What follows belongs to an exercise in optimizing a design on an open flow for a short achievable clock period and few clock cycles; a production flow would make more cautious choices.
At most, simulation tests tie the RTL to the original design; equivalence was not proved.
Not every run is shown, and edits may drop behaviour that the tests do not exercise.
Function not checked in run 4: the RTL went through the layout flow alone.

==> design.v <==
module flopr #(parameter WIDTH = 8)
            (input logic clk, reset,
              input logic [WIDTH-1:0] d,
              output logic [WIDTH-1:0] q);
  always_ff @(posedge clk, posedge reset)
    if (reset) q <= 0;
    else q <= d;
endmodule
module flopr2 #(parameter WIDTH = 8)
            (input logic clk, reset,
              input logic [WIDTH-1:0] d0, d1,
              output logic [WIDTH-1:0] q0, q1);
  always_ff @(posedge clk, posedge reset)
    if (reset)
    begin
      q0 <= 0; 
      q1 <= 0;
    end
    else 
    begin
      q0 <= d0;
      q1 <= d1;
    end
endmodule
module floprwithen #(parameter WIDTH = 8)
            (input logic clk, reset, en,
              input logic [WIDTH-1:0] d,
              output logic [WIDTH-1:0] q);
  always_ff @(posedge clk, posedge reset)
    if (reset) q <= 0;
    else if(en) q <= d;
endmodule
module mux2 #(parameter WIDTH = 8)
            (input logic [WIDTH-1:0] d0, d1,
              input logic s,
              output logic [WIDTH-1:0] y);
  assign y = s ? d1 : d0;
endmodule
module mux4 #(parameter WIDTH = 8)
            (input logic [WIDTH-1:0] d0, d1, d2, d3,
              input logic [1:0] s,
              output logic [WIDTH-1:0] y);
  assign y = s[1] ? (s[0] ? d3 : d2) : (s[0] ? d1 : d0);
endmodule
module signext(input logic [15:0] a,
                output logic [31:0] y);
  assign y = {{16{a[15]}}, a};
endmodule
module sl2(input logic [31:0] a,
            output logic [31:0] y);
  assign y = {a[29:0], 2'b00};
endmodule
module alu32(input logic [31:0] A, B,
              input logic [2:0] F,
              output logic [31:0] Y,
              output logic zero);
  always_comb
    case (F[2:0])
      3'b000: Y <= A & B;
      3'b001: Y <= A | B;
      3'b010: Y <= A + B;
      3'b011: Y <= 32'b0;
      3'b100: Y <= A & ~B;
      3'b101: Y <= A | ~B;
      3'b110: Y <= A - B;
      3'b111: Y <= (A < B);
      default: Y <= 32'b0;
    endcase
  assign zero = (Y == 0); 
endmodule
module regfile(input logic clk, 
                input logic we3, 
                input logic [4:0] ra1, ra2, wa3,
                input logic [31:0] wd3, 
                output logic [31:0] rd1, rd2);
  logic [31:0] rf[31:0];
  always_ff @(posedge clk)
    if (we3) rf[wa3] <= wd3;
  assign rd1 = (ra1 != 0) ? rf[ra1] : 0;
  assign rd2 = (ra2 != 0) ? rf[ra2] : 0;
endmodule
module aludec(input logic [5:0] funct,
              input logic [1:0] aluop,
              output logic [2:0] alucontrol);
  always_comb
    case(aluop)
      2'b00: alucontrol <= 3'b010;  
      2'b01: alucontrol <= 3'b110;  
      default: case(funct)  
        6'b100000: alucontrol <= 3'b010;  
        6'b100010: alucontrol <= 3'b110;  
        6'b100100: alucontrol <= 3'b000;  
        6'b100101: alucontrol <= 3'b001;  
        6'b101010: alucontrol <= 3'b111;  
        default: alucontrol <= 3'b010;  
        endcase
    endcase
endmodule
module maindec(input logic clk, reset,
                input logic [5:0] op,
                output logic memtoreg, memwrite,
                output logic branch, alusrca,
                output logic[1:0] alusrcb,
                output logic regdst, regwrite,
                output logic IorD,
                output logic irwrite, pcwrite,
                output logic [1:0] pcsrc, aluop);
  logic [14:0] controls;
  logic [3:0] state, nextstate;
  parameter S0 = 4'b0000;
  parameter S1 = 4'b0001;
  parameter S2 = 4'b0010;
  parameter S3 = 4'b0011;
  parameter S4 = 4'b0100;
  parameter S5 = 4'b0101;
  parameter S6 = 4'b0110;
  parameter S7 = 4'b0111;
  parameter S8 = 4'b1000;
  parameter S9 = 4'b1001;
  parameter S10 = 4'b1010;
  parameter S11 = 4'b1011;
  assign {memtoreg, memwrite, branch, alusrca, alusrcb, regdst, regwrite, IorD, irwrite, pcwrite, pcsrc, aluop} = controls;
  always_ff @(posedge clk, posedge reset)
    if(reset)
      state <= S0;
    else
      state <= nextstate;
  always_comb
    case(state)
      S0: nextstate <= S1;
      S1:
        case(op)
          6'b000000: nextstate <= S6; 
          6'b100011: nextstate <= S2;  
          6'b101011: nextstate <= S2;  
          6'b000100: nextstate <= S8;  
          6'b001000: nextstate <= S9; 
          6'b000010: nextstate <= S11;  
          default:  nextstate <= S0;  
        endcase 
      S2:
      begin
        case(op)
          6'b100011: nextstate <= S3;  
          6'b101011: nextstate <= S5;  
          default:   nextstate <= S0;
        endcase
      end
      S3: nextstate <= S4;  
      S4: nextstate <= S0;  
      S5: nextstate <= S0;  
      S6: nextstate <= S7;  
      S7: nextstate <= S0;  
      S8: nextstate <= S0;  
      S9: nextstate <= S10;  
      S10: nextstate <= S0;  
      S11: nextstate <= S0;  
      default: nextstate <= S0;
    endcase 
  always_comb
    begin
      case(state) 
	      S0: controls <= 15'b000_001_000_110_000;   
	      S1: controls <= 15'b000_011_000_000_000; 
	      S2: controls <= 15'b000_110_000_000_000;
	      S3: controls <= 15'b000_000_001_000_000;
	      S4: controls <= 15'b100_000_010_000_000;
	      S5: controls <= 15'b010_000_001_000_000;
	      S6: controls <= 15'b000_100_000_000_010;
	      S7: controls <= 15'b000_000_110_000_000;
	      S8: controls <= 15'b001_100_000_000_101;
	      S9: controls <= 15'b000_110_000_000_000;
	      S10: controls <= 15'b000_000_010_000_000;
	      S11: controls <= 15'b000_110_000_011_000;
	      default: controls <= 15'b000_001_000_110_000;
      endcase 
    end
endmodule
module controller(input logic clk, reset,
                  input logic [5:0] op, funct,  
                  input logic zero, 
                  output logic memtoreg, memwrite,
                  output logic alusrca,
                  output logic [1:0] alusrcb, pcsrc,
                  output logic regdst, regwrite,
                  output logic [2:0] alucontrol,
                  output logic IorD, irwrite,
                  output logic pcen);  
  logic [1:0] aluop;
  logic branch;  
  logic pcwrite;
  maindec md(clk, reset, op, memtoreg, memwrite, branch, alusrca, alusrcb, regdst, regwrite, IorD, irwrite, pcwrite, pcsrc, aluop);
  aludec ad(funct, aluop, alucontrol);
  logic pand;
  assign pand = branch && zero;
  assign pcen = pcwrite || pand;
endmodule
module datapath(input logic clk, reset,
                input logic memtoreg, 
                input logic [1:0] pcsrc,
                input logic alusrca,
                input logic [1:0] alusrcb,
                input logic regdst, regwrite,
                input logic [2:0] alucontrol,
                output logic zero,
                output logic [31:0] pc,
                input logic [31:0] readdata,
                output logic [31:0] adr, writedata,
                output logic [31:0] instr,
                input logic IorD,
                input logic irwrite,
                input logic pcen); 
  logic [31:0] pcnext;
  logic [31:0] signimm, signimmsh;
  logic [31:0] srca, srcb;
  logic [31:0] aluresult, aluout;
  logic [31:0] data;
  logic [31:0] jump;
  logic [4:0] a3;
  logic [31:0] rd1, rd2, a, b, wd3;
  floprwithen #(32) pcreg(clk, reset, pcen, pcnext, pc);
  sl2 sigjump({6'b0,instr[25:0]}, jump);
  mux4 #(32) pcmux(aluresult, aluout, {pc[31:28],jump[27:0]}, aluresult, pcsrc, pcnext);
  mux2 #(32) memmux(pc, aluout, IorD, adr);
  floprwithen #(32) ireg(clk, reset, irwrite, readdata, instr);
  flopr #(32) datareg(clk, reset, readdata, data); 
  mux2 #(5) a3mux(instr[20:16], instr[15:11], regdst, a3);
  mux2 #(32) wd3mux(aluout, data, memtoreg, wd3);
  regfile rf(clk, regwrite, instr[25:21], instr[20:16], a3, wd3, rd1, rd2);
  flopr2 #(32) aandbreg(clk, reset, rd1, rd2, a, writedata);    
  signext se(instr[15:0], signimm);
  mux2 #(32) srcamux(pc, a, alusrca, srca);
  sl2 signimml2(signimm, signimmsh);
  mux4 #(32) srcbmux(writedata, 32'b100, signimm, signimmsh, alusrcb, srcb);
  alu32 alu(srca, srcb, alucontrol, aluresult, zero);
  flopr #(32) resultreg(clk, reset, aluresult, aluout);
endmodule
module mips(input logic clk, reset,
            output logic memwrite,
            output logic [31:0] adr, writedata,
            input logic [31:0] readdata);
  logic [31:0] pc;
  logic        d_valid;
  logic [31:0] d_instr, d_pc4;
  logic        e_rw, e_lw, e_sw, e_beq, e_sub, e_and, e_or, e_slt, e_useimm;
  logic        e_fam, e_faw, e_fbm, e_fbw;
  logic [4:0]  e_rd;
  logic [31:0] e_a, e_b, e_imm, e_bt;
  logic        m_rw, m_lw, m_sw, m_mem;
  logic [4:0]  m_rd;
  logic [31:0] m_res, m_b;
  logic        w_rw;
  logic [4:0]  w_rd;
  logic [31:0] w_val;
  assign adr       = m_mem ? m_res : pc;
  assign writedata = m_b;
  assign memwrite  = m_sw;
  logic [31:0] pc4;
  logic        f_j;
  assign pc4 = pc + 32'd4;
  assign f_j = (readdata[31:26] == 6'b000010);
  logic [5:0]  op, funct;
  logic [4:0]  rs, rt, rdf, dest;
  logic        is_r, is_addi, is_lw, is_sw, is_beq, uses_rt;
  logic [31:0] simm, ra, rb;
  logic        stall;
  assign op    = d_instr[31:26];
  assign rs    = d_instr[25:21];
  assign rt    = d_instr[20:16];
  assign rdf   = d_instr[15:11];
  assign funct = d_instr[5:0];
  assign is_r    = (op == 6'b000000);
  assign is_addi = (op == 6'b001000);
  assign is_lw   = (op == 6'b100011);
  assign is_sw   = (op == 6'b101011);
  assign is_beq  = (op == 6'b000100);
  assign uses_rt = is_r | is_sw | is_beq;
  assign dest    = is_r ? rdf : rt;
  assign simm    = {{16{d_instr[15]}}, d_instr[15:0]};
  logic [31:0] rf [1:31];
  always_ff @(posedge clk)
    if (w_rw) rf[w_rd] <= w_val;
  assign ra = (rs == 5'd0) ? 32'd0 : (w_rw && w_rd == rs) ? w_val : rf[rs];
  assign rb = (rt == 5'd0) ? 32'd0 : (w_rw && w_rd == rt) ? w_val : rf[rt];
  assign stall = d_valid & e_lw & ((e_rd == rs) | (uses_rt & (e_rd == rt)));
  logic [31:0] fa, fb, srcb, sum, res;
  logic        cout, taken;
  assign fa   = e_fam ? m_res : e_faw ? w_val : e_a;
  assign fb   = e_fbm ? m_res : e_fbw ? w_val : e_b;
  assign srcb = e_useimm ? e_imm : fb;
  assign {cout, sum} = {1'b0, fa} + {1'b0, srcb ^ {32{e_sub}}} + {32'd0, e_sub};
  always_comb
    if (e_and)      res = fa & srcb;
    else if (e_or)  res = fa | srcb;
    else if (e_slt) res = {31'd0, ~cout};
    else            res = sum;
  assign taken = e_beq & (fa == fb);
  logic id_rw;
  assign id_rw = d_valid & (is_r | is_addi | is_lw) & (dest != 5'd0);
  always_ff @(posedge clk, posedge reset)
    if (reset) begin
      pc      <= 32'd0;
      d_valid <= 1'b0;
      e_rw    <= 1'b0;
      e_lw    <= 1'b0;
      e_sw    <= 1'b0;
      e_beq   <= 1'b0;
      m_rw    <= 1'b0;
      m_lw    <= 1'b0;
      m_sw    <= 1'b0;
      m_mem   <= 1'b0;
      w_rw    <= 1'b0;
    end else begin
      if (taken) begin
        pc      <= e_bt;
        d_valid <= 1'b0;
      end else if (stall) begin
      end else if (m_mem) begin
        d_valid <= 1'b0;
      end else begin
        pc      <= f_j ? {pc4[31:28], readdata[25:0], 2'b00} : pc4;
        d_valid <= ~f_j;
      end
      if (taken | stall) begin
        e_rw  <= 1'b0;
        e_lw  <= 1'b0;
        e_sw  <= 1'b0;
        e_beq <= 1'b0;
      end else begin
        e_rw  <= id_rw;
        e_lw  <= id_rw & is_lw;
        e_sw  <= d_valid & is_sw;
        e_beq <= d_valid & is_beq;
      end
      m_rw  <= e_rw;
      m_lw  <= e_lw;
      m_sw  <= e_sw;
      m_mem <= e_lw | e_sw;
      w_rw  <= m_rw;
    end
  always_ff @(posedge clk) begin
    if (!taken && !stall && !m_mem) begin
      d_instr <= readdata;
      d_pc4   <= pc4;
    end
    if (!stall) begin
      e_rd     <= dest;
      e_sub    <= is_r ? (funct[1] | funct[3]) : is_beq;
      e_and    <= is_r & funct[2] & ~funct[0];
      e_or     <= is_r & funct[2] & funct[0];
      e_slt    <= is_r & ~funct[2] & funct[3];
      e_useimm <= ~is_r;
      e_a      <= ra;
      e_b      <= rb;
      e_imm    <= simm;
      e_bt     <= d_pc4 + {simm[29:0], 2'b00};
      e_fam    <= e_rw & (e_rd == rs);
      e_faw    <= m_rw & (m_rd == rs);
      e_fbm    <= e_rw & (e_rd == rt);
      e_fbw    <= m_rw & (m_rd == rt);
    end
    m_rd  <= e_rd;
    m_res <= res;
    m_b   <= fb;
    w_rd  <= m_rd;
    w_val <= m_lw ? readdata : m_res;
  end
endmodule
==> run.sh <==
#!/bin/bash
# synth_recipe.tcl (not shown) runs the flow's synth.tcl, then flattens the netlist and writes it again
# the make line also repeats each setting of config.mk as NAME=value (left out here)
make -C /OpenROAD-flow-scripts/flow DESIGN_CONFIG=/design/flow/config.mk WORK_HOME=/design/flow/orfs CLKGATE_MAP_FILE= SYNTH_SCRIPT=/design/flow/synth_recipe.tcl finish
==> config.mk <==
export PLATFORM = sky130hd
export DESIGN_NAME = mips
export DESIGN_NICKNAME = mips
export VERILOG_FILES = /design/flow/design.v
export SDC_FILE = /design/flow/constraint.sdc
export NUM_CORES = 4
export LEC_CHECK = 0
export CAP_MARGIN = 20
export CORE_MARGIN = 2
export CORE_UTILIZATION = 40
export SLEW_MARGIN = 20
==> constraint.sdc <==
create_clock -name core_clock -period 11.0 [get_ports {clk}]
set_input_delay 2.2000 -clock core_clock [delete_from_list [all_inputs] [get_ports {clk}]]
set_output_delay 2.2000 -clock core_clock [all_outputs]
set_load 0.01 [all_outputs]
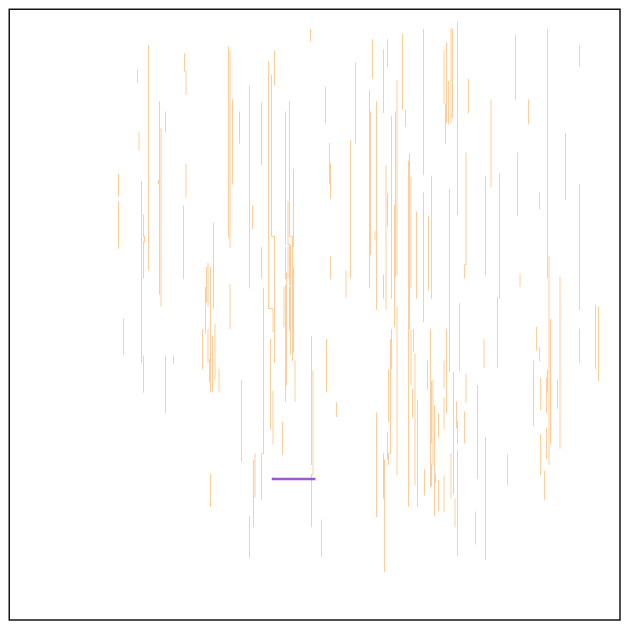
Fig. 1. Signal wires by layer (run 1).
Drawn at 1.5 px/µm. Two of the layers only.
metal 5: drawn in purple, wire length 27.6 µm. metal 4: drawn in orange, wire length 9480 µm.
Total GRT Usage: 24.6%
final WL: 204000 µm
routed len/inst: 31.2 µm
Vias: 40474

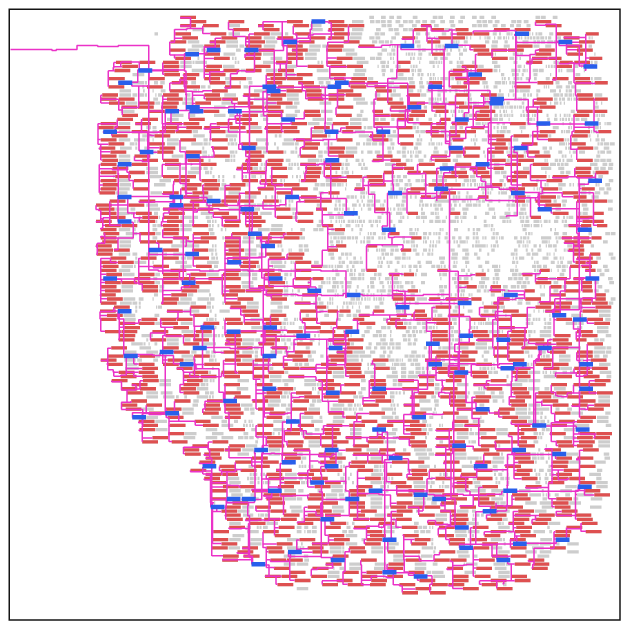
Fig. 2. Clock distribution (run 1).
Drawn at 1.5 px/µm.
clock drivers: drawn in blue, count 140. clock wires: drawn in magenta, length 16300 µm. flip-flops: drawn in red, count 1330.
Position of the flops: all over the die. There are 141 routed clock nets.

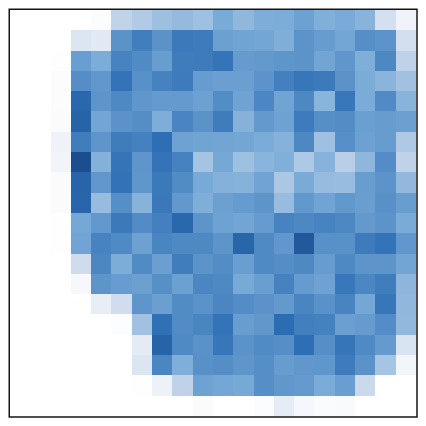
Fig. 3. Cell area per tile (run 1).
Drawn at 1 px/µm. 20 x 20 tiles, from white (low) to dark blue (high), 0 to 100% covered.
2.8% of the tiles are over 75% full. The fullest tile reaches 88%. The emptiest ninth of the die: bottom left. 21% of the tiles are nearly empty. The mean over all tiles is 43%.

## run 1: synthesized netlist by cell type, drive strengths merged, types with 4 or more instances
cell type	n
nand2b	13
o211a	5
o31a	5
a221oi	67
nor2	257
or3b	5
a31oi	12
a21o	30
clkbuf	157
and3	28
or2	4
o221ai	41
buf	144
xor2	64
edfxtp	1182
a21boi	6
ha	66
nor4	17
xnor2	111
o21ai	181
inv	71
nand2	122
dfxtp	106
and2	7
a41oi	4
or3	8
nor3	82
o21a	13
mux2	144
o22ai	11
nand4	13
a31o	4
o211ai	9
a211oi	8
nand3	45
o21bai	5
mux4	440
mux2i	256
dfrtp	42
nor2b	37
a21oi	369
and4	4
nand3b	9
## run 1: sequential cells by signal, indices dropped and copies added (netlist names), 16 cells and up
signal	flops
rf	992
d_instr	32
d_pc4	32
e_a	32
e_b	32
e_bt	32
m_b	32
m_res	32
pc	32
w_val	32
e_imm	16
## run 1: layer usage
layer  global-route usage [%]  routed length (µm)  up-vias
met5                    0.119                  27        -
met4                     11.1                9480        2
met3                     4.19               16400      424
met2                     39.1               96400     2038
met1                     33.1               81400    21022
li1                         -                   -    16988
## run 1: worst max-delay path, cell delays in order, from the launching register on
cell             delay, ps
dfrtp_1                820
buf_4                  440
nand2_1                 80
o21ai_0                200
clkdlybuf4s50_1        630
## run 1: cells in the final DEF (no fill, tap or decap), types with 13 or more instances in the layout
cell type / n
o21a_1: 13
buf_4: 90
nor4_1: 15
clkinv_1: 25
a21o_1: 30
nor2b_1: 35
bufinv_16: 14
edfxtp_1: 1182
nand4_1: 13
dfxtp_2: 25
clkbuf_1: 26
and3_1: 26
inv_1: 70
ha_1: 66
nand3_1: 45
clkinv_2: 15
clkbuf_16: 144
mux2i_1: 256
clkdlybuf4s50_1: 98
nor2_1: 226
a221oi_1: 67
o21ai_0: 163
xnor2_1: 111
xor2_1: 64
a21oi_1: 358
o21ai_1: 13
nand2_1: 120
mux4_2: 440
dfxtp_1: 81
o221ai_1: 40
mux2_2: 137
nor3_1: 78
dfrtp_1: 42
nor2_4: 31
## run 1: cell type report
cell class,count,area (µm²)
flip-flops and latches,1330,38700
inverters,71,267
well taps,2160,2700
multi-input cells,2533,24700
clock buffers,172,3730
repair buffers,197,1840
clock inverters,72,807
fillers,13928,87800
## run 1: metrics by stage
step                cells
CTS                  6535
detailed placement   6291
global route         6535
global placement     6290
floorplan            4235
finish               6535
## run 1: logic make-up after synthesis
| family | synth area share [%] |
|---|---|
| adders and majority gates | 1.34 |
| buffers and inverters | 2.49 |
| xor gates and xnor gates | 2.37 |
| DFF | 59.8 |
| and+or+nand+nor | 4.81 |
| muxes | 21.8 |
| AOI/OAI and AO/OA | 7.41 |
## run 1: worst paths after layout
kind | endpoint | start | slack [ps] | depth (start not counted)
worst max-delay path | adr[2] | m_mem | 5830 | 4
worst min-delay path | w_rw | m_rw | 400 | 0
worst max register to register | d_pc4[5] | w_val[10] | 6180 | 9
worst min register to register | w_rw | m_rw | 400 | 0
max in group asynchronous | e_beq | reset | 8690 | 3
min in group asynchronous | pc[3] | reset | 1740 | 2
==> out/metrics.csv, run 1 <==
stage,metric,value,unit
cts,cts_hold_buf,0,
cts,cts-root-buf,clkbuf_16,
timing,worstMarginPinSlew,1240,ps
cts,htreeDepth,4,
place,io_buffer_count,98,
outcome,status,"complete, no violations",
synth,synthFlopType,edfxtp_1,
timing,fin_worst_skew,42.4,ps
setup_path,cp-end-kind,primary output,
synth,synthArstFlopShare,3.16,%
finish,fin_nets,4375,
floorplan,ioPinCount,99,
floorplan,fp.dieW,406,µm
detailed_routing,drt_iter0_drc,5120,
place,dpl_cell_area,68200,µm²
cts,clk_path_buf_depth,3,
job,cap_violations,0,
timing,finalSetupViolations,0,
timing,finalWorstSetupSlack,5830,ps
timing,slew_headroom,17.7,%
detailed_routing,drcViolationCount,0,
detailed_routing,viasPerCell,6.19,
grt,grt_max_degree,112,
place,hpwl,120000,µm
setup_path,worstSetupStartpointType,flip-flop,
synth,yosysWarnings,1,
setup_path,cp.required,8800,ps
cts,cts_setup_buffers,0,
cts,clk_pin_slew_worst_paths,60,ps
detailed_routing,detail-route-antenna-nets,0,
synth,synth-seq-area-share,59.8,%
min_path,hp-class,flip-flop to flip-flop,
Testbench counts for the RTL of run 1, summed over its fixed seeds: cycles 73,811.
==> inputs of run 2 (changes only) <==
==> flow/run.sh (new file) <==
#!/bin/bash
set -euo pipefail
bash standard.sh SETUP_SLACK_MARGIN=7.2 SKIP_GATE_CLONING=1 FASTROUTE_TCL="$PWD/flow/fastroute.tcl" finish > standard_flow.log 2>&1
==> flow/fastroute.tcl (new file) <==
# Global routing capacity: met1 and met2 are derated more than the upper
# layers, so that global routing moves wiring up and detailed routing has room
# for pin access on met1.
set_global_routing_layer_adjustment met1 0.45
set_global_routing_layer_adjustment met2 0.35
set_global_routing_layer_adjustment met3-met5 0.2
set_routing_layers -clock met3-met5
set_routing_layers -signal met1-met5
==> standard.sh (new file) <==
#!/bin/bash
# synth_recipe.tcl (not shown) runs the flow's synth.tcl, then flattens the netlist and writes it again
# the make line also repeats each setting of config.mk as NAME=value (left out here)
make -C /OpenROAD-flow-scripts/flow DESIGN_CONFIG=/design/flow/config.mk WORK_HOME=/design/flow/orfs CLKGATE_MAP_FILE= SYNTH_SCRIPT=/design/flow/synth_recipe.tcl "${@:-finish}"
--- a/config.mk
+++ b/config.mk
@@ -6,6 +6,7 @@
 export NUM_CORES = 4
 export LEC_CHECK = 0
 export CAP_MARGIN = 20
+export CELL_PAD_IN_SITES_DETAIL_PLACEMENT = 1
 export CORE_MARGIN = 2
 export CORE_UTILIZATION = 40
 export SLEW_MARGIN = 20
removed: run.sh
==> run 2 against run 1 <==
  * Still clean
  * First-iteration DRC count shrank 31%
  * Die area unchanged
  * Synthesized cell count unchanged
  * Wire length rose by 10%
  * Critical endpoint is now adr[13]
  * Highest routed layer unchanged
==> out/metrics.csv, run 2 <==
stage,metric,value,unit,change
outcome,status,"complete, no violations",,unchanged
finish,fin_nets,4477,,was 4375
detailed_routing,detail-route-antenna-nets,0,,unchanged
setup_path,cp-end-kind,primary output,,unchanged
synth,synth-seq-area-share,59.8,%,unchanged
cts,clk_path_buf_depth,3,,unchanged
timing,worstMarginPinSlew,1080,ps,was 1240 ps
floorplan,fp.dieW,406,µm,unchanged
place,hpwl,130000,µm,was 120000 µm
setup_path,worstSetupStartpointType,flip-flop,,unchanged
detailed_routing,wl_per_cell,33.8,µm,was 31.2 µm
cts,clk_pin_slew_worst_paths,60,ps,about the same
detailed_routing,vias,42062,,was 40474
synth,yosysWarnings,1,,unchanged
finish,largest_reg_flops,992,,unchanged
detailed_routing,top_layer_used,met5,,unchanged
detailed_routing,drt_iter0_drc,3533,,was 5120
synth,yosysMostFrequentCell,edfxtp_1,,unchanged
timing,finalSetupViolations,0,,unchanged
min_path,hp-class,flip-flop to flip-flop,,unchanged
timing,finalWorstSetupSlack,6760,ps,was 5830 ps
detailed_routing,drcViolationCount,0,,unchanged
detailed_routing,viasPerCell,6.32,,was 6.19
detailed_routing,met2_length,97700,µm,was 96400 µm
## run 2: cell counts after synthesis
No cell type changed its count.
## run 2: logic make-up (layout without fill, tap and decap cells)
kind of cell	after synthesis	in the layout	share of synthesized area, %
buf+inv	372	625	2.49
fa+ha+maj	68	68	1.34
flops	1330	1330	59.8
mux	840	840	21.8
compound gates	788	788	7.41
simple gates	662	662	4.81
other cells	0	5	0
xor+xnor	175	175	2.37
## run 2: path summary, 6_finish.rpt
kind | start | end | depth (start not counted)
worst max register to register | e_fbw | m_res[29] | 18
worst max-delay path | m_mem | adr[13] | 5
worst min register to register | m_rd[0] | w_rd[0] | 0
worst min-delay path | m_rd[0] | w_rd[0] | 0
min in group asynchronous | reset | pc[7] | 3
max in group asynchronous | reset | m_mem | 3
## run 2: stage by stage
step                instance area [µm²]  hold WS [ps]
finish                            74800           407
global route                      74800           407
CTS                               73600           388
detailed placement                68300           372
global placement                  68300           365
floorplan                         64700           346
## run 2: critical path, stage by stage, from the launching register on
cell and delay (ps):
dfrtp_2 430, buf_12 150, buf_12 130, buf_12 140, mux2_2 280, buf_6 120
## run 2: routing by layer
metal	vias up	track usage (%)
li1	17212	-
met1	21530	45.9
met2	2365	48.5
met3	935	13.0
met4	20	20.2
met5	-	0
## run 2: final cells by class
cell class / instances / area [µm²]
fillers: 15600 / 85700
flip-flops and latches: 1330 / 38700
multi-input cells: 2533 / 25500
clock buffers: 192 / 3970
repair buffers: 294 / 3100
well taps: 2160 / 2700
clock inverters: 68 / 536
inverters: 71 / 267
diodes: 5 / 12.5
## run 2: timing repair
action / 4_1_cts / 5_1_grt
endpoints found under the setup margin: 254 / 146
pin swaps: 10 / 51
endpoints found under the hold margin: 0 / 0
gates resized for setup: 329 / 153
gates cloned: 0 / 0
setup buffers: 31 / 51
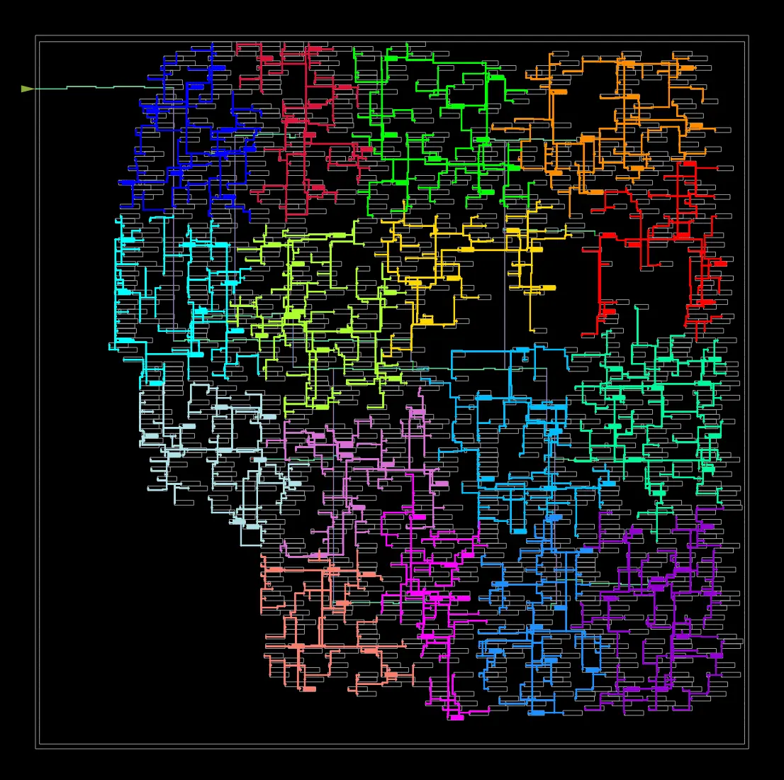
Fig. 4. The clock tree on the layout (run 2).
CTS H-tree depth: 4
Seq cells: 1330
clock buffer count from CTS: 145
clk root buf: clkbuf_16
# clock sinks: 1330

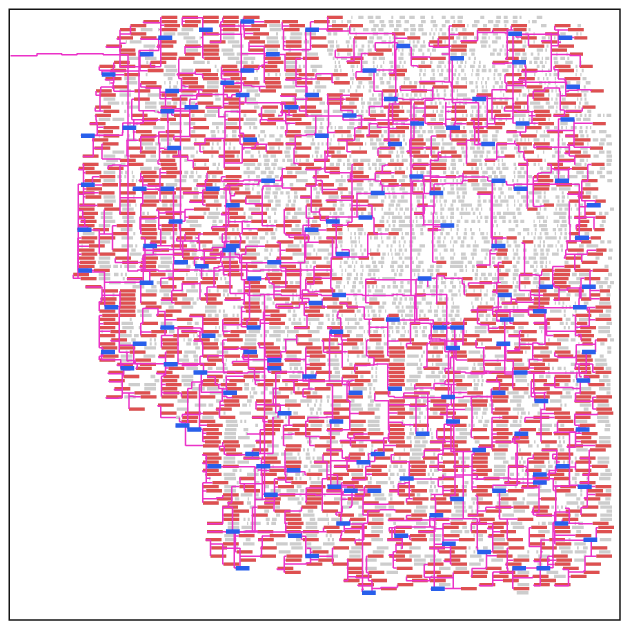
Fig. 5. Clock distribution (run 2).
Drawn at 1.5 px/µm.
clock wires: drawn in magenta, length 17200 µm. flip-flops: drawn in red, count 1330. clock drivers: drawn in blue, count 145.
There are 146 routed clock nets.
clk latency of the worst-skew pair: 810 ps
clock skew: 32.5 ps

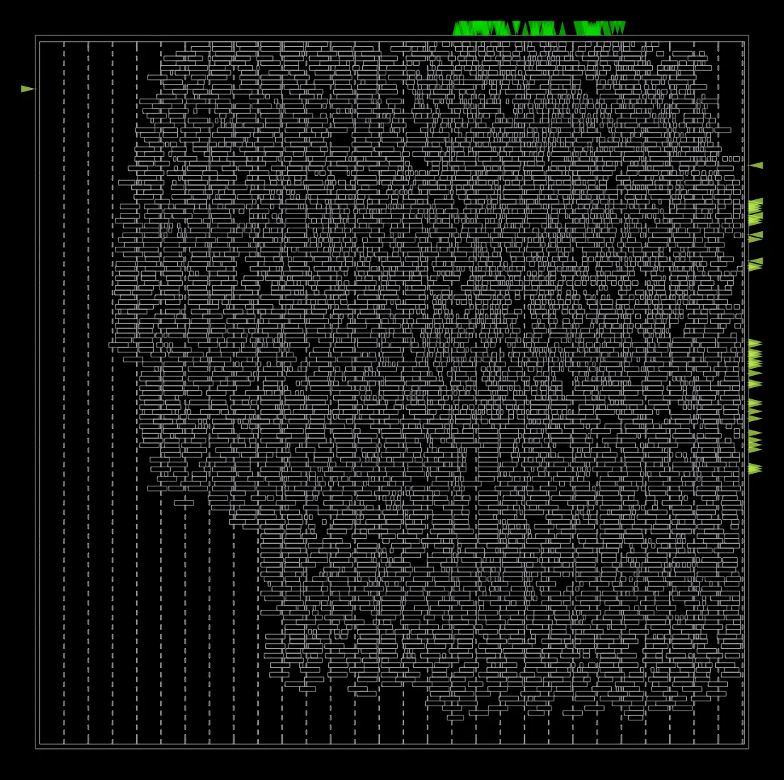
Fig. 6. Cell outlines without signal wires (run 2).
area of the core: 161000 µm²
row count: 147

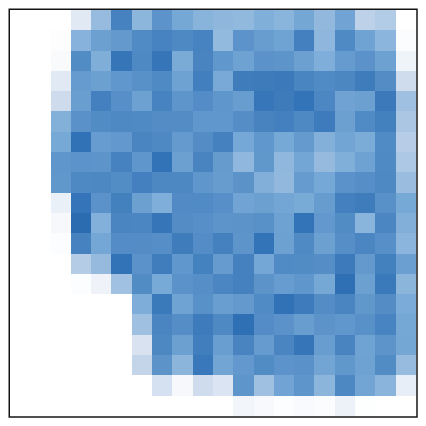
Fig. 7. Cell area per tile (run 2).
Drawn at 1 px/µm. 20 x 20 tiles, from white (low) to dark blue (high), 0 to 100% covered.
Final Util: 46.6%
Initial Util: 40.3%

==> inputs of run 3 (changes only) <==
--- a/design.v
+++ b/design.v
@@ -255,10 +255,28 @@
   assign adr       = m_mem ? m_res : pc;
   assign writedata = m_b;
   assign memwrite  = m_sw;
-  logic [31:0] pc4;
+  logic [31:0] c_data [0:63];
+  logic [5:0]  c_tag  [0:63];
+  logic [63:0] c_valid;
+  logic [5:0]  cidx;
+  logic        c_hit, f_ok, inrange;
+  logic [31:0] pc4, f_ins;
   logic        f_j;
+  assign cidx    = pc[7:2];
+  assign inrange = (pc[31:14] == 18'd0);
+  assign c_hit   = c_valid[cidx] & (c_tag[cidx] == pc[13:8]) & inrange;
+  assign f_ok    = ~m_mem | c_hit;
+  assign f_ins   = m_mem ? c_data[cidx] : readdata;
   assign pc4 = pc + 32'd4;
-  assign f_j = (readdata[31:26] == 6'b000010);
+  assign f_j = (f_ins[31:26] == 6'b000010);
+  always_ff @(posedge clk, posedge reset)
+    if (reset) c_valid <= 64'd0;
+    else if (~m_mem & inrange) c_valid[cidx] <= 1'b1;
+  always_ff @(posedge clk)
+    if (~m_mem & inrange) begin
+      c_data[cidx] <= readdata;
+      c_tag[cidx]  <= pc[13:8];
+    end
   logic [5:0]  op, funct;
   logic [4:0]  rs, rt, rdf, dest;
   logic        is_r, is_addi, is_lw, is_sw, is_beq, uses_rt;
@@ -315,10 +333,10 @@
         pc      <= e_bt;
         d_valid <= 1'b0;
       end else if (stall) begin
-      end else if (m_mem) begin
+      end else if (~f_ok) begin
         d_valid <= 1'b0;
       end else begin
-        pc      <= f_j ? {pc4[31:28], readdata[25:0], 2'b00} : pc4;
+        pc      <= f_j ? {pc4[31:28], f_ins[25:0], 2'b00} : pc4;
         d_valid <= ~f_j;
       end
       if (taken | stall) begin
@@ -339,8 +357,8 @@
       w_rw  <= m_rw;
     end
   always_ff @(posedge clk) begin
-    if (!taken && !stall && !m_mem) begin
-      d_instr <= readdata;
+    if (!taken && !stall && f_ok) begin
+      d_instr <= f_ins;
       d_pc4   <= pc4;
     end
     if (!stall) begin
==> run 3 against run 2 <==
  * Register-to-register slack got worse by 990 ps
  * Synthesized cell count up 120%
  * Sequential share of layout area rose by 8.4 points
  * Core utilization up 1.8 points
  * Maximum frequency fell by 12%
  * First-iteration DRC count rose to 2.9 times the previous value
==> out/metrics.csv, run 3 <==
stage,metric,value,unit,change
outcome,status,"complete, no violations",,unchanged
finish,final_common_cell,edfxtp_1,,unchanged
synth,synthFlopType,edfxtp_1,,unchanged
place,pre_cts_slack,4410,ps,was 5920 ps
cts,cts_sinks,3826,,was 1330
timing,drv_slew,0,,unchanged
detailed_routing,viasPerCell,6.57,,was 6.32
finish,fin_nets,9923,,was 4477
synth,yosys.cell_types.count,87,,was 78
finish,drive_gt1_share,27.1,%,was 27.6%
synth,syn-num-nets,9256,,was 4337
grt,grt_max_degree,98,,was 106
timing,max_freq,0.208,GHz,was 0.236 GHz
timing,slew_headroom,2.34,%,was 27.7%
job,cap_violations,0,,unchanged
place,hpwl,318000,µm,was 130000 µm
min_path,hp-class,flip-flop to flip-flop,,unchanged
place,io_buffer_count,98,,unchanged
finish,final_cell_mix,"edfxtp_1, a22oi_1, mux4_2, clkbuf_16, buf_4",,"was edfxtp_1, mux4_2, a21oi_1, mux2i_1, nor2_1"
timing,min_period,4800,ps,was 4240 ps
timing,min_period_over_period,43.6,%,was 38.5%
synth,avgSynthCellArea,17.1,µm²,was 15.3 µm²
synth,synthArstFlopShare,2.77,%,was 3.16%
timing,finalWorstSetupSlack,6200,ps,was 6760 ps
timing,worstMarginPinSlew,1460,ps,was 1080 ps
cts,htreeDepth,5,,was 4
synth,yosysWarnings,1,,unchanged
floorplan,fp.dieW,629,µm,was 406 µm
cts,cts_hold_buf,0,,unchanged
setup_path,worstSetupStartpointType,flip-flop,,unchanged
timing,finalSetupViolations,0,,unchanged
setup_path,arrival,5730,ps,was 2040 ps
cts,clk_pin_slew_worst_paths,60,ps,about the same
setup_path,path_class,flip-flop to flip-flop,,was flip-flop to primary output
setup_path,cp-end-kind,flip-flop,,was primary output
detailed_routing,drcViolationCount,0,,unchanged
synth,ys_top_cells_by_count,"edfxtp_1, a22oi_1, mux4_2",,"was edfxtp_1, mux4_2, a21oi_1"
synth,syn_inst,9150,,was 4235
cts,cts_buffers,397,,was 145
detailed_routing,drt_iter0_drc,10280,,was 3533
finish,largest_reg_flops,2048,,was 992
cts,clk_path_buf_depth,4,,was 3
place,place_inst,14118,,was 6306
synth,synth-seq-area-share,72.4,%,was 59.8%
setup_path,cp.required,11930,ps,was 8800 ps
cts,cts-root-buf,clkbuf_16,,unchanged
synth,yosysMostFrequentCell,edfxtp_1,,unchanged
floorplan,die_h,629,µm,was 406 µm
floorplan,ioPinCount,99,,unchanged
detailed_routing,detail-route-antenna-nets,0,,unchanged
Testbench counts for the RTL of run 3, summed over its fixed seeds: cycles 63,797.
[run 3: critical path: stages (launching register included)]
cell       delay, ps
dfrtp_4          490
buf_16           190
buf_16           170
buf_4            140
and3b_4          220
buf_4            200
buf_16           210
a22oi_2          260
nand2_1          160
a2111oi_2        450
a311oi_2         130
nor4_4           350
o21ai_2          130
nor4_4           410
buf_12           180
buf_12           140
buf_8            150
mux2i_1          260
nor2_1            80
a221o_1          260
[run 3: kinds of logic after synthesis]
logic type / count (synthesis) / synth area share [%]
buffers and inverters: 724 / 1.98
adder cells (fa/ha/maj): 72 / 0.585
multiplexers: 999 / 10.4
AO/OA/AOI/OAI: 2246 / 10.2
flip-flops: 3826 / 72.4
AND/OR/NAND/NOR: 1101 / 3.40
XOR/XNOR: 182 / 1.02
[run 3: path summary, 6_finish.rpt]
path | start | endpoint | slack (ps) | cells past startpoint
min | m_rd[1] | w_rd[1] | 400 | 0
min reg2reg | m_rd[1] | w_rd[1] | 400 | 0
min in group asynchronous | reset | c_valid[7] | 1860 | 3
max in group asynchronous | reset | pc[3] | 7820 | 4
max | pc[4] | pc[12] | 6200 | 19
max reg2reg | pc[4] | pc[12] | 6200 | 19
[run 3: layout make-up]
class,instances,area [µm²]
Fill cell,36077,201000
Sequential cell,3826,113000
Multi-Input combinational cell,4600,44000
Timing Repair Buffer,901,11200
Clock buffer,507,10600
Tap cell,5197,6500
Clock inverter,236,2390
Inverter,91,415
Antenna cell,62,155
[run 3: repair_timing]
action                     4_1_cts  5_1_grt
gates resized for setup        995      417
pin swaps                      112      213
setup endpoints to repair     2833     1765
buffers inserted               323      173
[run 3: per-stage QoR]
step           instance area (µm²)  hold WS, ps
2_1_floorplan               157000          346
3_3_place_gp                165000          378
3_5_place_dp                165000          391
4_1_cts                     185000          395
5_1_grt                     189000          414
6_report                    189000          396
[run 3: metal layers]
metal	GRT usage (%)	wire length [µm]	vias to the layer above
met4	28.9	63200	44
met3	16.9	90600	2937
met1	46.9	200000	51520
met5	0.362	532	-
li1	-	-	39201
met2	52.7	262000	7624
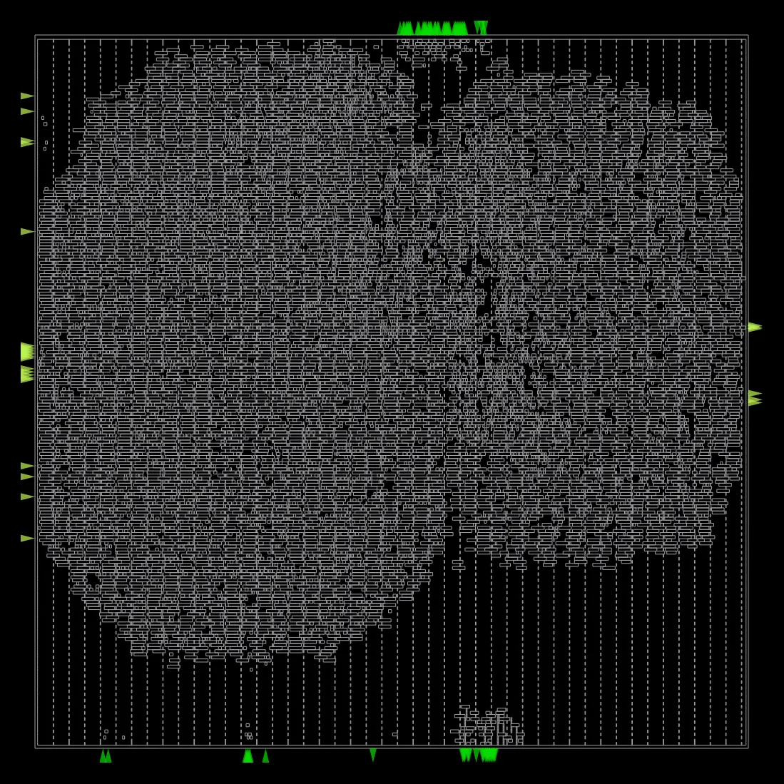
Fig. 8. Cell outlines without signal wires (run 3).
Final Util: 48.4%
final non-filler cell total: 15420
Well Taps: 5197
Seq cells: 3826
row count: 229

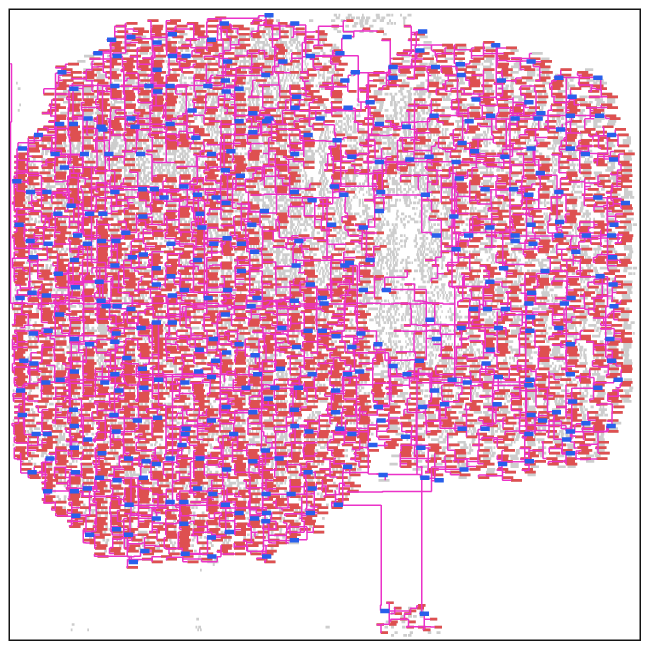
Fig. 9. Clock distribution (run 3).
Drawn at 1 px/µm.
clk latency of the worst-skew pair: 1060 ps
clock skew: 103 ps

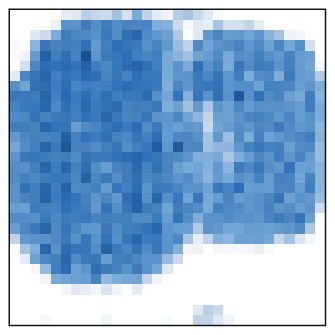
Fig. 10. Cell area per tile (run 3).
Drawn at 0.5 px/µm. 31 x 31 tiles, from white (low) to dark blue (high), 0 to 100% covered.
The densest ninth of the die: left middle. 5.4% of the tiles are over 75% full. 21% of the tiles are nearly empty. The emptiest ninth of the die: bottom right. The mean over all tiles is 46%. The fullest tile reaches 87%.
area of the core: 389000 µm²
Initial Util: 40.2%

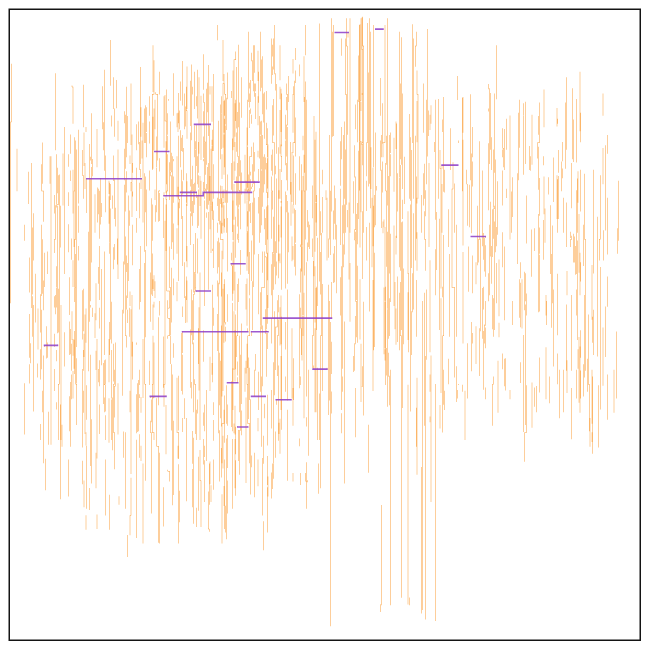
Fig. 11. Signal wires by layer (run 3).
Drawn at 1 px/µm. Two of the layers only.
final WL: 617000 µm
Total GRT Usage: 36.1%
routed len/inst: 40.0 µm
Vias: 101326

--- run 4 (changed files replaced; the others as in run 3) ---
removed: flow/run.sh
removed: flow/fastroute.tcl
removed: standard.sh
==> design.v <==
module flopr #(parameter WIDTH = 8)
            (input logic clk, reset,
              input logic [WIDTH-1:0] d,
              output logic [WIDTH-1:0] q);
  always_ff @(posedge clk, posedge reset)
    if (reset) q <= 0;
    else q <= d;
endmodule
module flopr2 #(parameter WIDTH = 8)
            (input logic clk, reset,
              input logic [WIDTH-1:0] d0, d1,
              output logic [WIDTH-1:0] q0, q1);
  always_ff @(posedge clk, posedge reset)
    if (reset)
    begin
      q0 <= 0; 
      q1 <= 0;
    end
    else 
    begin
      q0 <= d0;
      q1 <= d1;
    end
endmodule
module floprwithen #(parameter WIDTH = 8)
            (input logic clk, reset, en,
              input logic [WIDTH-1:0] d,
              output logic [WIDTH-1:0] q);
  always_ff @(posedge clk, posedge reset)
    if (reset) q <= 0;
    else if(en) q <= d;
endmodule
module mux2 #(parameter WIDTH = 8)
            (input logic [WIDTH-1:0] d0, d1,
              input logic s,
              output logic [WIDTH-1:0] y);
  assign y = s ? d1 : d0;
endmodule
module mux4 #(parameter WIDTH = 8)
            (input logic [WIDTH-1:0] d0, d1, d2, d3,
              input logic [1:0] s,
              output logic [WIDTH-1:0] y);
  assign y = s[1] ? (s[0] ? d3 : d2) : (s[0] ? d1 : d0);
endmodule
module signext(input logic [15:0] a,
                output logic [31:0] y);
  assign y = {{16{a[15]}}, a};
endmodule
module sl2(input logic [31:0] a,
            output logic [31:0] y);
  assign y = {a[29:0], 2'b00};
endmodule
module alu32(input logic [31:0] A, B,
              input logic [2:0] F,
              output logic [31:0] Y,
              output logic zero);
  always_comb
    case (F[2:0])
      3'b000: Y <= A & B;
      3'b001: Y <= A | B;
      3'b010: Y <= A + B;
      3'b011: Y <= 32'b0;
      3'b100: Y <= A & ~B;
      3'b101: Y <= A | ~B;
      3'b110: Y <= A - B;
      3'b111: Y <= (A < B);
      default: Y <= 32'b0;
    endcase
  assign zero = (Y == 0); 
endmodule
module regfile(input logic clk, 
                input logic we3, 
                input logic [4:0] ra1, ra2, wa3,
                input logic [31:0] wd3, 
                output logic [31:0] rd1, rd2);
  logic [31:0] rf[31:0];
  always_ff @(posedge clk)
    if (we3) rf[wa3] <= wd3;
  assign rd1 = (ra1 != 0) ? rf[ra1] : 0;
  assign rd2 = (ra2 != 0) ? rf[ra2] : 0;
endmodule
module aludec(input logic [5:0] funct,
              input logic [1:0] aluop,
              output logic [2:0] alucontrol);
  always_comb
    case(aluop)
      2'b00: alucontrol <= 3'b010;  
      2'b01: alucontrol <= 3'b110;  
      default: case(funct)  
        6'b100000: alucontrol <= 3'b010;  
        6'b100010: alucontrol <= 3'b110;  
        6'b100100: alucontrol <= 3'b000;  
        6'b100101: alucontrol <= 3'b001;  
        6'b101010: alucontrol <= 3'b111;  
        default: alucontrol <= 3'b010;  
        endcase
    endcase
endmodule
module maindec(input logic clk, reset,
                input logic [5:0] op,
                output logic memtoreg, memwrite,
                output logic branch, alusrca,
                output logic[1:0] alusrcb,
                output logic regdst, regwrite,
                output logic IorD,
                output logic irwrite, pcwrite,
                output logic [1:0] pcsrc, aluop);
  logic [14:0] controls;
  logic [3:0] state, nextstate;
  parameter S0 = 4'b0000;
  parameter S1 = 4'b0001;
  parameter S2 = 4'b0010;
  parameter S3 = 4'b0011;
  parameter S4 = 4'b0100;
  parameter S5 = 4'b0101;
  parameter S6 = 4'b0110;
  parameter S7 = 4'b0111;
  parameter S8 = 4'b1000;
  parameter S9 = 4'b1001;
  parameter S10 = 4'b1010;
  parameter S11 = 4'b1011;
  assign {memtoreg, memwrite, branch, alusrca, alusrcb, regdst, regwrite, IorD, irwrite, pcwrite, pcsrc, aluop} = controls;
  always_ff @(posedge clk, posedge reset)
    if(reset)
      state <= S0;
    else
      state <= nextstate;
  always_comb
    case(state)
      S0: nextstate <= S1;
      S1:
        case(op)
          6'b000000: nextstate <= S6; 
          6'b100011: nextstate <= S2;  
          6'b101011: nextstate <= S2;  
          6'b000100: nextstate <= S8;  
          6'b001000: nextstate <= S9; 
          6'b000010: nextstate <= S11;  
          default:  nextstate <= S0;  
        endcase 
      S2:
      begin
        case(op)
          6'b100011: nextstate <= S3;  
          6'b101011: nextstate <= S5;  
          default:   nextstate <= S0;
        endcase
      end
      S3: nextstate <= S4;  
      S4: nextstate <= S0;  
      S5: nextstate <= S0;  
      S6: nextstate <= S7;  
      S7: nextstate <= S0;  
      S8: nextstate <= S0;  
      S9: nextstate <= S10;  
      S10: nextstate <= S0;  
      S11: nextstate <= S0;  
      default: nextstate <= S0;
    endcase 
  always_comb
    begin
      case(state) 
	      S0: controls <= 15'b000_001_000_110_000;   
	      S1: controls <= 15'b000_011_000_000_000; 
	      S2: controls <= 15'b000_110_000_000_000;
	      S3: controls <= 15'b000_000_001_000_000;
	      S4: controls <= 15'b100_000_010_000_000;
	      S5: controls <= 15'b010_000_001_000_000;
	      S6: controls <= 15'b000_100_000_000_010;
	      S7: controls <= 15'b000_000_110_000_000;
	      S8: controls <= 15'b001_100_000_000_101;
	      S9: controls <= 15'b000_110_000_000_000;
	      S10: controls <= 15'b000_000_010_000_000;
	      S11: controls <= 15'b000_110_000_011_000;
	      default: controls <= 15'b000_001_000_110_000;
      endcase 
    end
endmodule
module controller(input logic clk, reset,
                  input logic [5:0] op, funct,  
                  input logic zero, 
                  output logic memtoreg, memwrite,
                  output logic alusrca,
                  output logic [1:0] alusrcb, pcsrc,
                  output logic regdst, regwrite,
                  output logic [2:0] alucontrol,
                  output logic IorD, irwrite,
                  output logic pcen);  
  logic [1:0] aluop;
  logic branch;  
  logic pcwrite;
  maindec md(clk, reset, op, memtoreg, memwrite, branch, alusrca, alusrcb, regdst, regwrite, IorD, irwrite, pcwrite, pcsrc, aluop);
  aludec ad(funct, aluop, alucontrol);
  logic pand;
  assign pand = branch && zero;
  assign pcen = pcwrite || pand;
endmodule
module datapath(input logic clk, reset,
                input logic memtoreg, 
                input logic [1:0] pcsrc,
                input logic alusrca,
                input logic [1:0] alusrcb,
                input logic regdst, regwrite,
                input logic [2:0] alucontrol,
                output logic zero,
                output logic [31:0] pc,
                input logic [31:0] readdata,
                output logic [31:0] adr, writedata,
                output logic [31:0] instr,
                input logic IorD,
                input logic irwrite,
                input logic pcen); 
  logic [31:0] pcnext;
  logic [31:0] signimm, signimmsh;
  logic [31:0] srca, srcb;
  logic [31:0] aluresult, aluout;
  logic [31:0] data;
  logic [31:0] jump;
  logic [4:0] a3;
  logic [31:0] rd1, rd2, a, b, wd3;
  floprwithen #(32) pcreg(clk, reset, pcen, pcnext, pc);
  sl2 sigjump({6'b0,instr[25:0]}, jump);
  mux4 #(32) pcmux(aluresult, aluout, {pc[31:28],jump[27:0]}, aluresult, pcsrc, pcnext);
  mux2 #(32) memmux(pc, aluout, IorD, adr);
  floprwithen #(32) ireg(clk, reset, irwrite, readdata, instr);
  flopr #(32) datareg(clk, reset, readdata, data); 
  mux2 #(5) a3mux(instr[20:16], instr[15:11], regdst, a3);
  mux2 #(32) wd3mux(aluout, data, memtoreg, wd3);
  regfile rf(clk, regwrite, instr[25:21], instr[20:16], a3, wd3, rd1, rd2);
  flopr2 #(32) aandbreg(clk, reset, rd1, rd2, a, writedata);    
  signext se(instr[15:0], signimm);
  mux2 #(32) srcamux(pc, a, alusrca, srca);
  sl2 signimml2(signimm, signimmsh);
  mux4 #(32) srcbmux(writedata, 32'b100, signimm, signimmsh, alusrcb, srcb);
  alu32 alu(srca, srcb, alucontrol, aluresult, zero);
  flopr #(32) resultreg(clk, reset, aluresult, aluout);
endmodule
module mips(input logic clk, reset,
            output logic memwrite,
            output logic [31:0] adr, writedata,  
            input logic [31:0] readdata);
  logic memtoreg, alusrca, regdst, regwrite, irwrite, pcen, IorD, zero;
  logic [1:0] alusrcb, pcsrc;
  logic [2:0] alucontrol;
  logic [31:0] instr;
  logic [31:0] pc;
  controller c(clk, reset, instr[31:26], instr[5:0], zero, memtoreg, memwrite,
    alusrca, alusrcb, pcsrc, regdst, regwrite, alucontrol, IorD, irwrite, pcen);
  datapath dp(clk, reset, memtoreg, pcsrc, alusrca, alusrcb, regdst, regwrite,
    alucontrol, zero, pc, readdata, adr, writedata, instr, IorD, irwrite, pcen);
endmodule
==> run.sh <==
#!/bin/bash
# synth_recipe.tcl (not shown) runs the flow's synth.tcl, then flattens the netlist and writes it again
# the make line also repeats each setting of config.mk as NAME=value (left out here)
make -C /OpenROAD-flow-scripts/flow DESIGN_CONFIG=/design/flow/config.mk WORK_HOME=/design/flow/orfs CLKGATE_MAP_FILE= SYNTH_SCRIPT=/design/flow/synth_recipe.tcl finish
==> config.mk <==
export PLATFORM = sky130hd
export DESIGN_NAME = mips
export DESIGN_NICKNAME = mips
export VERILOG_FILES = /design/flow/design.v
export SDC_FILE = /design/flow/constraint.sdc
export NUM_CORES = 4
export LEC_CHECK = 0
export CAP_MARGIN = 20
export CORE_MARGIN = 2
export CORE_UTILIZATION = 40
export SLEW_MARGIN = 20
==> run 4 against run 3 <==
  * Still clean
  * Clock skew shrank 62 ps
  * Sequential cell count shrank 2606
  * Critical path depth shrank 1
  * Synthesized cell count shrank 61%
  * Die area shrank 61%
  * Synthesized area shrank 61%
  * Global-route usage shrank 11 points
  * Worst hold slack gained 130 ps
  * Maximum frequency shrank 39%
  * Largest cell class unchanged
  * Highest routed layer unchanged
==> out/metrics.csv, run 4 <==
stage,metric,value,unit,change
timing,finalSetupViolations,0,,unchanged
detailed_routing,viasPerCell,6.44,,was 6.57
setup_path,path_delay_family,compound AO/OA/AOI/OAI gates,,was buffers and inverters
timing,fin_worst_skew,40.7,ps,was 103 ps
synth,avgSynthCellArea,16.9,µm²,was 17.1 µm²
setup_path,path_class,flip-flop to flip-flop,,unchanged
timing,worstMarginPinSlew,1030,ps,was 1460 ps
place,pre_cts_slack,3380,ps,was 4410 ps
min_path,hold_depth,1,,was 0
synth,synth-seq-area-share,58.5,%,was 72.4%
timing,slew_headroom,30.8,%,was 2.34%
cts,cts-root-buf,clkbuf_16,,unchanged
outcome,status,"complete, no violations",,unchanged
finish,final_common_cell,edfxtp_1,,unchanged
grt,grtUsageTotal,25.0,%,was 36.1%
place,dpl_cell_area,64500,µm²,was 165000 µm²
setup_path,cp-end-kind,flip-flop,,unchanged
timing,min_period_over_period,71.2,%,was 43.6%
setup_path,path_cells,inv_1 > a21oi_1 > mux2_2 > a22oi_1 > inv_1 > ha_1 > nor2_1 > a221oi_1 > a21oi_1 > or2_2 > and3_1 > o41ai_1 > and4_1 > and4_1 > nand4_2 > o211ai_4 > buf_4 > mux2_2,,was buf_16 > buf_16 > buf_4 > and3b_4 > buf_4 > buf_16 > a22oi_2 > nand2_1 > a2111oi_2 > a311oi_2 > nor4_4 > o21ai_2 > nor4_4 > buf_12 > buf_12 > buf_8 > mux2i_1 > nor2_1 > a221o_1
cts,htreeDepth,4,,was 5
finish,ff_latch_area,35700,µm²,was 113000 µm²
finish,final_area,68800,µm²,was 189000 µm²
setup_path,reg2reg_to,dp.pcreg.q[24],,was pc[12]
finish,final_cell_mix,"edfxtp_1, mux4_2, dfrtp_1, nor2_1, clkbuf_16",,"was edfxtp_1, a22oi_1, mux4_2, clkbuf_16, buf_4"
floorplan,ioPinCount,99,,unchanged
timing,max_freq,0.128,GHz,was 0.208 GHz
setup_path,cp.required,11640,ps,was 11930 ps
finish,fillCellCount,13076,,was 36077
synth,syn_inst,3602,,was 9150
setup_path,critPathBufInv,3,,was 8
==> run 4: cell count changes in the layout (fill, tap and decap cells not counted), sizes merged, moves of 119 or more <==
cell    delta
edfxtp  -2590
a221oi   -202
mux4     +155
nor2     -190
nand4    -119
a22oi    -807
a21oi    -263
buf      -778
clkinv   -121
clkbuf   -338
mux2i    -216
==> run 4: cell families after synthesis <==
group | count (synthesis) | share of synthesized area (%)
adder cells (fa/ha/maj) | 74 | 1.53
AO/OA/AOI/OAI | 496 | 5.32
buffers and inverters | 364 | 2.36
flip-flops | 1220 | 58.5
XOR/XNOR | 24 | 0.345
multiplexers | 867 | 27.6
AND/OR/NAND/NOR | 557 | 4.36
==> run 4: worst reg2reg max path: stages (launching register included) <==
cell and delay (ps):
dfrtp_1 850, inv_1 370, a21oi_1 610, mux2_2 410, a22oi_1 240, inv_1 90
ha_1 460, nor2_1 120, a221oi_1 580, a21oi_1 340, or2_2 430, and3_1 200
o41ai_1 790, and4_1 410, and4_1 320, nand4_2 230, o211ai_4 430, buf_4 440
mux2_2 390
==> run 4: routing by layer <==
layer	up-vias	global-route usage (%)	wire, µm
met3	386	4.94	18000
met1	20016	35.2	78900
met4	4	8.35	7120
li1	15008	-	-
met2	1977	39.2	91700
met5	-	0	21
==> run 4: final cells by class <==
cell class              count  share of cell area (%)
inverters                 105                   0.583
clock buffers             176                    5.38
clock inverters            65                   0.880
diodes                      1                 0.00363
flip-flops and latches   1220                    51.8
well taps                2030                    3.69
repair buffers            188                    2.44
multi-input cells        2018                    35.2
==> run 4: per-stage QoR <==
step,hold WS [ps],utilization [%]
floorplan,493,-
global placement,514,42.5
detailed placement,512,42.5
CTS,527,45.4
global route,548,45.4
finish,529,45.4
==> run 4: worst max path at each step <==
stage | endpoint | slack (ps) | depth (start not counted)
2_1_floorplan | c.md.state[0] | 3460 | 1
3_3_place_gp | dp.pcreg.q[22] | 3480 | 18
3_5_place_dp | dp.pcreg.q[26] | 3380 | 18
4_1_cts | dp.pcreg.q[24] | 3330 | 18
5_1_grt | dp.pcreg.q[24] | 2860 | 18
6_report | dp.pcreg.q[24] | 3160 | 18
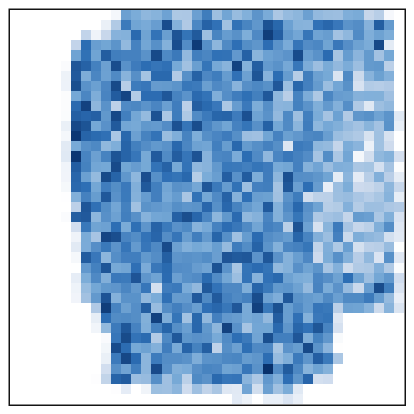
Fig. 12. Cell area per tile (run 4).
Drawn at 1 px/µm. 39 x 39 tiles, from white (low) to dark blue (high), 0 to 100% covered.
The fullest tile reaches 100%. The mean over all tiles is 43%. 23% of the tiles are nearly empty. 11% of the tiles are over 75% full. The emptiest ninth of the die: bottom left.

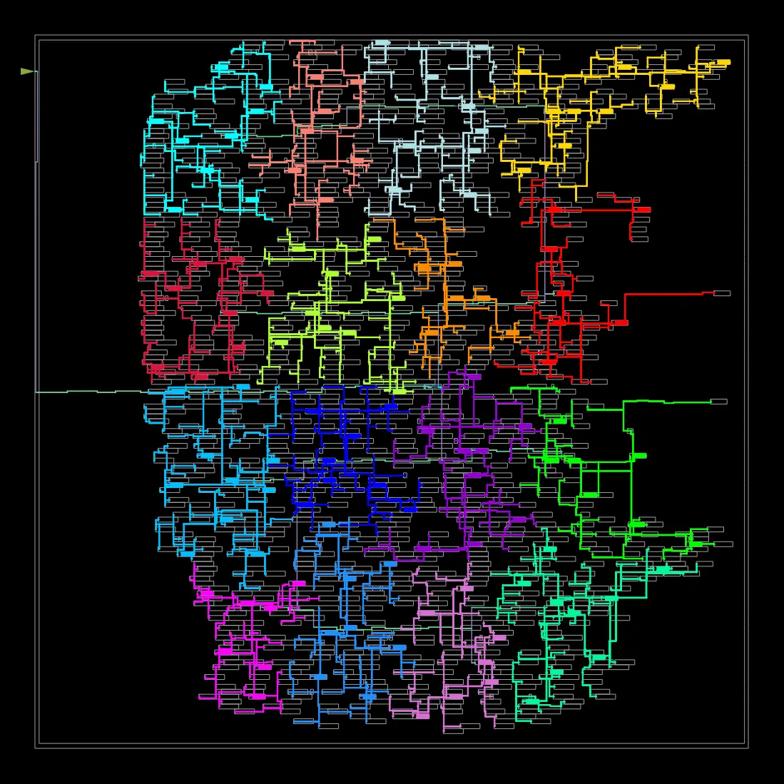
Fig. 13. The clock tree on the layout (run 4).
clock buffer count from CTS: 131
Seq cells: 1220

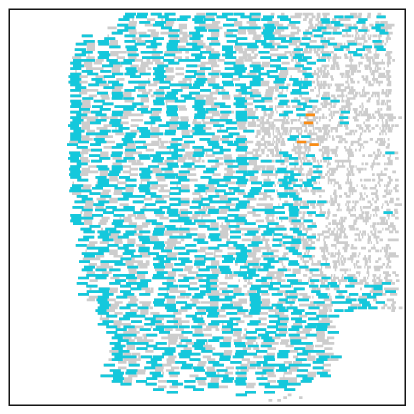
Fig. 14. Sequential cells colored by instance or generate block (run 4).
Drawn at 1 px/µm. Other cells in gray.
`c`: drawn in orange, flops 4. `dp`: drawn in cyan, flops 1216.

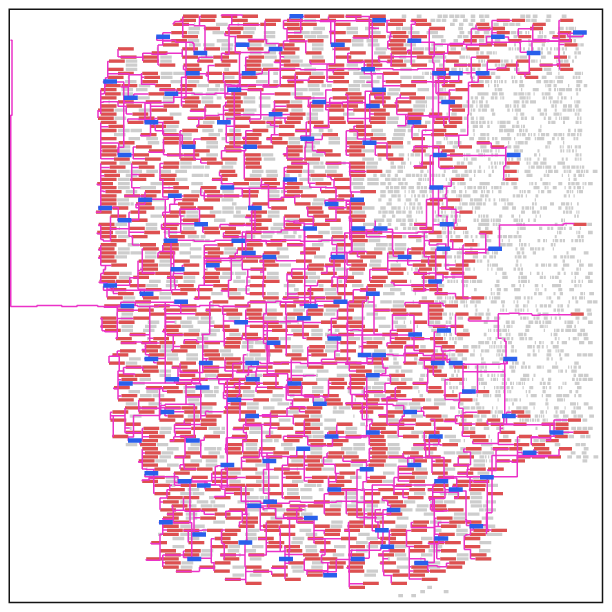
Fig. 15. Clock distribution (run 4).
Drawn at 1.5 px/µm.
clock drivers: drawn in blue, count 131. clock wires: drawn in magenta, length 15200 µm. flip-flops: drawn in red, count 1220.
There are 132 routed clock nets.

==> run 5: a larger rewrite; changed files in full <==
removed: run.sh
==> design.v <==
module flopr #(parameter WIDTH = 8)
            (input logic clk, reset,
              input logic [WIDTH-1:0] d,
              output logic [WIDTH-1:0] q);
  always_ff @(posedge clk, posedge reset)
    if (reset) q <= 0;
    else q <= d;
endmodule
module flopr2 #(parameter WIDTH = 8)
            (input logic clk, reset,
              input logic [WIDTH-1:0] d0, d1,
              output logic [WIDTH-1:0] q0, q1);
  always_ff @(posedge clk, posedge reset)
    if (reset)
    begin
      q0 <= 0; 
      q1 <= 0;
    end
    else 
    begin
      q0 <= d0;
      q1 <= d1;
    end
endmodule
module floprwithen #(parameter WIDTH = 8)
            (input logic clk, reset, en,
              input logic [WIDTH-1:0] d,
              output logic [WIDTH-1:0] q);
  always_ff @(posedge clk, posedge reset)
    if (reset) q <= 0;
    else if(en) q <= d;
endmodule
module mux2 #(parameter WIDTH = 8)
            (input logic [WIDTH-1:0] d0, d1,
              input logic s,
              output logic [WIDTH-1:0] y);
  assign y = s ? d1 : d0;
endmodule
module mux4 #(parameter WIDTH = 8)
            (input logic [WIDTH-1:0] d0, d1, d2, d3,
              input logic [1:0] s,
              output logic [WIDTH-1:0] y);
  assign y = s[1] ? (s[0] ? d3 : d2) : (s[0] ? d1 : d0);
endmodule
module signext(input logic [15:0] a,
                output logic [31:0] y);
  assign y = {{16{a[15]}}, a};
endmodule
module sl2(input logic [31:0] a,
            output logic [31:0] y);
  assign y = {a[29:0], 2'b00};
endmodule
module alu32(input logic [31:0] A, B,
              input logic [2:0] F,
              output logic [31:0] Y,
              output logic zero);
  always_comb
    case (F[2:0])
      3'b000: Y <= A & B;
      3'b001: Y <= A | B;
      3'b010: Y <= A + B;
      3'b011: Y <= 32'b0;
      3'b100: Y <= A & ~B;
      3'b101: Y <= A | ~B;
      3'b110: Y <= A - B;
      3'b111: Y <= (A < B);
      default: Y <= 32'b0;
    endcase
  assign zero = (Y == 0); 
endmodule
module regfile(input logic clk, 
                input logic we3, 
                input logic [4:0] ra1, ra2, wa3,
                input logic [31:0] wd3, 
                output logic [31:0] rd1, rd2);
  logic [31:0] rf[31:0];
  always_ff @(posedge clk)
    if (we3) rf[wa3] <= wd3;
  assign rd1 = (ra1 != 0) ? rf[ra1] : 0;
  assign rd2 = (ra2 != 0) ? rf[ra2] : 0;
endmodule
module aludec(input logic [5:0] funct,
              input logic [1:0] aluop,
              output logic [2:0] alucontrol);
  always_comb
    case(aluop)
      2'b00: alucontrol <= 3'b010;  
      2'b01: alucontrol <= 3'b110;  
      default: case(funct)  
        6'b100000: alucontrol <= 3'b010;  
        6'b100010: alucontrol <= 3'b110;  
        6'b100100: alucontrol <= 3'b000;  
        6'b100101: alucontrol <= 3'b001;  
        6'b101010: alucontrol <= 3'b111;  
        default: alucontrol <= 3'b010;  
        endcase
    endcase
endmodule
module maindec(input logic clk, reset,
                input logic [5:0] op,
                output logic memtoreg, memwrite,
                output logic branch, alusrca,
                output logic[1:0] alusrcb,
                output logic regdst, regwrite,
                output logic IorD,
                output logic irwrite, pcwrite,
                output logic [1:0] pcsrc, aluop);
  logic [14:0] controls;
  logic [3:0] state, nextstate;
  parameter S0 = 4'b0000;
  parameter S1 = 4'b0001;
  parameter S2 = 4'b0010;
  parameter S3 = 4'b0011;
  parameter S4 = 4'b0100;
  parameter S5 = 4'b0101;
  parameter S6 = 4'b0110;
  parameter S7 = 4'b0111;
  parameter S8 = 4'b1000;
  parameter S9 = 4'b1001;
  parameter S10 = 4'b1010;
  parameter S11 = 4'b1011;
  assign {memtoreg, memwrite, branch, alusrca, alusrcb, regdst, regwrite, IorD, irwrite, pcwrite, pcsrc, aluop} = controls;
  always_ff @(posedge clk, posedge reset)
    if(reset)
      state <= S0;
    else
      state <= nextstate;
  always_comb
    case(state)
      S0: nextstate <= S1;
      S1:
        case(op)
          6'b000000: nextstate <= S6; 
          6'b100011: nextstate <= S2;  
          6'b101011: nextstate <= S2;  
          6'b000100: nextstate <= S8;  
          6'b001000: nextstate <= S9; 
          6'b000010: nextstate <= S11;  
          default:  nextstate <= S0;  
        endcase 
      S2:
      begin
        case(op)
          6'b100011: nextstate <= S3;  
          6'b101011: nextstate <= S5;  
          default:   nextstate <= S0;
        endcase
      end
      S3: nextstate <= S4;  
      S4: nextstate <= S0;  
      S5: nextstate <= S0;  
      S6: nextstate <= S7;  
      S7: nextstate <= S0;  
      S8: nextstate <= S0;  
      S9: nextstate <= S10;  
      S10: nextstate <= S0;  
      S11: nextstate <= S0;  
      default: nextstate <= S0;
    endcase 
  always_comb
    begin
      case(state) 
	      S0: controls <= 15'b000_001_000_110_000;   
	      S1: controls <= 15'b000_011_000_000_000; 
	      S2: controls <= 15'b000_110_000_000_000;
	      S3: controls <= 15'b000_000_001_000_000;
	      S4: controls <= 15'b100_000_010_000_000;
	      S5: controls <= 15'b010_000_001_000_000;
	      S6: controls <= 15'b000_100_000_000_010;
	      S7: controls <= 15'b000_000_110_000_000;
	      S8: controls <= 15'b001_100_000_000_101;
	      S9: controls <= 15'b000_110_000_000_000;
	      S10: controls <= 15'b000_000_010_000_000;
	      S11: controls <= 15'b000_110_000_011_000;
	      default: controls <= 15'b000_001_000_110_000;
      endcase 
    end
endmodule
module controller(input logic clk, reset,
                  input logic [5:0] op, funct,  
                  input logic zero, 
                  output logic memtoreg, memwrite,
                  output logic alusrca,
                  output logic [1:0] alusrcb, pcsrc,
                  output logic regdst, regwrite,
                  output logic [2:0] alucontrol,
                  output logic IorD, irwrite,
                  output logic pcen);  
  logic [1:0] aluop;
  logic branch;  
  logic pcwrite;
  maindec md(clk, reset, op, memtoreg, memwrite, branch, alusrca, alusrcb, regdst, regwrite, IorD, irwrite, pcwrite, pcsrc, aluop);
  aludec ad(funct, aluop, alucontrol);
  logic pand;
  assign pand = branch && zero;
  assign pcen = pcwrite || pand;
endmodule
module datapath(input logic clk, reset,
                input logic memtoreg, 
                input logic [1:0] pcsrc,
                input logic alusrca,
                input logic [1:0] alusrcb,
                input logic regdst, regwrite,
                input logic [2:0] alucontrol,
                output logic zero,
                output logic [31:0] pc,
                input logic [31:0] readdata,
                output logic [31:0] adr, writedata,
                output logic [31:0] instr,
                input logic IorD,
                input logic irwrite,
                input logic pcen); 
  logic [31:0] pcnext;
  logic [31:0] signimm, signimmsh;
  logic [31:0] srca, srcb;
  logic [31:0] aluresult, aluout;
  logic [31:0] data;
  logic [31:0] jump;
  logic [4:0] a3;
  logic [31:0] rd1, rd2, a, b, wd3;
  floprwithen #(32) pcreg(clk, reset, pcen, pcnext, pc);
  sl2 sigjump({6'b0,instr[25:0]}, jump);
  mux4 #(32) pcmux(aluresult, aluout, {pc[31:28],jump[27:0]}, aluresult, pcsrc, pcnext);
  mux2 #(32) memmux(pc, aluout, IorD, adr);
  floprwithen #(32) ireg(clk, reset, irwrite, readdata, instr);
  flopr #(32) datareg(clk, reset, readdata, data); 
  mux2 #(5) a3mux(instr[20:16], instr[15:11], regdst, a3);
  mux2 #(32) wd3mux(aluout, data, memtoreg, wd3);
  regfile rf(clk, regwrite, instr[25:21], instr[20:16], a3, wd3, rd1, rd2);
  flopr2 #(32) aandbreg(clk, reset, rd1, rd2, a, writedata);    
  signext se(instr[15:0], signimm);
  mux2 #(32) srcamux(pc, a, alusrca, srca);
  sl2 signimml2(signimm, signimmsh);
  mux4 #(32) srcbmux(writedata, 32'b100, signimm, signimmsh, alusrcb, srcb);
  alu32 alu(srca, srcb, alucontrol, aluresult, zero);
  flopr #(32) resultreg(clk, reset, aluresult, aluout);
endmodule
module mips(input logic clk, reset,
            output logic memwrite,
            output logic [31:0] adr, writedata,
            input logic [31:0] readdata);
  logic [31:0] pc;         
  logic [31:0] adr_q;      
  logic        p_mode;     
  logic [13:2] pf;         
  logic [13:2] hw;         
  logic        p_fill;     
  logic [31:0] p_ins, p_pc;
  logic        d_valid, d_v1, d_fill;
  logic [31:0] d_instr, d_ins1, d_pc, d_pc4;
  logic        e_rw, e_lw, e_sw, e_beq, e_sub, e_and, e_or, e_slt;
  logic [4:0]  e_rd;
  logic [31:0] e_a, e_b, e_imm, e_bt;
  logic        e_rw1, e_sub1, e_and1, e_or1, e_slt1, e_lw1, e_sw1;
  logic [4:0]  e_rd1;
  logic [31:0] e_a1, e_b1, e_imm1;
  logic [2:0]  e_sa, e_sb, e_sa1, e_sb1;
  logic        e_imm0, e_useimm1;
  logic [2:0]  e_sst, e_sst1;             
  logic        m_rw, m_lw, m_sw, m_mem, m_rw1, m_lw1;
  logic        m_taken;                 
  logic [31:0] m_bt;
  logic [CN-1:0] m_bt_oh;
  logic [4:0]  m_rd, m_rd1;
  logic [31:0] m_res, m_b, m_res1;
  assign adr       = adr_q;
  assign writedata = m_b;
  assign memwrite  = m_sw;
  localparam int CB = 6;           
  localparam int CN = 1 << CB;
  logic [31:0] c_data [0:CN-1];
  logic [13-CB-2:0] c_tag  [0:CN-1];
  logic [CN-1:0] c_valid;
  logic [CN-1:0] c_redir;            
  logic [13:2] c_tgt  [0:CN-1];
  logic [CN-1:0] c_skip;             
  logic [13-CB-2:0] c_stag [0:CN-1]; 
  logic [13:2] c_stgt [0:CN-1];
  logic [CN-1:0] c_pair;             
  logic [13-CB-2:0] c_ptag [0:CN-1]; 
  logic        c_hit, f_ok, f_redir, f_j, f_skip, f_pair;
  logic [31:0] pc4, pc8, f_ins, f_tgt, npc;
  logic [CN-1:0]    oh, oh1, npc_oh, e_bt_oh;
  logic [31:0]      r_data, n_data;
  logic [13:2]      r_tgt, r_stgt, n_stgt;
  logic             r_hit, r_redir, r_skip, r_pair, n_hit, n_skip;
  assign oh1 = {oh[CN-2:0], oh[CN-1]};
  always_comb begin
    r_tgt = '0; r_stgt = '0; n_stgt = '0;
    r_hit = 1'b0; r_redir = 1'b0; r_skip = 1'b0; r_pair = 1'b0; n_hit = 1'b0; n_skip = 1'b0;
    for (int i = 0; i < CN; i++) begin
      r_tgt   = r_tgt   | ({12{oh[i]}} & c_tgt[i]);
      r_stgt  = r_stgt  | ({12{oh[i]}} & c_stgt[i]);
      r_hit   = r_hit   | (oh[i] & c_valid[i] & (c_tag[i] == pc[13:CB+2]));
      r_redir = r_redir | (oh[i] & c_redir[i]);
      r_skip  = r_skip  | (oh[i] & c_skip[i] & (c_stag[i] == pc[13:CB+2]));
      r_pair  = r_pair  | (oh[i] & c_pair[i] & (c_ptag[i] == pc[13:CB+2]));
      n_hit   = n_hit   | (oh1[i] & c_valid[i] & (c_tag[i] == pc[13:CB+2]));
      n_skip  = n_skip  | (oh1[i] & c_skip[i] & (c_stag[i] == pc[13:CB+2]));
      n_stgt  = n_stgt  | ({12{oh1[i]}} & c_stgt[i]);
    end
  end
  logic [CB-1:0] cidx1;
  assign cidx1  = pc[CB+1:2] + 1'b1;
  assign r_data = c_data[pc[CB+1:2]];
  assign n_data = c_data[cidx1];
  assign c_hit = r_hit & (pc[31:14] == 18'd0);
  assign f_ok  = ~m_mem & ~p_mode | c_hit;
  assign f_ins = (m_mem | p_mode) ? r_data : readdata;
  assign pc4   = pc + 32'd4;
  assign pc8   = pc + 32'd8;
  assign f_j   = (readdata[31:26] == 6'b000010);
  assign f_redir = c_hit ? r_redir : f_j;
  assign f_tgt   = c_hit ? {18'd0, r_tgt, 2'b00} : {pc4[31:28], readdata[25:0], 2'b00};
  assign f_skip  = c_hit & r_skip;
  assign f_pair = c_hit & n_hit & ~oh[CN-1] & r_pair;
  function automatic logic [CN-1:0] dec(input logic [CB-1:0] a);
    dec = '0;
    dec[a] = 1'b1;
  endfunction
  localparam int PFWIN = 32;      
  logic        pf_want, pref_next;
  logic [13:2] pf_d;
  assign pf_d      = pf - hw;
  assign pf_want   = (pf_d != 12'd0) & (pf_d <= 12'(PFWIN)) & (pf != pc4[13:2]);
  logic        fl_en, fl_j, fl_rng;
  logic [31:0] fl_ins, fl_pc;
  logic [13:2] fl_tgt;
  logic        fl_redir;
  logic        q_en, q_redir, q_pen;
  logic [31:0] q_ins;
  logic [13:2] q_pc, q_prev, q_tgt;
  logic        a_en;
  logic [31:0] a_ins, a_pc, a_bt;
  logic [31:0] d_bt;
  always_ff @(posedge clk) begin
    a_ins <= p_fill ? p_ins : d_instr;
    a_pc  <= p_fill ? p_pc : d_pc;
    a_bt  <= p_fill ? p_pc + 32'd4 + {{14{p_ins[15]}}, p_ins[15:0], 2'b00} : d_bt;
  end
  assign fl_en   = a_en;
  assign fl_ins  = a_ins;
  assign fl_pc   = a_pc;
  assign fl_j    = (fl_ins[31:26] == 6'b000010);
  assign fl_tgt  = fl_j ? fl_ins[11:0] : a_bt[13:2];
  assign fl_rng  = fl_j ? (fl_ins[25:12] == 14'd0) : (a_bt[31:14] == 18'd0);
  assign fl_redir = (fl_j | ((fl_ins[31:26] == 6'b000100) &
                             ((fl_ins[25:21] == fl_ins[20:16]) | (fl_ins[15:0] == 16'd0))))
                    & fl_rng;
  logic        lf_valid, lf_pairs, lf_alu;
  logic        pp_en;                  
  logic [13:2] pp_pc;
  logic [13:2] lf_pc;
  logic [31:0] lf_ins;
  logic [4:0]  lf_dst, q_dst;
  logic        q_alu, q_r, q_mem, q_sw;
  assign lf_alu = (lf_ins[31:26] == 6'b000000) | (lf_ins[31:26] == 6'b001000);
  assign lf_dst = (lf_ins[31:26] == 6'b000000) ? lf_ins[15:11] :
                  ((lf_ins[31:26] == 6'b001000) | (lf_ins[31:26] == 6'b100011)) ? lf_ins[20:16] :
                  5'd0;
  assign q_r    = (q_ins[31:26] == 6'b000000);
  assign q_alu  = q_r | (q_ins[31:26] == 6'b001000);
  assign q_sw   = (q_ins[31:26] == 6'b101011);
  assign q_mem  = q_sw | (q_ins[31:26] == 6'b100011);
  assign q_dst  = q_r ? q_ins[15:11] : q_sw ? 5'd0 : q_ins[20:16];
  assign lf_pairs = lf_valid & (q_pc == lf_pc + 12'd1) & (lf_pc[CB+1:2] != {CB{1'b1}}) &
                    (q_alu | (q_mem & lf_alu)) &
                    ((lf_dst == 5'd0) |
                     ((lf_dst != q_ins[25:21]) & (~(q_r | q_sw) | (lf_dst != q_ins[20:16])) &
                      (lf_dst != q_dst)));
  logic [5:0]  op, funct, funct1;
  logic [4:0]  rs, rt, rdf, dest, rs1, rt1, dest1;
  logic        is_r, is_addi, is_lw, is_sw, is_beq, uses_rt, is_r1, is_lw1, is_sw1, uses_rt1;
  logic [31:0] simm, simm1, ra, rb, ra1, rb1;
  logic        stall;
  assign op    = d_instr[31:26];
  assign rs    = d_instr[25:21];
  assign rt    = d_instr[20:16];
  assign rdf   = d_instr[15:11];
  assign funct = d_instr[5:0];
  assign is_r    = (op == 6'b000000);
  assign is_addi = (op == 6'b001000);
  assign is_lw   = (op == 6'b100011);
  assign is_sw   = (op == 6'b101011);
  assign is_beq  = (op == 6'b000100);
  assign uses_rt = is_r | is_sw | is_beq;
  assign dest    = is_r ? rdf : rt;
  assign simm    = {{16{d_instr[15]}}, d_instr[15:0]};
  assign d_bt    = d_pc4 + {simm[29:0], 2'b00};
  assign rs1    = d_ins1[25:21];
  assign rt1    = d_ins1[20:16];
  assign funct1 = d_ins1[5:0];
  assign is_r1  = (d_ins1[31:26] == 6'b000000);
  assign is_lw1 = (d_ins1[31:26] == 6'b100011);
  assign is_sw1 = (d_ins1[31:26] == 6'b101011);
  assign uses_rt1 = is_r1 | is_sw1;
  assign dest1  = is_r1 ? d_ins1[15:11] : rt1;
  assign simm1  = {{16{d_ins1[15]}}, d_ins1[15:0]};
  logic [31:0] rf [1:31];
  logic [31:0] m_val, m_val1;
  assign m_val  = m_lw  ? readdata : m_res;
  assign m_val1 = m_lw1 ? readdata : m_res1;
  always_ff @(posedge clk) begin
    if (m_rw)  rf[m_rd]  <= m_val;
    if (m_rw1) rf[m_rd1] <= m_val1;
  end
  function automatic logic [31:0] rdreg(input logic [4:0] r);
    rdreg = (r == 5'd0) ? 32'd0 :
            (m_rw1 && m_rd1 == r) ? m_val1 :
            (m_rw && m_rd == r) ? m_val : rf[r];
  endfunction
  assign ra  = rdreg(rs);
  assign rb  = rdreg(rt);
  assign ra1 = rdreg(rs1);
  assign rb1 = rdreg(rt1);
  function automatic logic [2:0] fwd(input logic [4:0] r);
    logic m0, m1;
    m0 = e_rw  & (e_rd  == r);
    m1 = e_rw1 & (e_rd1 == r);
    fwd = {~m0 & ~m1, m1, m0};
  endfunction
  logic [2:0] sa, sb, sa1, sb1;
  assign sa  = fwd(rs);
  assign sb  = fwd(rt);
  assign sa1 = fwd(rs1);
  assign sb1 = fwd(rt1);
  function automatic logic needs(input logic [4:0] r);
    needs = (d_valid & ((r == rs) | (uses_rt & (r == rt)))) |
            (d_v1 & ((r == rs1) | (uses_rt1 & (r == rt1))));
  endfunction
  logic base_busy;
  assign base_busy = (d_valid & (is_lw | is_sw) & ((e_rw & (e_rd == rs)) | (e_rw1 & (e_rd1 == rs)))) |
                     (d_v1 & (is_lw1 | is_sw1) & ((e_rw & (e_rd == rs1)) | (e_rw1 & (e_rd1 == rs1))));
  assign stall = (e_lw & needs(e_rd)) | (e_lw1 & needs(e_rd1)) | base_busy;
  function automatic logic [31:0] pick(input logic [2:0] s, input logic [31:0] own);
    pick = ({32{s[0]}} & m_res) | ({32{s[1]}} & m_res1) | ({32{s[2]}} & own);
  endfunction
  function automatic logic [31:0] pickb(input logic [2:0] s, input logic [31:0] own,
                                        input logic sub);
    pickb = ({32{s[0]}} & (m_res ^ {32{sub}})) | ({32{s[1]}} & (m_res1 ^ {32{sub}})) |
            ({32{s[2]}} & own);
  endfunction
  function automatic logic [32:0] ksadd(input logic [31:0] a, input logic [31:0] b,
                                        input logic cin);
    logic [32:0] g, p, g2, p2;
    g = {a & b, cin};
    p = {a ^ b, 1'b0};
    for (int d = 1; d < 33; d = d * 2) begin
      g2 = g;
      p2 = p;
      for (int i = d; i < 33; i++) begin
        g2[i] = g[i] | (p[i] & g[i-d]);
        p2[i] = p[i] & p[i-d];
      end
      g = g2;
      p = p2;
    end
    ksadd = {g[32], (a ^ b) ^ g[31:0]};
  endfunction
  logic [31:0] fa, fb, srcb, sum, res;
  logic [32:0] add0;
  logic        cout, taken;
  assign fa   = pick(e_sa, e_a);
  assign fb   = pick(e_sb, e_b);
  assign srcb = pickb(e_imm0 ? 3'b100 : e_sb, e_imm0 ? e_imm : (e_b ^ {32{e_sub}}), e_sub);
  assign add0 = ksadd(fa, srcb, e_sub);
  assign sum  = add0[31:0];
  assign cout = add0[32];
  always_comb
    if (e_and)      res = fa & fb;
    else if (e_or)  res = fa | fb;
    else if (e_slt) res = {31'd0, ~cout};
    else            res = sum;
  assign taken = e_beq & (fa == fb);
  logic [31:0] agu0, agu1;
  assign agu0 = ksadd(e_a, e_imm, 1'b0);
  assign agu1 = ksadd(e_a1, e_imm1, 1'b0);
  logic [31:0] fa1, fb1, srcb1, res1;
  logic [32:0] add1;
  assign fa1   = pick(e_sa1, e_a1);
  assign fb1   = pick(e_sb1, e_b1);
  assign srcb1 = pickb(e_useimm1 ? 3'b100 : e_sb1, e_useimm1 ? e_imm1 : (e_b1 ^ {32{e_sub1}}),
                       e_sub1);
  assign add1  = ksadd(fa1, srcb1, e_sub1);
  always_comb
    if (e_and1)      res1 = fa1 & fb1;
    else if (e_or1)  res1 = fa1 | fb1;
    else if (e_slt1) res1 = {31'd0, ~add1[32]};
    else             res1 = add1[31:0];
  logic id_rw, id_rw1;
  assign id_rw   = d_valid & (is_r | is_addi | is_lw) & (dest != 5'd0);
  assign id_rw1  = d_v1 & ~is_sw1 & (dest1 != 5'd0);
  logic [31:0]   npc_c, npc_m;
  logic [CN-1:0] npc_c_oh, npc_m_oh;
  logic          pair_ok;
  assign pair_ok = r_pair & n_hit & ~oh[CN-1];
  always_comb
    if (r_redir) begin
      npc_c = {18'd0, r_tgt, 2'b00};   npc_c_oh = dec(r_tgt[CB+1:2]);
    end else if (r_skip) begin
      npc_c = {18'd0, r_stgt, 2'b00};  npc_c_oh = dec(r_stgt[CB+1:2]);
    end else if (pair_ok & n_skip) begin
      npc_c = {18'd0, n_stgt, 2'b00};  npc_c_oh = dec(n_stgt[CB+1:2]);
    end else if (pair_ok) begin
      npc_c = pc8;  npc_c_oh = {oh[CN-3:0], oh[CN-1:CN-2]};
    end else begin
      npc_c = pc4;  npc_c_oh = oh1;
    end
  always_comb
    if (m_mem | p_mode) begin           
      npc_m = pc;   npc_m_oh = oh;
    end else if (f_j) begin
      npc_m = {pc4[31:28], readdata[25:0], 2'b00};  npc_m_oh = dec(readdata[CB-1:0]);
    end else begin
      npc_m = pc4;  npc_m_oh = oh1;
    end
  always_comb
    if (m_taken) begin
      npc = m_bt;   npc_oh = m_bt_oh;
    end else if (stall) begin
      npc = pc;     npc_oh = oh;
    end else if (c_hit) begin
      npc = npc_c;  npc_oh = npc_c_oh;
    end else begin
      npc = npc_m;  npc_oh = npc_m_oh;
    end
  assign pref_next = ~(e_lw | e_sw | e_lw1 | e_sw1) & ~m_taken & c_hit & pf_want;
  always_ff @(posedge clk, posedge reset)
    if (reset) begin
      pc      <= 32'd0;
      oh      <= CN'(1);
      p_mode  <= 1'b0;
      p_fill  <= 1'b0;
      pf      <= 12'd0;
      hw      <= 12'd0;
      d_valid <= 1'b0;
      d_v1    <= 1'b0;
      d_fill  <= 1'b0;
      e_rw    <= 1'b0;
      e_lw    <= 1'b0;
      e_sw    <= 1'b0;
      e_beq   <= 1'b0;
      e_rw1   <= 1'b0;
      e_lw1   <= 1'b0;
      e_sw1   <= 1'b0;
      m_rw    <= 1'b0;
      m_lw    <= 1'b0;
      m_mem   <= 1'b0;
      m_rw1   <= 1'b0;
      m_taken <= 1'b0;
      c_valid <= '0;
      c_skip  <= '0;
      c_pair  <= '0;
      lf_valid <= 1'b0;
      pp_en   <= 1'b0;
      a_en    <= 1'b0;
      q_en    <= 1'b0;
      q_pen   <= 1'b0;
    end else begin
      pc     <= npc;
      oh     <= npc_oh;
      p_mode <= pref_next;
      p_fill <= p_mode;
      if (pc[13:2] > hw || pc[13:2] + 12'(CN) < hw) hw <= pc[13:2];
      if (~pf_want)       pf <= hw + 12'd1;
      else if (pref_next) pf <= pf + 12'd1;
      if (m_taken) begin
        d_valid <= 1'b0;
        d_v1    <= 1'b0;
        d_fill  <= 1'b0;
      end else if (stall) begin
        d_fill  <= 1'b0;
      end else begin
        d_valid <= f_ok & ~f_redir;
        d_v1    <= f_ok & ~f_redir & ~f_skip & f_pair;
        d_fill  <= ~m_mem & ~p_mode & ~c_hit;
      end
      if (m_taken | stall) begin
        e_rw  <= 1'b0;
        e_lw  <= 1'b0;
        e_sw  <= 1'b0;
        e_beq <= 1'b0;
        e_rw1 <= 1'b0;
        e_lw1 <= 1'b0;
        e_sw1 <= 1'b0;
      end else begin
        e_rw  <= id_rw;
        e_lw  <= id_rw & is_lw;
        e_sw  <= d_valid & is_sw;
        e_beq <= d_valid & is_beq;
        e_rw1 <= id_rw1;
        e_lw1 <= id_rw1 & is_lw1;
        e_sw1 <= d_v1 & is_sw1;
      end
      m_rw    <= e_rw & ~m_taken;
      m_lw    <= e_lw & ~m_taken;
      m_mem   <= (e_lw | e_sw | e_lw1 | e_sw1) & ~m_taken;
      m_rw1   <= e_rw1 & ~taken & ~m_taken;
      m_taken <= taken & ~m_taken;
      a_en    <= p_fill ? (p_pc[31:14] == 18'd0) : (d_fill & (d_pc[31:14] == 18'd0));
      q_en    <= fl_en;
      q_pen   <= fl_en & fl_redir & (fl_pc[13:2] != 12'd0);
      if (q_en)
        c_valid[q_pc[CB+1:2]] <= 1'b1;
      if (q_pen)
        c_skip[q_prev[CB+1:2]] <= 1'b1;
      if (q_en)
        lf_valid <= 1'b1;
      pp_en <= q_en & lf_pairs;
      if (pp_en)
        c_pair[pp_pc[CB+1:2]] <= 1'b1;
    end
  always_ff @(posedge clk) begin
    adr_q <= ((e_lw | e_sw) & ~m_taken & ~reset) ? agu0 :
             ((e_lw1 | e_sw1) & ~m_taken & ~reset) ? agu1 :
             reset ? 32'd0 : pref_next ? {18'd0, pf, 2'b00} : npc;
    m_sw  <= (e_sw | e_sw1) & ~m_taken & ~reset;
  end
  always_ff @(posedge clk) begin
    q_ins   <= fl_ins;
    q_pc    <= fl_pc[13:2];
    q_prev  <= fl_pc[13:2] - 12'd1;
    q_tgt   <= fl_tgt;
    q_redir <= fl_redir;
    if (q_en) begin
      c_data[q_pc[CB+1:2]]  <= q_ins;
      c_tag[q_pc[CB+1:2]]   <= q_pc[13:CB+2];
      c_redir[q_pc[CB+1:2]] <= q_redir;
      c_tgt[q_pc[CB+1:2]]   <= q_tgt;
    end
    if (q_pen) begin
      c_stag[q_prev[CB+1:2]] <= q_prev[13:CB+2];
      c_stgt[q_prev[CB+1:2]] <= q_tgt;
    end
    if (q_en) begin
      lf_pc  <= q_pc;
      lf_ins <= q_ins;
    end
    pp_pc <= lf_pc;
    if (pp_en)
      c_ptag[pp_pc[CB+1:2]] <= pp_pc[13:CB+2];
  end
  always_ff @(posedge clk)
    if (p_mode) begin
      p_ins <= readdata;
      p_pc  <= adr_q;
    end
  always_ff @(posedge clk) begin
    if (!stall) begin
      d_instr <= f_ins;
      d_ins1  <= n_data;
      d_pc    <= pc;
      d_pc4   <= pc4;
    end
    if (!stall) begin
      e_rd      <= dest;
      e_sub     <= is_r ? (funct[1] | funct[3]) : is_beq;
      e_and     <= is_r & funct[2] & ~funct[0];
      e_or      <= is_r & funct[2] & funct[0];
      e_slt     <= is_r & ~funct[2] & funct[3];
      e_imm0    <= ~is_r;
      e_a       <= ra;
      e_b       <= rb;
      e_imm     <= simm;
      e_bt      <= d_bt;
      e_bt_oh   <= dec(d_bt[CB+1:2]);
      e_sa      <= sa;
      e_sb      <= sb;
      e_sst     <= sb & {3{is_sw}};
      e_rd1     <= dest1;
      e_sub1    <= is_r1 & (funct1[1] | funct1[3]);
      e_and1    <= is_r1 & funct1[2] & ~funct1[0];
      e_or1     <= is_r1 & funct1[2] & funct1[0];
      e_slt1    <= is_r1 & ~funct1[2] & funct1[3];
      e_useimm1 <= ~is_r1;
      e_a1      <= ra1;
      e_b1      <= rb1;
      e_imm1    <= simm1;
      e_sa1     <= sa1;
      e_sb1     <= sb1;
      e_sst1    <= sb1 & {3{is_sw1}};
    end
    m_rd   <= e_rd;
    m_bt   <= e_bt;
    m_bt_oh <= e_bt_oh;
    m_res  <= res;
    m_b    <= e_sw1 ? pick(e_sst1, e_b1) : pick(e_sst, e_b);
    m_lw1  <= e_lw1;
    m_rd1  <= e_rd1;
    m_res1 <= res1;
  end
endmodule
==> flow/run.sh <==
#!/bin/bash
set -euo pipefail
bash standard.sh SETUP_SLACK_MARGIN=7.2 FASTROUTE_TCL="$PWD/flow/fastroute.tcl" finish > standard_flow.log 2>&1
==> flow/fastroute.tcl <==
# Global routing capacity: met1 and met2 are derated more than the upper
# layers, so that global routing moves wiring up and detailed routing has room
# for pin access on met1.
set_global_routing_layer_adjustment met1 0.45
set_global_routing_layer_adjustment met2 0.35
set_global_routing_layer_adjustment met3-met5 0.2
set_routing_layers -clock met3-met5
set_routing_layers -signal met1-met5
==> standard.sh <==
#!/bin/bash
# synth_recipe.tcl (not shown) runs the flow's synth.tcl, then flattens the netlist and writes it again
# the make line also repeats each setting of config.mk as NAME=value (left out here)
make -C /OpenROAD-flow-scripts/flow DESIGN_CONFIG=/design/flow/config.mk WORK_HOME=/design/flow/orfs CLKGATE_MAP_FILE= SYNTH_SCRIPT=/design/flow/synth_recipe.tcl "${@:-finish}"
==> config.mk <==
export PLATFORM = sky130hd
export DESIGN_NAME = mips
export DESIGN_NICKNAME = mips
export VERILOG_FILES = /design/flow/design.v
export SDC_FILE = /design/flow/constraint.sdc
export NUM_CORES = 4
export LEC_CHECK = 0
export ABC_CLOCK_PERIOD_IN_PS = 3000
export CAP_MARGIN = 20
export CELL_PAD_IN_SITES_DETAIL_PLACEMENT = 1
export CELL_PAD_IN_SITES_GLOBAL_PLACEMENT = 1
export CORE_MARGIN = 2
export CORE_UTILIZATION = 40
export PLACE_DENSITY = 0.55
export SLEW_MARGIN = 20
==> run 5 against run 4 <==
  * The layout now fails its checks (max-capacitance violations, max-slew violations)
  * Maximum frequency up 58%
  * Worst setup slack better by 2900 ps
  * Synthesized area rose to 5.7 times the previous value
  * Worst hold slack worse by 210 ps
  * Cell area rose to 6.1 times the previous value
  * Critical path depth up 1
  * Die area rose to 5.6 times the previous value
  * Count of clock-buffer cells in the layout up 865
  * Non-clock buffer count up 2068
  * Highest routed layer unchanged
==> out/metrics.csv, run 5 <==
stage,metric,value,unit,change
setup_path,worstSetupStartpointType,flip-flop,,unchanged
min_path,hp-class,flip-flop to flip-flop,,unchanged
finish,drive_gt1_share,27.6,%,was 30.1%
outcome,so.violations,"max-capacitance violations, max-slew violations",,
timing,slew_headroom,-8.07,%,was 30.8%
finish,final_core_util,48.1,%,was 45.4%
synth,yosys.cell_types.count,118,,was 96
setup_path,cp-end-kind,flip-flop,,unchanged
cts,cts-root-buf,clkbuf_16,,unchanged
job,cap_violations,1,,was 0
detailed_routing,wl_per_cell,49.4,µm,was 33.7 µm
synth,ys_top_cells_by_count,"edfxtp_1, mux4_2, nor2_1",,unchanged
synth,synthFlopType,edfxtp_1,,unchanged
floorplan,initial_core_util,40.1,%,was 40.2%
timing,min_period_over_period,45.1,%,was 71.2%
synth,syn_inst,24173,,was 3602
finish,final_cell_mix,"edfxtp_1, mux4_2, nor2_1, a21oi_1, buf_4",,"was edfxtp_1, mux4_2, dfrtp_1, nor2_1, clkbuf_16"
setup_path,crit_start,pc[10],,was c.md.state[3]
outcome,status,"complete, but fails checks",,"was complete, no violations"
detailed_routing,drt_iter0_drc,26264,,was 4706
synth,avgSynthCellArea,14.4,µm²,was 16.9 µm²
detailed_routing,wirelength,1870000,µm,was 196000 µm
finish,multi_input_area,140000,µm²,was 24200 µm²
detailed_routing,detail-route-antenna-nets,0,,unchanged
place,pre_cts_slack,3860,ps,was 3380 ps
synth,syn-num-nets,24540,,was 3706
place,hpwl,1110000,µm,was 114000 µm
finish,ff_latch_area,206000,µm²,was 35700 µm²
floorplan,ioPinCount,99,,unchanged
timing,drv_slew,14,,was 0
cts,clk_pin_slew_worst_paths,70,ps,was 60 ps
grt,grt_util_met3,32.8,%,was 4.94%
finish,largest_reg_flops,2048,,was 1024
place,io_buffer_count,98,,unchanged
synth,yosysWarnings,1,,was 7
Testbench counts for the RTL of run 5, summed over its fixed seeds: cycles 40,246.
-- run 5: cell count changes in the layout (fill, tap and decap cells not counted), sizes merged, moves of 478 or more --
cell    before   now
a21oi      126  1565
a221oi      13   851
a22o        10   488
buf         90  2087
clkbuf     176  1105
edfxtp    1024  6302
mux2i      107   678
mux4       640  1981
nand2      129   704
nor2       204  1946
o21ai      130   666
xnor2       19   782
xor2         5   758
-- run 5: through the flow --
stage                     cells  hold WS [ps]  instance area [µm²]
final                     37795           322               417000
after global routing      37548           320               416000
after CTS                 37008           307               409000
after detailed placement  34765           328               366000
after global placement    34752           324               366000
after floorplan           24173           323               348000
-- run 5: critical path, stage by stage, from the launching register on --
cell and delay (ps):
dfrtp_4 660, buf_12 250, buf_16 190, buf_4 140
xor2_2 140, nor3_2 80, nand4_1 120, nand4_1 220
a2111o_1 400, or4b_4 570, o21ai_4 200, buf_12 260
buf_16 190, buf_8 120, nor2_8 40, buf_12 160
a222oi_1 410, o31ai_1 150, a221oi_1 300, o31ai_1 100
-- run 5: worst min path at each step --
stage	to	slack [ps]	depth (start not counted)
after floorplan	m_bt[0]	320	0
after global placement	m_bt_oh[56]	320	0
after detailed placement	m_bt_oh[25]	330	0
after CTS	m_bt[11]	310	0
after global routing	m_bt[11]	320	0
final	m_bt[11]	320	0
-- run 5: logic make-up after synthesis --
| kind of cell | synth area share (%) |
|---|---|
| AOI/OAI and AO/OA | 11.0 |
| xor gates and xnor gates | 3.90 |
| adders and majority gates | 1.21 |
| buffers and inverters | 2.92 |
| DFF | 59.1 |
| muxes | 16.0 |
| and+or+nand+nor | 5.88 |
-- run 5: layout make-up --
type | count | area share [%]
clock inverter | 436 | 0.998
multi-input combinational | 14752 | 33.7
antenna | 431 | 0.259
tap | 11524 | 3.46
clock buffer | 1041 | 5.17
timing repair buffer | 2256 | 6.66
inverter | 328 | 0.313
sequential | 7027 | 49.4
-- run 5: repair_timing --
item,4_1_cts,5_1_grt
setup endpoints to repair,2087,914
pin swaps,359,345
cloned,175,63
gates resized for setup,1767,597
buffers inserted,591,280
-- run 5: layer usage --
layer | share of wire (%) | wire, µm | vias up
li1 | - | - | 99921
met1 | 34 | 630000 | 134663
met2 | 38 | 709000 | 20231
met3 | 17 | 325000 | 7669
met4 | 10 | 193000 | 308
met5 | 0.57 | 10600 | -
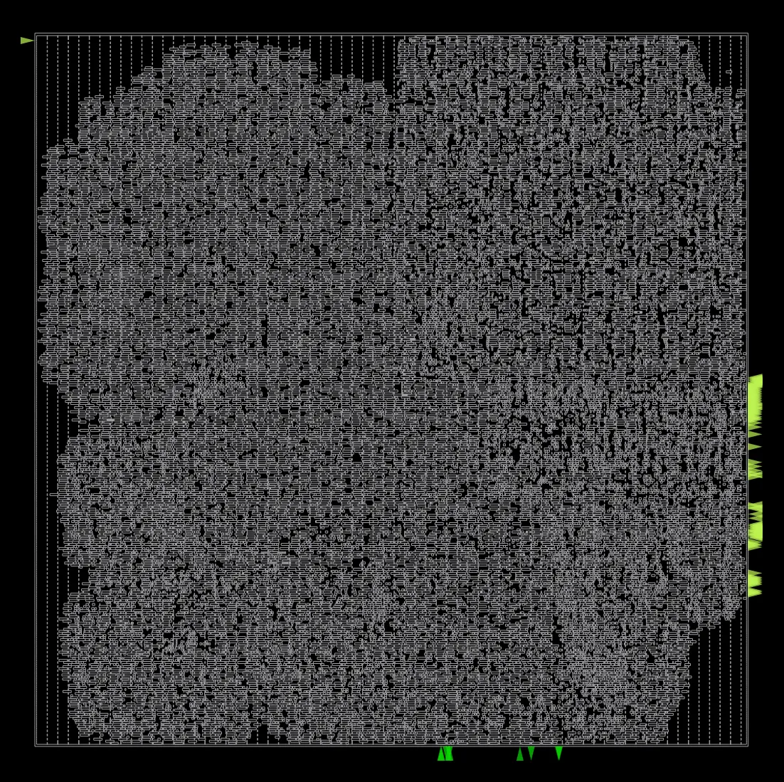
Fig. 16. Cell outlines without signal wires (run 5).
row count: 342
filler instances: 83649
area of the core: 867000 µm²
fraction of area in registers: 49.4%
final non-filler cell total: 37795

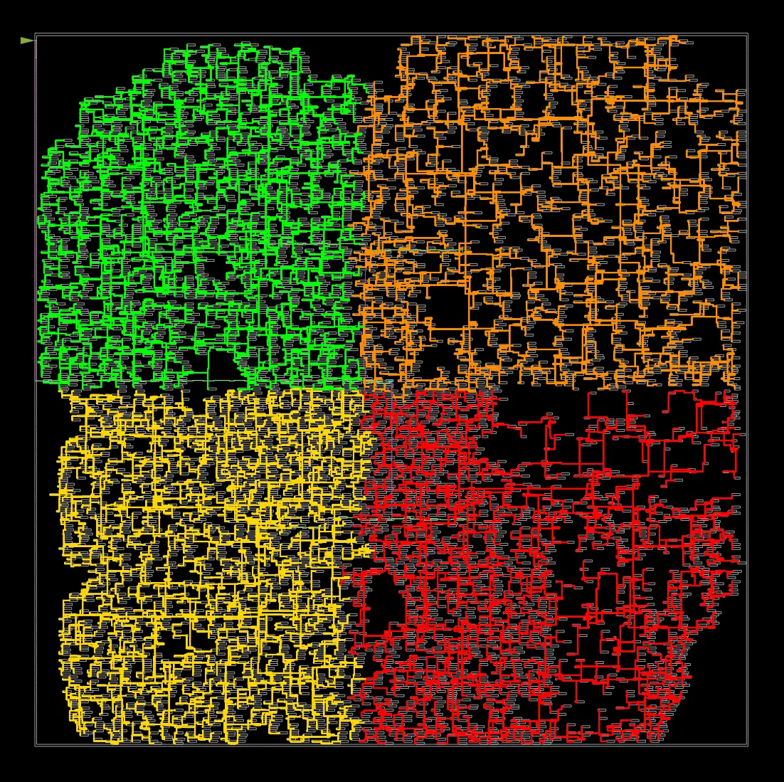
Fig. 17. The clock tree on the layout (run 5).
CTS H-tree depth: 6
Seq cells: 7027
# clock sinks: 7027
clock buffer count from CTS: 790

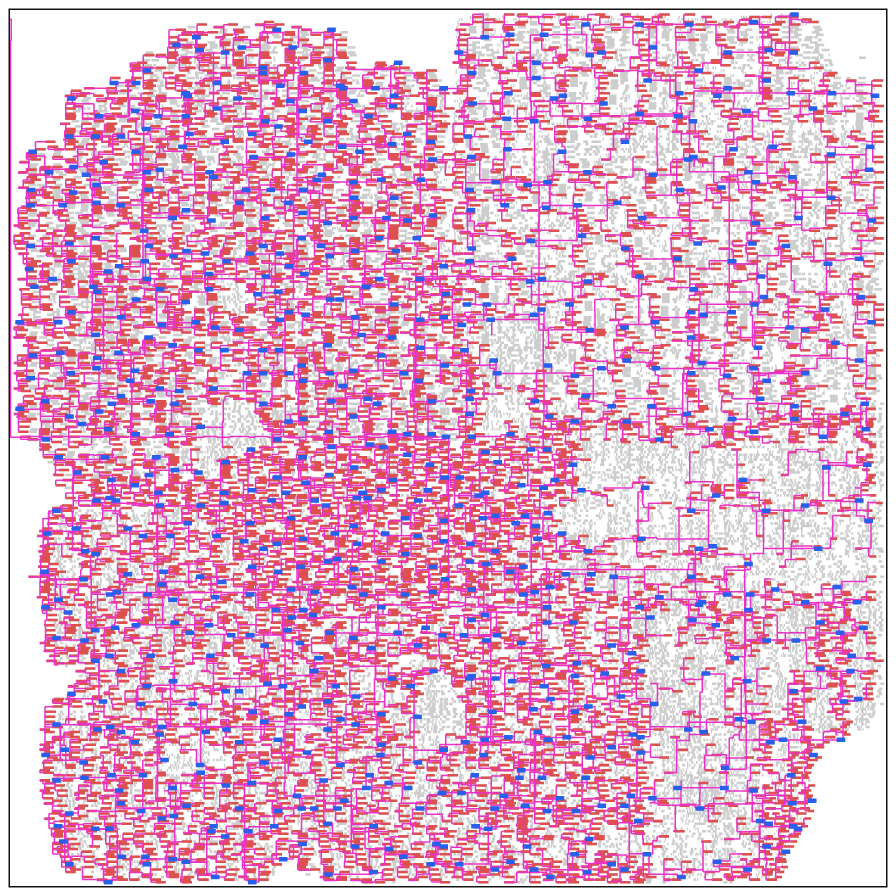
Fig. 18. Clock distribution (run 5).
clock drivers: drawn in blue, count 790. clock wires: drawn in magenta, length 98.3 mm. flip-flops: drawn in red, count 7027.
There are 791 routed clock nets.
clk latency of the worst-skew pair: 1240 ps
clock skew: 82.6 ps

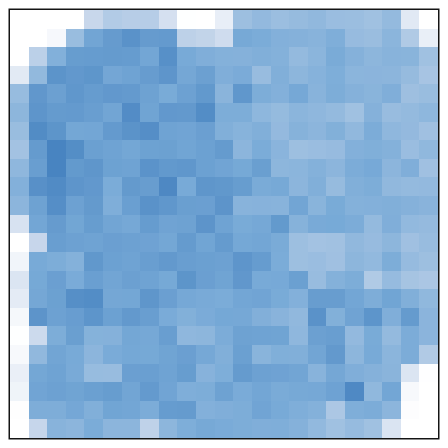
Fig. 19. Cell area per tile (run 5).
23 x 23 tiles, from white (low) to dark blue (high), 0 to 100% covered.
3.8% of the tiles are nearly empty. The mean over all tiles is 46%. The fullest tile reaches 66%.

==> inputs of run 6 (changes only) <==
==> flow/fastroute.tcl (replaced) <==
# Global routing: signals on met2-met5 (met1 is left to pin access),
# clock on met3-met5.
set_global_routing_layer_adjustment met2-met5 0.2
set_routing_layers -clock met3-met5
set_routing_layers -signal met2-met5
--- a/config.mk
+++ b/config.mk
@@ -11,5 +11,6 @@
 export CELL_PAD_IN_SITES_GLOBAL_PLACEMENT = 1
 export CORE_MARGIN = 2
 export CORE_UTILIZATION = 40
+export MIN_ROUTING_LAYER = met2
 export PLACE_DENSITY = 0.55
 export SLEW_MARGIN = 20
==> run 6 against run 5 <==
  * Synthesized area is the same
  * The flow now stops in global routing (5_1_grt)
  * Synthesized cell count did not move
==> out/metrics.csv, run 6 <==
stage,metric,value,unit,change
outcome,failed_stage,global routing (5_1_grt),,
floorplan,fp.dieW,936,µm,unchanged
grt,gr-total-overflow,196,,
synth,syn-num-nets,24540,,unchanged
cts,htreeDepth,6,,unchanged
cts,cts_sinks,7027,,unchanged
synth,syn_inst,24173,,unchanged
floorplan,initial_core_util,40.1,%,unchanged
synth,synth_top_family_by_area,multiplexers,,unchanged
grt,grt_pass1_wl,2980000,µm,
synth,yosys.cell_types.count,118,,unchanged
synth,synth_compound_area_share,11.0,%,unchanged
synth,yosysTopAreaCell,edfxtp_1,,unchanged
synth,synthFlopType,edfxtp_1,,unchanged
grt,grt_max_degree,115,,
synth,netlist_area,348000,µm²,unchanged
floorplan,die_h,936,µm,unchanged
synth,ys_top_cells_by_count,"edfxtp_1, mux4_2, nor2_1",,unchanged
synth,synth_xor_area_share,3.90,%,unchanged
grt,grt_pass1_vias,403376,,
floorplan,ioPinCount,99,,unchanged
place,hpwl,1210000,µm,was 1110000 µm
synth,synthMuxAreaShare,16.0,%,unchanged
synth,synth-seq-area-share,59.1,%,unchanged
synth,synthArstFlopShare,4.75,%,unchanged
place,gp_routability_congestion,1.10,,was 1.02
synth,synth.top_cell.area_share,54.4,%,unchanged
cts,cts-root-buf,clkbuf_16,,unchanged
synth,synth_fa_ha_area_share,1.21,%,unchanged
outcome,status,stopped before the end,,"was complete, but fails checks"
cts,cts_buffers,795,,was 790
synth,synthSimpleGateAreaFrac,5.88,%,unchanged
synth,avgSynthCellArea,14.4,µm²,unchanged
synth,ys_ff_latch,7027,,unchanged
synth,yosysWarnings,1,,unchanged
synth,synth-edff-count,6302,,unchanged
cts,clk_path_buf_depth,4,,unchanged
outcome,first-error,[ERROR GRT-0116] Global routing finished with congestion. Check the congestion regions in the DRC Viewer.,,
place,io_buffer_count,98,,unchanged
floorplan,row_count,342,,unchanged
grt,grtUsageTotal,73.9,%,
synth,synthTopCellsByArea,"edfxtp_1, mux4_2, dfrtp_1, a21oi_1, dfxtp_1",,unchanged
synth,yosysMostFrequentCell,edfxtp_1,,unchanged
run 6: cell counts after synthesis:
Identical to the previous run, type by type.
run 6: how the worst max path moves through the flow:
stage                end  depth (start not counted)    start
2_1_floorplan  adr_q[12]                          4    reset
3_3_place_gp      oh[34]                         16   pc[12]
3_5_place_dp      oh[34]                         17   pc[12]
4_1_cts        m_res[31]                         18  e_sb[0]
run 6: cell families after synthesis:
logic type | count (synthesis)
compound gates | 5457
xor+xnor | 1543
fa+ha+maj | 333
buf+inv | 2413
flops | 7027
mux | 3047
simple gates | 4353
run 6: what timing repair did:
action / 4_1_cts
setup endpoints to repair: 2275
gates cloned: 186
gates resized for setup: 2081
buffers inserted: 611
pin swaps: 391
hold buffers: 0
run 6: through the flow:
step | hold WS (ps) | std cells | worst slack (ps) | area, µm² | util (%)
3_5_place_dp | 329 | 34885 | 3790 | 367000 | 42.3
3_3_place_gp | 324 | 34881 | 3440 | 367000 | 42.3
4_1_cts | 276 | 37183 | 6260 | 412000 | 47.5
2_1_floorplan | 323 | 24173 | 2390 | 348000 | -
run 6: metal layers:
| metal | GRT overflow | track usage (%) |
|---|---|---|
| met5 | 28 | 60.6 |
| met4 | 18 | 51.4 |
| met3 | 146 | 84.2 |
| met2 | 4 | 78.0 |
| met1 | - | - |
==> inputs of run 7 (changes only) <==
--- a/design.v
+++ b/design.v
@@ -527,8 +527,6 @@
   assign pref_next = ~(e_lw | e_sw | e_lw1 | e_sw1) & ~m_taken & c_hit & pf_want;
   always_ff @(posedge clk, posedge reset)
     if (reset) begin
-      pc      <= 32'd0;
-      oh      <= CN'(1);
       p_mode  <= 1'b0;
       p_fill  <= 1'b0;
       pf      <= 12'd0;
@@ -557,8 +555,6 @@
       q_en    <= 1'b0;
       q_pen   <= 1'b0;
     end else begin
-      pc     <= npc;
-      oh     <= npc_oh;
       p_mode <= pref_next;
       p_fill <= p_mode;
       if (pc[13:2] > hw || pc[13:2] + 12'(CN) < hw) hw <= pc[13:2];
@@ -611,6 +607,8 @@
         c_pair[pp_pc[CB+1:2]] <= 1'b1;
     end
   always_ff @(posedge clk) begin
+    pc    <= reset ? 32'd0 : npc;
+    oh    <= reset ? CN'(1) : npc_oh;
     adr_q <= ((e_lw | e_sw) & ~m_taken & ~reset) ? agu0 :
              ((e_lw1 | e_sw1) & ~m_taken & ~reset) ? agu1 :
              reset ? 32'd0 : pref_next ? {18'd0, pf, 2'b00} : npc;
==> flow/run.sh (replaced) <==
#!/bin/bash
set -euo pipefail
bash standard.sh SETUP_SLACK_MARGIN=7.2 SKIP_GATE_CLONING=1 FASTROUTE_TCL="$PWD/flow/fastroute.tcl" finish > standard_flow.log 2>&1
==> flow/fastroute.tcl (replaced) <==
# Global routing capacity: met1 and met2 are derated more than the upper
# layers, so that global routing moves wiring up and detailed routing has room
# for pin access on met1.
set_global_routing_layer_adjustment met1 0.45
set_global_routing_layer_adjustment met2 0.35
set_global_routing_layer_adjustment met3-met5 0.2
set_routing_layers -clock met3-met5
set_routing_layers -signal met1-met5
--- a/config.mk
+++ b/config.mk
@@ -6,11 +6,10 @@
 export NUM_CORES = 4
 export LEC_CHECK = 0
 export ABC_CLOCK_PERIOD_IN_PS = 3000
-export CAP_MARGIN = 20
+export CAP_MARGIN = 30
 export CELL_PAD_IN_SITES_DETAIL_PLACEMENT = 1
 export CELL_PAD_IN_SITES_GLOBAL_PLACEMENT = 1
 export CORE_MARGIN = 2
 export CORE_UTILIZATION = 40
-export MIN_ROUTING_LAYER = met2
 export PLACE_DENSITY = 0.55
-export SLEW_MARGIN = 20
+export SLEW_MARGIN = 30
==> run 7 against run 6 <==
  * The flow again stops in global routing (5_1_grt)
  * Synthesized area up 0.20%
  * Synthesized cell count up 1.6%
==> out/metrics.csv, run 7 <==
stage,metric,value,unit,change
synth,yosysTopAreaCell,edfxtp_1,,unchanged
outcome,status,stopped before the end,,unchanged
place,hpwl,1140000,µm,was 1210000 µm
synth,synthArstFlopShare,3.39,%,was 4.75%
synth,synth.top_cell.area_share,54.3,%,was 54.4%
synth,syn_inst,24571,,was 24173
synth,synth_xor_area_share,3.85,%,was 3.90%
cts,htreeDepth,6,,unchanged
cts,cts-root-buf,clkbuf_16,,unchanged
synth,synth-seq-area-share,58.8,%,was 59.1%
floorplan,fp.dieW,937,µm,was 936 µm
synth,synthMuxAreaShare,15.8,%,was 16.0%
synth,netlist_area,348000,µm²,about the same
outcome,failed_stage,global routing (5_1_grt),,unchanged
synth,synth-edff-count,6302,,unchanged
place,place_inst,35173,,was 34885
place,gp_routability_congestion,1.01,,was 1.10
synth,synthSimpleGateAreaFrac,6.31,%,was 5.88%
outcome,first-error,"[ERROR GRT-0229] Vertical edge usage exceeds the maximum allowed. (128, 28) usage=65535 limit=2200",,was [ERROR GRT-0116] Global routing finished with congestion. Check the congestion regions in the DRC Viewer.
cts,clk_path_buf_depth,4,,unchanged
synth,synthTopCellsByArea,"edfxtp_1, mux4_2, dfxtp_1, a21oi_1, nor2_1",,"was edfxtp_1, mux4_2, dfrtp_1, a21oi_1, dfxtp_1"
synth,synth_fa_ha_area_share,1.21,%,about the same
synth,syn-num-nets,24938,,was 24540
synth,ys_top_cells_by_count,"edfxtp_1, nor2_1, mux4_2",,"was edfxtp_1, mux4_2, nor2_1"
synth,synth_top_family_by_area,multiplexers,,unchanged
place,pre_cts_slack,4390,ps,was 3790 ps
cts,cts_sinks,7027,,unchanged
floorplan,initial_core_util,40.1,%,about the same
synth,synthFlopType,edfxtp_1,,unchanged
floorplan,die_h,937,µm,was 936 µm
cts,cts_buffers,788,,was 795
floorplan,row_count,342,,unchanged
synth,ys_ff_latch,7027,,unchanged
synth,synth_compound_area_share,11.1,%,was 11.0%
place,io_buffer_count,98,,unchanged
grt,grt_max_degree,123,,
synth,yosysWarnings,1,,unchanged
Testbench counts for the RTL of run 7, summed over its fixed seeds: cycles 40,246.
==> run 7: worst min path at each step <==
| stage | startpoint | end | slack (ps) | cells past startpoint |
|---|---|---|---|---|
| after floorplan | e_bt[0] | m_bt[0] | 320 | 0 |
| after global placement | e_bt_oh[9] | m_bt_oh[9] | 320 | 0 |
| after detailed placement | e_bt[23] | m_bt[23] | 330 | 0 |
| after CTS | e_bt[5] | m_bt[5] | 320 | 0 |
==> run 7: cells by family after synthesis <==
logic type / Yosys count
flip-flops: 7027
AO/OA/AOI/OAI: 5549
multiplexers: 3003
adder cells (fa/ha/maj): 333
buffers and inverters: 2427
XOR/XNOR: 1532
AND/OR/NAND/NOR: 4700
==> run 7: repair_timing <==
action,4_1_cts
gates resized for setup,2031
setup buffers,900
hold buffers,0
pin swaps,447
hold endpoints to repair,0
setup endpoints to repair,1954
==> run 7: through the flow <==
step | hold WS, ps | cell area [µm²]
after global placement | 324 | 367000
after floorplan | 323 | 349000
after CTS | 317 | 412000
after detailed placement | 328 | 368000
==> inputs of run 8 (changes only) <==
--- a/config.mk
+++ b/config.mk
@@ -6,10 +6,10 @@
 export NUM_CORES = 4
 export LEC_CHECK = 0
 export ABC_CLOCK_PERIOD_IN_PS = 3000
-export CAP_MARGIN = 30
+export CAP_MARGIN = 25
 export CELL_PAD_IN_SITES_DETAIL_PLACEMENT = 1
 export CELL_PAD_IN_SITES_GLOBAL_PLACEMENT = 1
 export CORE_MARGIN = 2
 export CORE_UTILIZATION = 40
 export PLACE_DENSITY = 0.55
-export SLEW_MARGIN = 30
+export SLEW_MARGIN = 25
==> run 8 against run 7 <==
  * The layout now fails its checks (max-capacitance violations)
  * Synthesized area is the same
  * Synthesized cell count is the same
==> out/metrics.csv, run 8 <==
stage,metric,value,unit,change
detailed_routing,drcViolationCount,0,,
outcome,status,"complete, but fails checks",,was stopped before the end
setup_path,path_cells,buf_12 > buf_12 > buf_16 > buf_16 > buf_4 > xor2_1 > nor4_1 > a22oi_1 > and3_1 > nand4_4 > buf_6 > buf_4 > o21ai_1 > buf_6 > nand3b_1 > buf_4 > o221a_2 > a211oi_1 > o21a_1,,
floorplan,initial_core_util,40.1,%,unchanged
floorplan,core_area,868000,µm²,
min_path,hp-start,e_bt[18],,
timing,max_freq,0.220,GHz,
outcome,so.violations,max-capacitance violations,,
place,place_inst,35154,,was 35173
timing,finalSetupViolations,0,,
job,cap_violations,1,,
setup_path,path_class,flip-flop to flip-flop,,
timing,slew_headroom,-2.22,%,
-- run 8: timing repair --
item | in CTS | in global routing
pin swaps | 484 | 305
hold buffers | 0 | 0
endpoints found under the setup margin | 2034 | 972
gates resized for setup | 2020 | 515
setup buffers | 876 | 235
-- run 8: metal layers --
| metal | vias to the layer above | part of all wire [%] | global-route usage [%] |
|---|---|---|---|
| li1 | 101049 | - | - |
| met1 | 135455 | 34 | 63.9 |
| met2 | 19850 | 38 | 64.2 |
| met3 | 7232 | 18 | 34.6 |
| met4 | 321 | 10 | 39.0 |
| met5 | - | 0.58 | 8.30 |
-- run 8: worst register-to-register path: cells and delay by family (launching register included) --
family,cells,cell delay (ps)
and+or+nand+nor,4,1380
xor gates and xnor gates,1,180
buffers and inverters,9,1510
AOI/OAI and AO/OA,5,1070
DFF,1,350
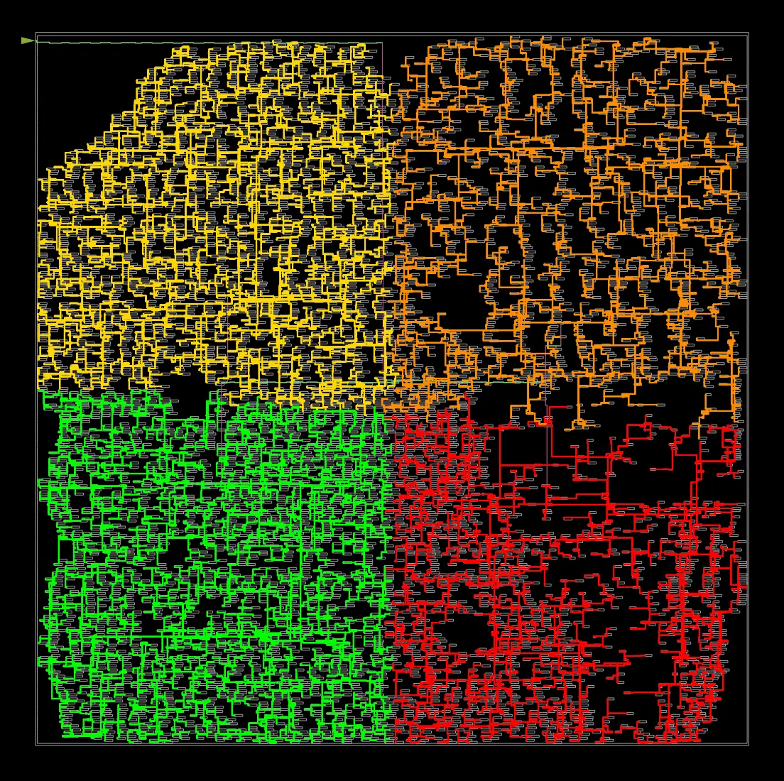
Fig. 20. The clock tree on the layout (run 8).

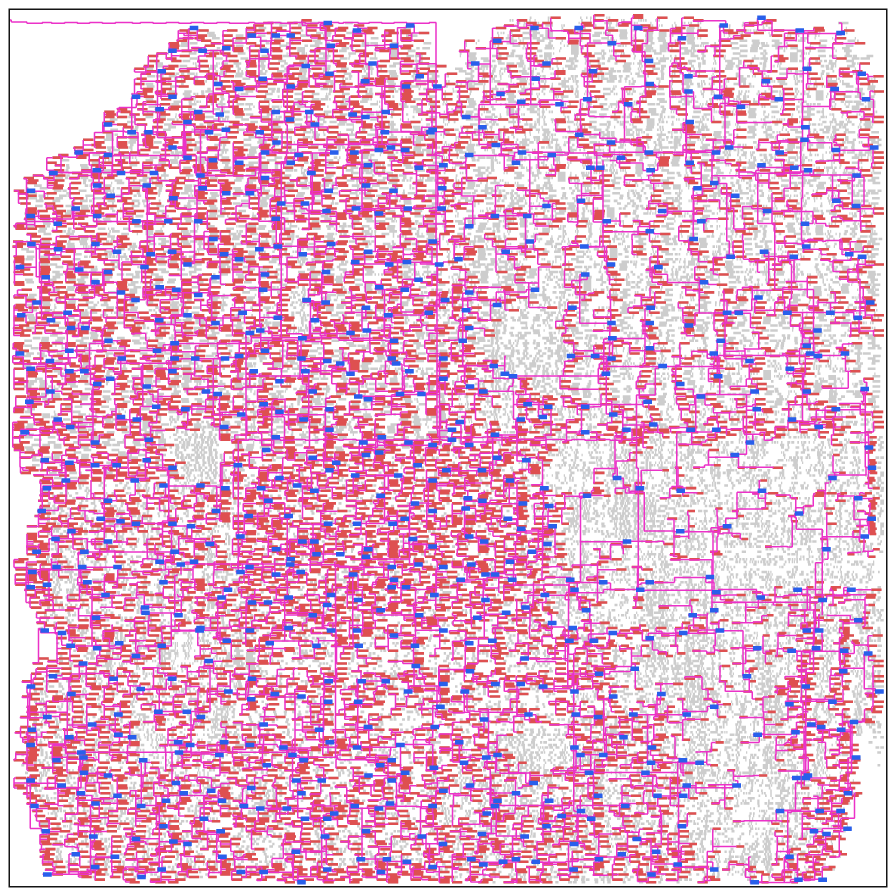
Fig. 21. Clock distribution (run 8).
clk latency of the worst-skew pair: 1230 ps
clock skew: 71.5 ps

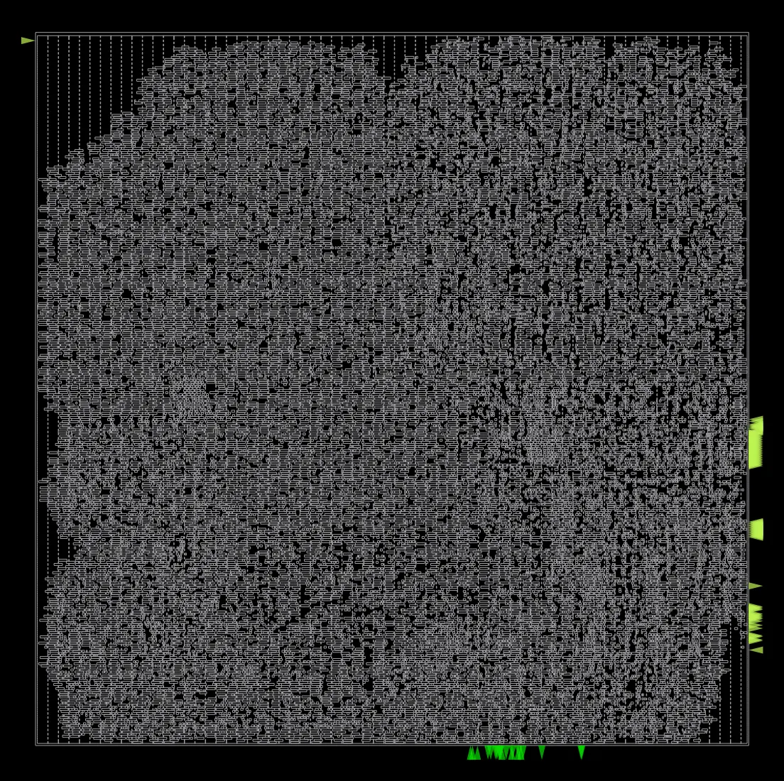
Fig. 22. Cell outlines without signal wires (run 8).
fraction of area in registers: 49.3%
Well Taps: 11524
final non-filler cell total: 38089

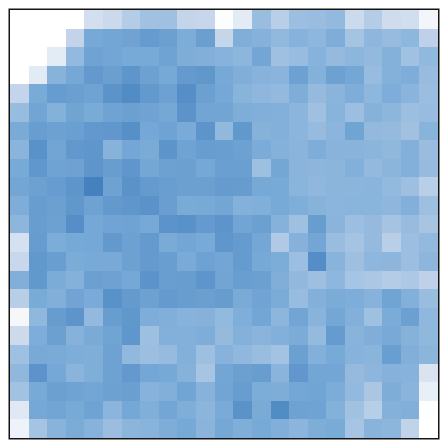
Fig. 23. Cell area per tile (run 8).
23 x 23 tiles, from white (low) to dark blue (high), 0 to 100% covered.
2.5% of the tiles are nearly empty. The mean over all tiles is 46%. The fullest tile reaches 67%.


==> layout pictures side by side <==
Signal wires by layer.
(a)
Drawn at 1.5 px/µm. Two of the layers only.
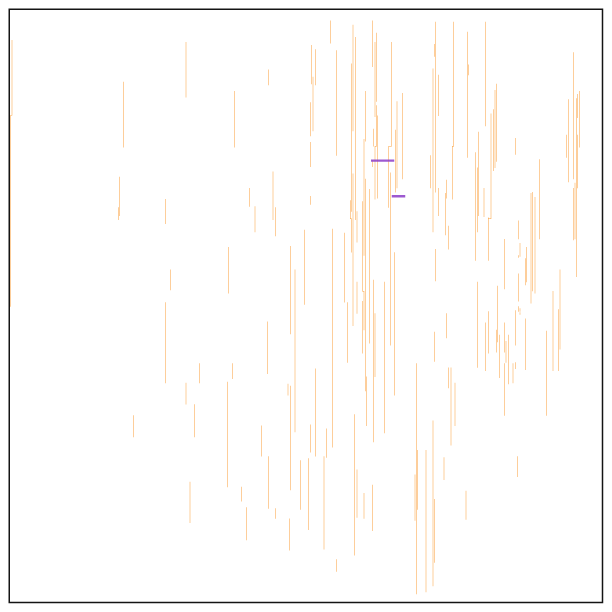
(b)
Two of the layers only.
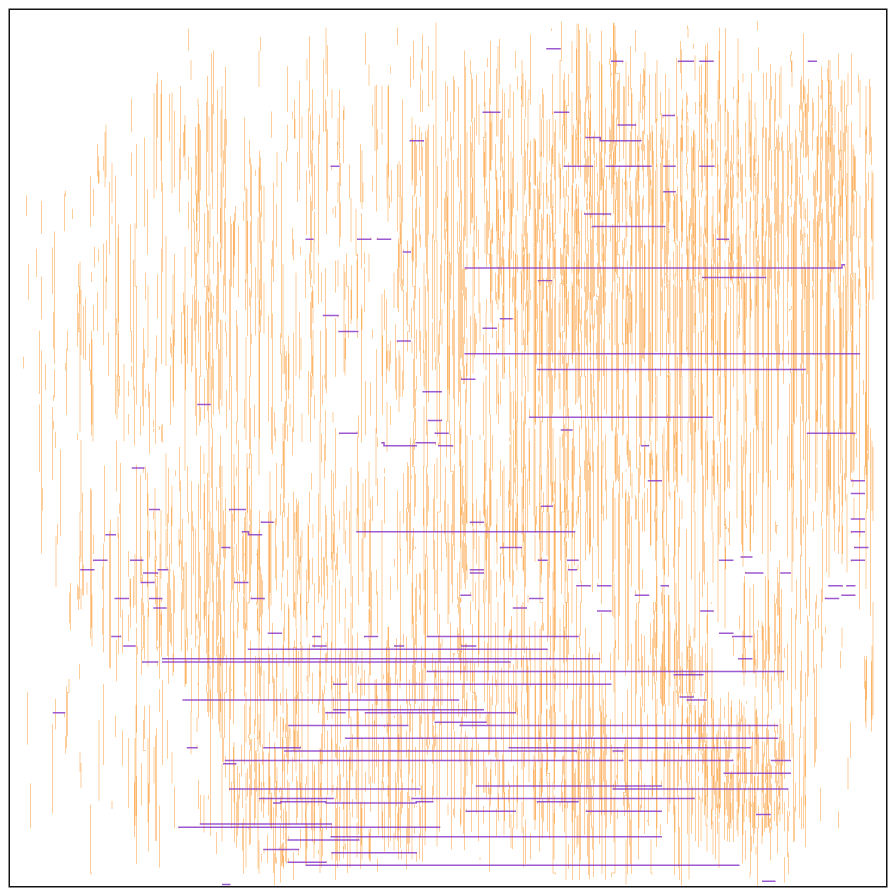
(c)
Drawn at 1.5 px/µm. Two of the layers only.
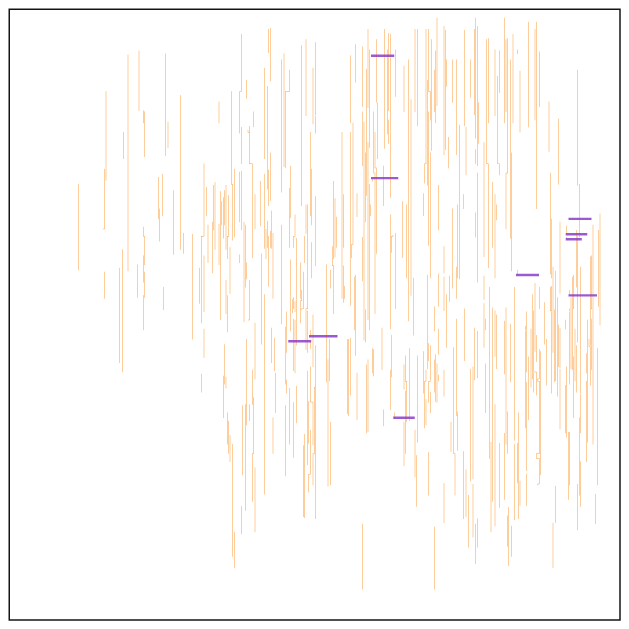
- run 2 = (c)
- run 8 = (b)
- run 4 = (a)
- largest die: (b)

Key to (c):
metal 5: drawn in purple, wire length 142 µm. metal 4: drawn in orange, wire length 18000 µm.

## static timing again, ports no longer ideal
The results above use ideal ports. As a check the final layouts listed here were re-extracted and re-timed, cells and wires unchanged.
Step 1 assumes that a clkbuf_16 drives the clock port and a buf_2 every other input.
Step 2, shift: input delay + t, output delay - t, t = (earliest + latest rising clock arrival at the registers) / 2. This alone moves slack from input paths to output paths.
a / b / c = ideal / step 1 / step 2; a / b = the first two.
run | t (ns) | setup slack, ns | hold WS [ns] | worst register clock-pin slew, ns | pins driven straight from the clock port
run 1 | 0.863 | 5.827 / 5.740 / 6.178 | 0.404 / 0.404 / 0.404 | 0.07 / 0.07 | 1
run 2 | 0.877 | 6.760 / 6.674 / 6.540 | 0.407 / 0.407 / 0.407 | 0.07 / 0.07 | 1
run 3 | 1.112 | 6.199 / 6.199 / 6.189 | 0.396 / 0.396 / 0.396 | 0.08 / 0.08 | 1
run 4 | 0.839 | 3.164 / 3.164 / 3.164 | 0.529 / 0.529 / 0.529 | 0.07 / 0.07 | 1
run 5 | 1.351 | 6.036 / 6.036 / 5.298 | 0.322 / 0.322 / 0.322 | 0.07 / 0.07 | 1
run 8 | 1.343 | 6.452 / 6.452 / 5.359 | 0.319 / 0.319 / 0.319 | 0.07 / 0.07 | 1
For run 8, which loses most, drivers alone change the setup slack by 0.000 ns; drivers and shift together by -1.093 ns.
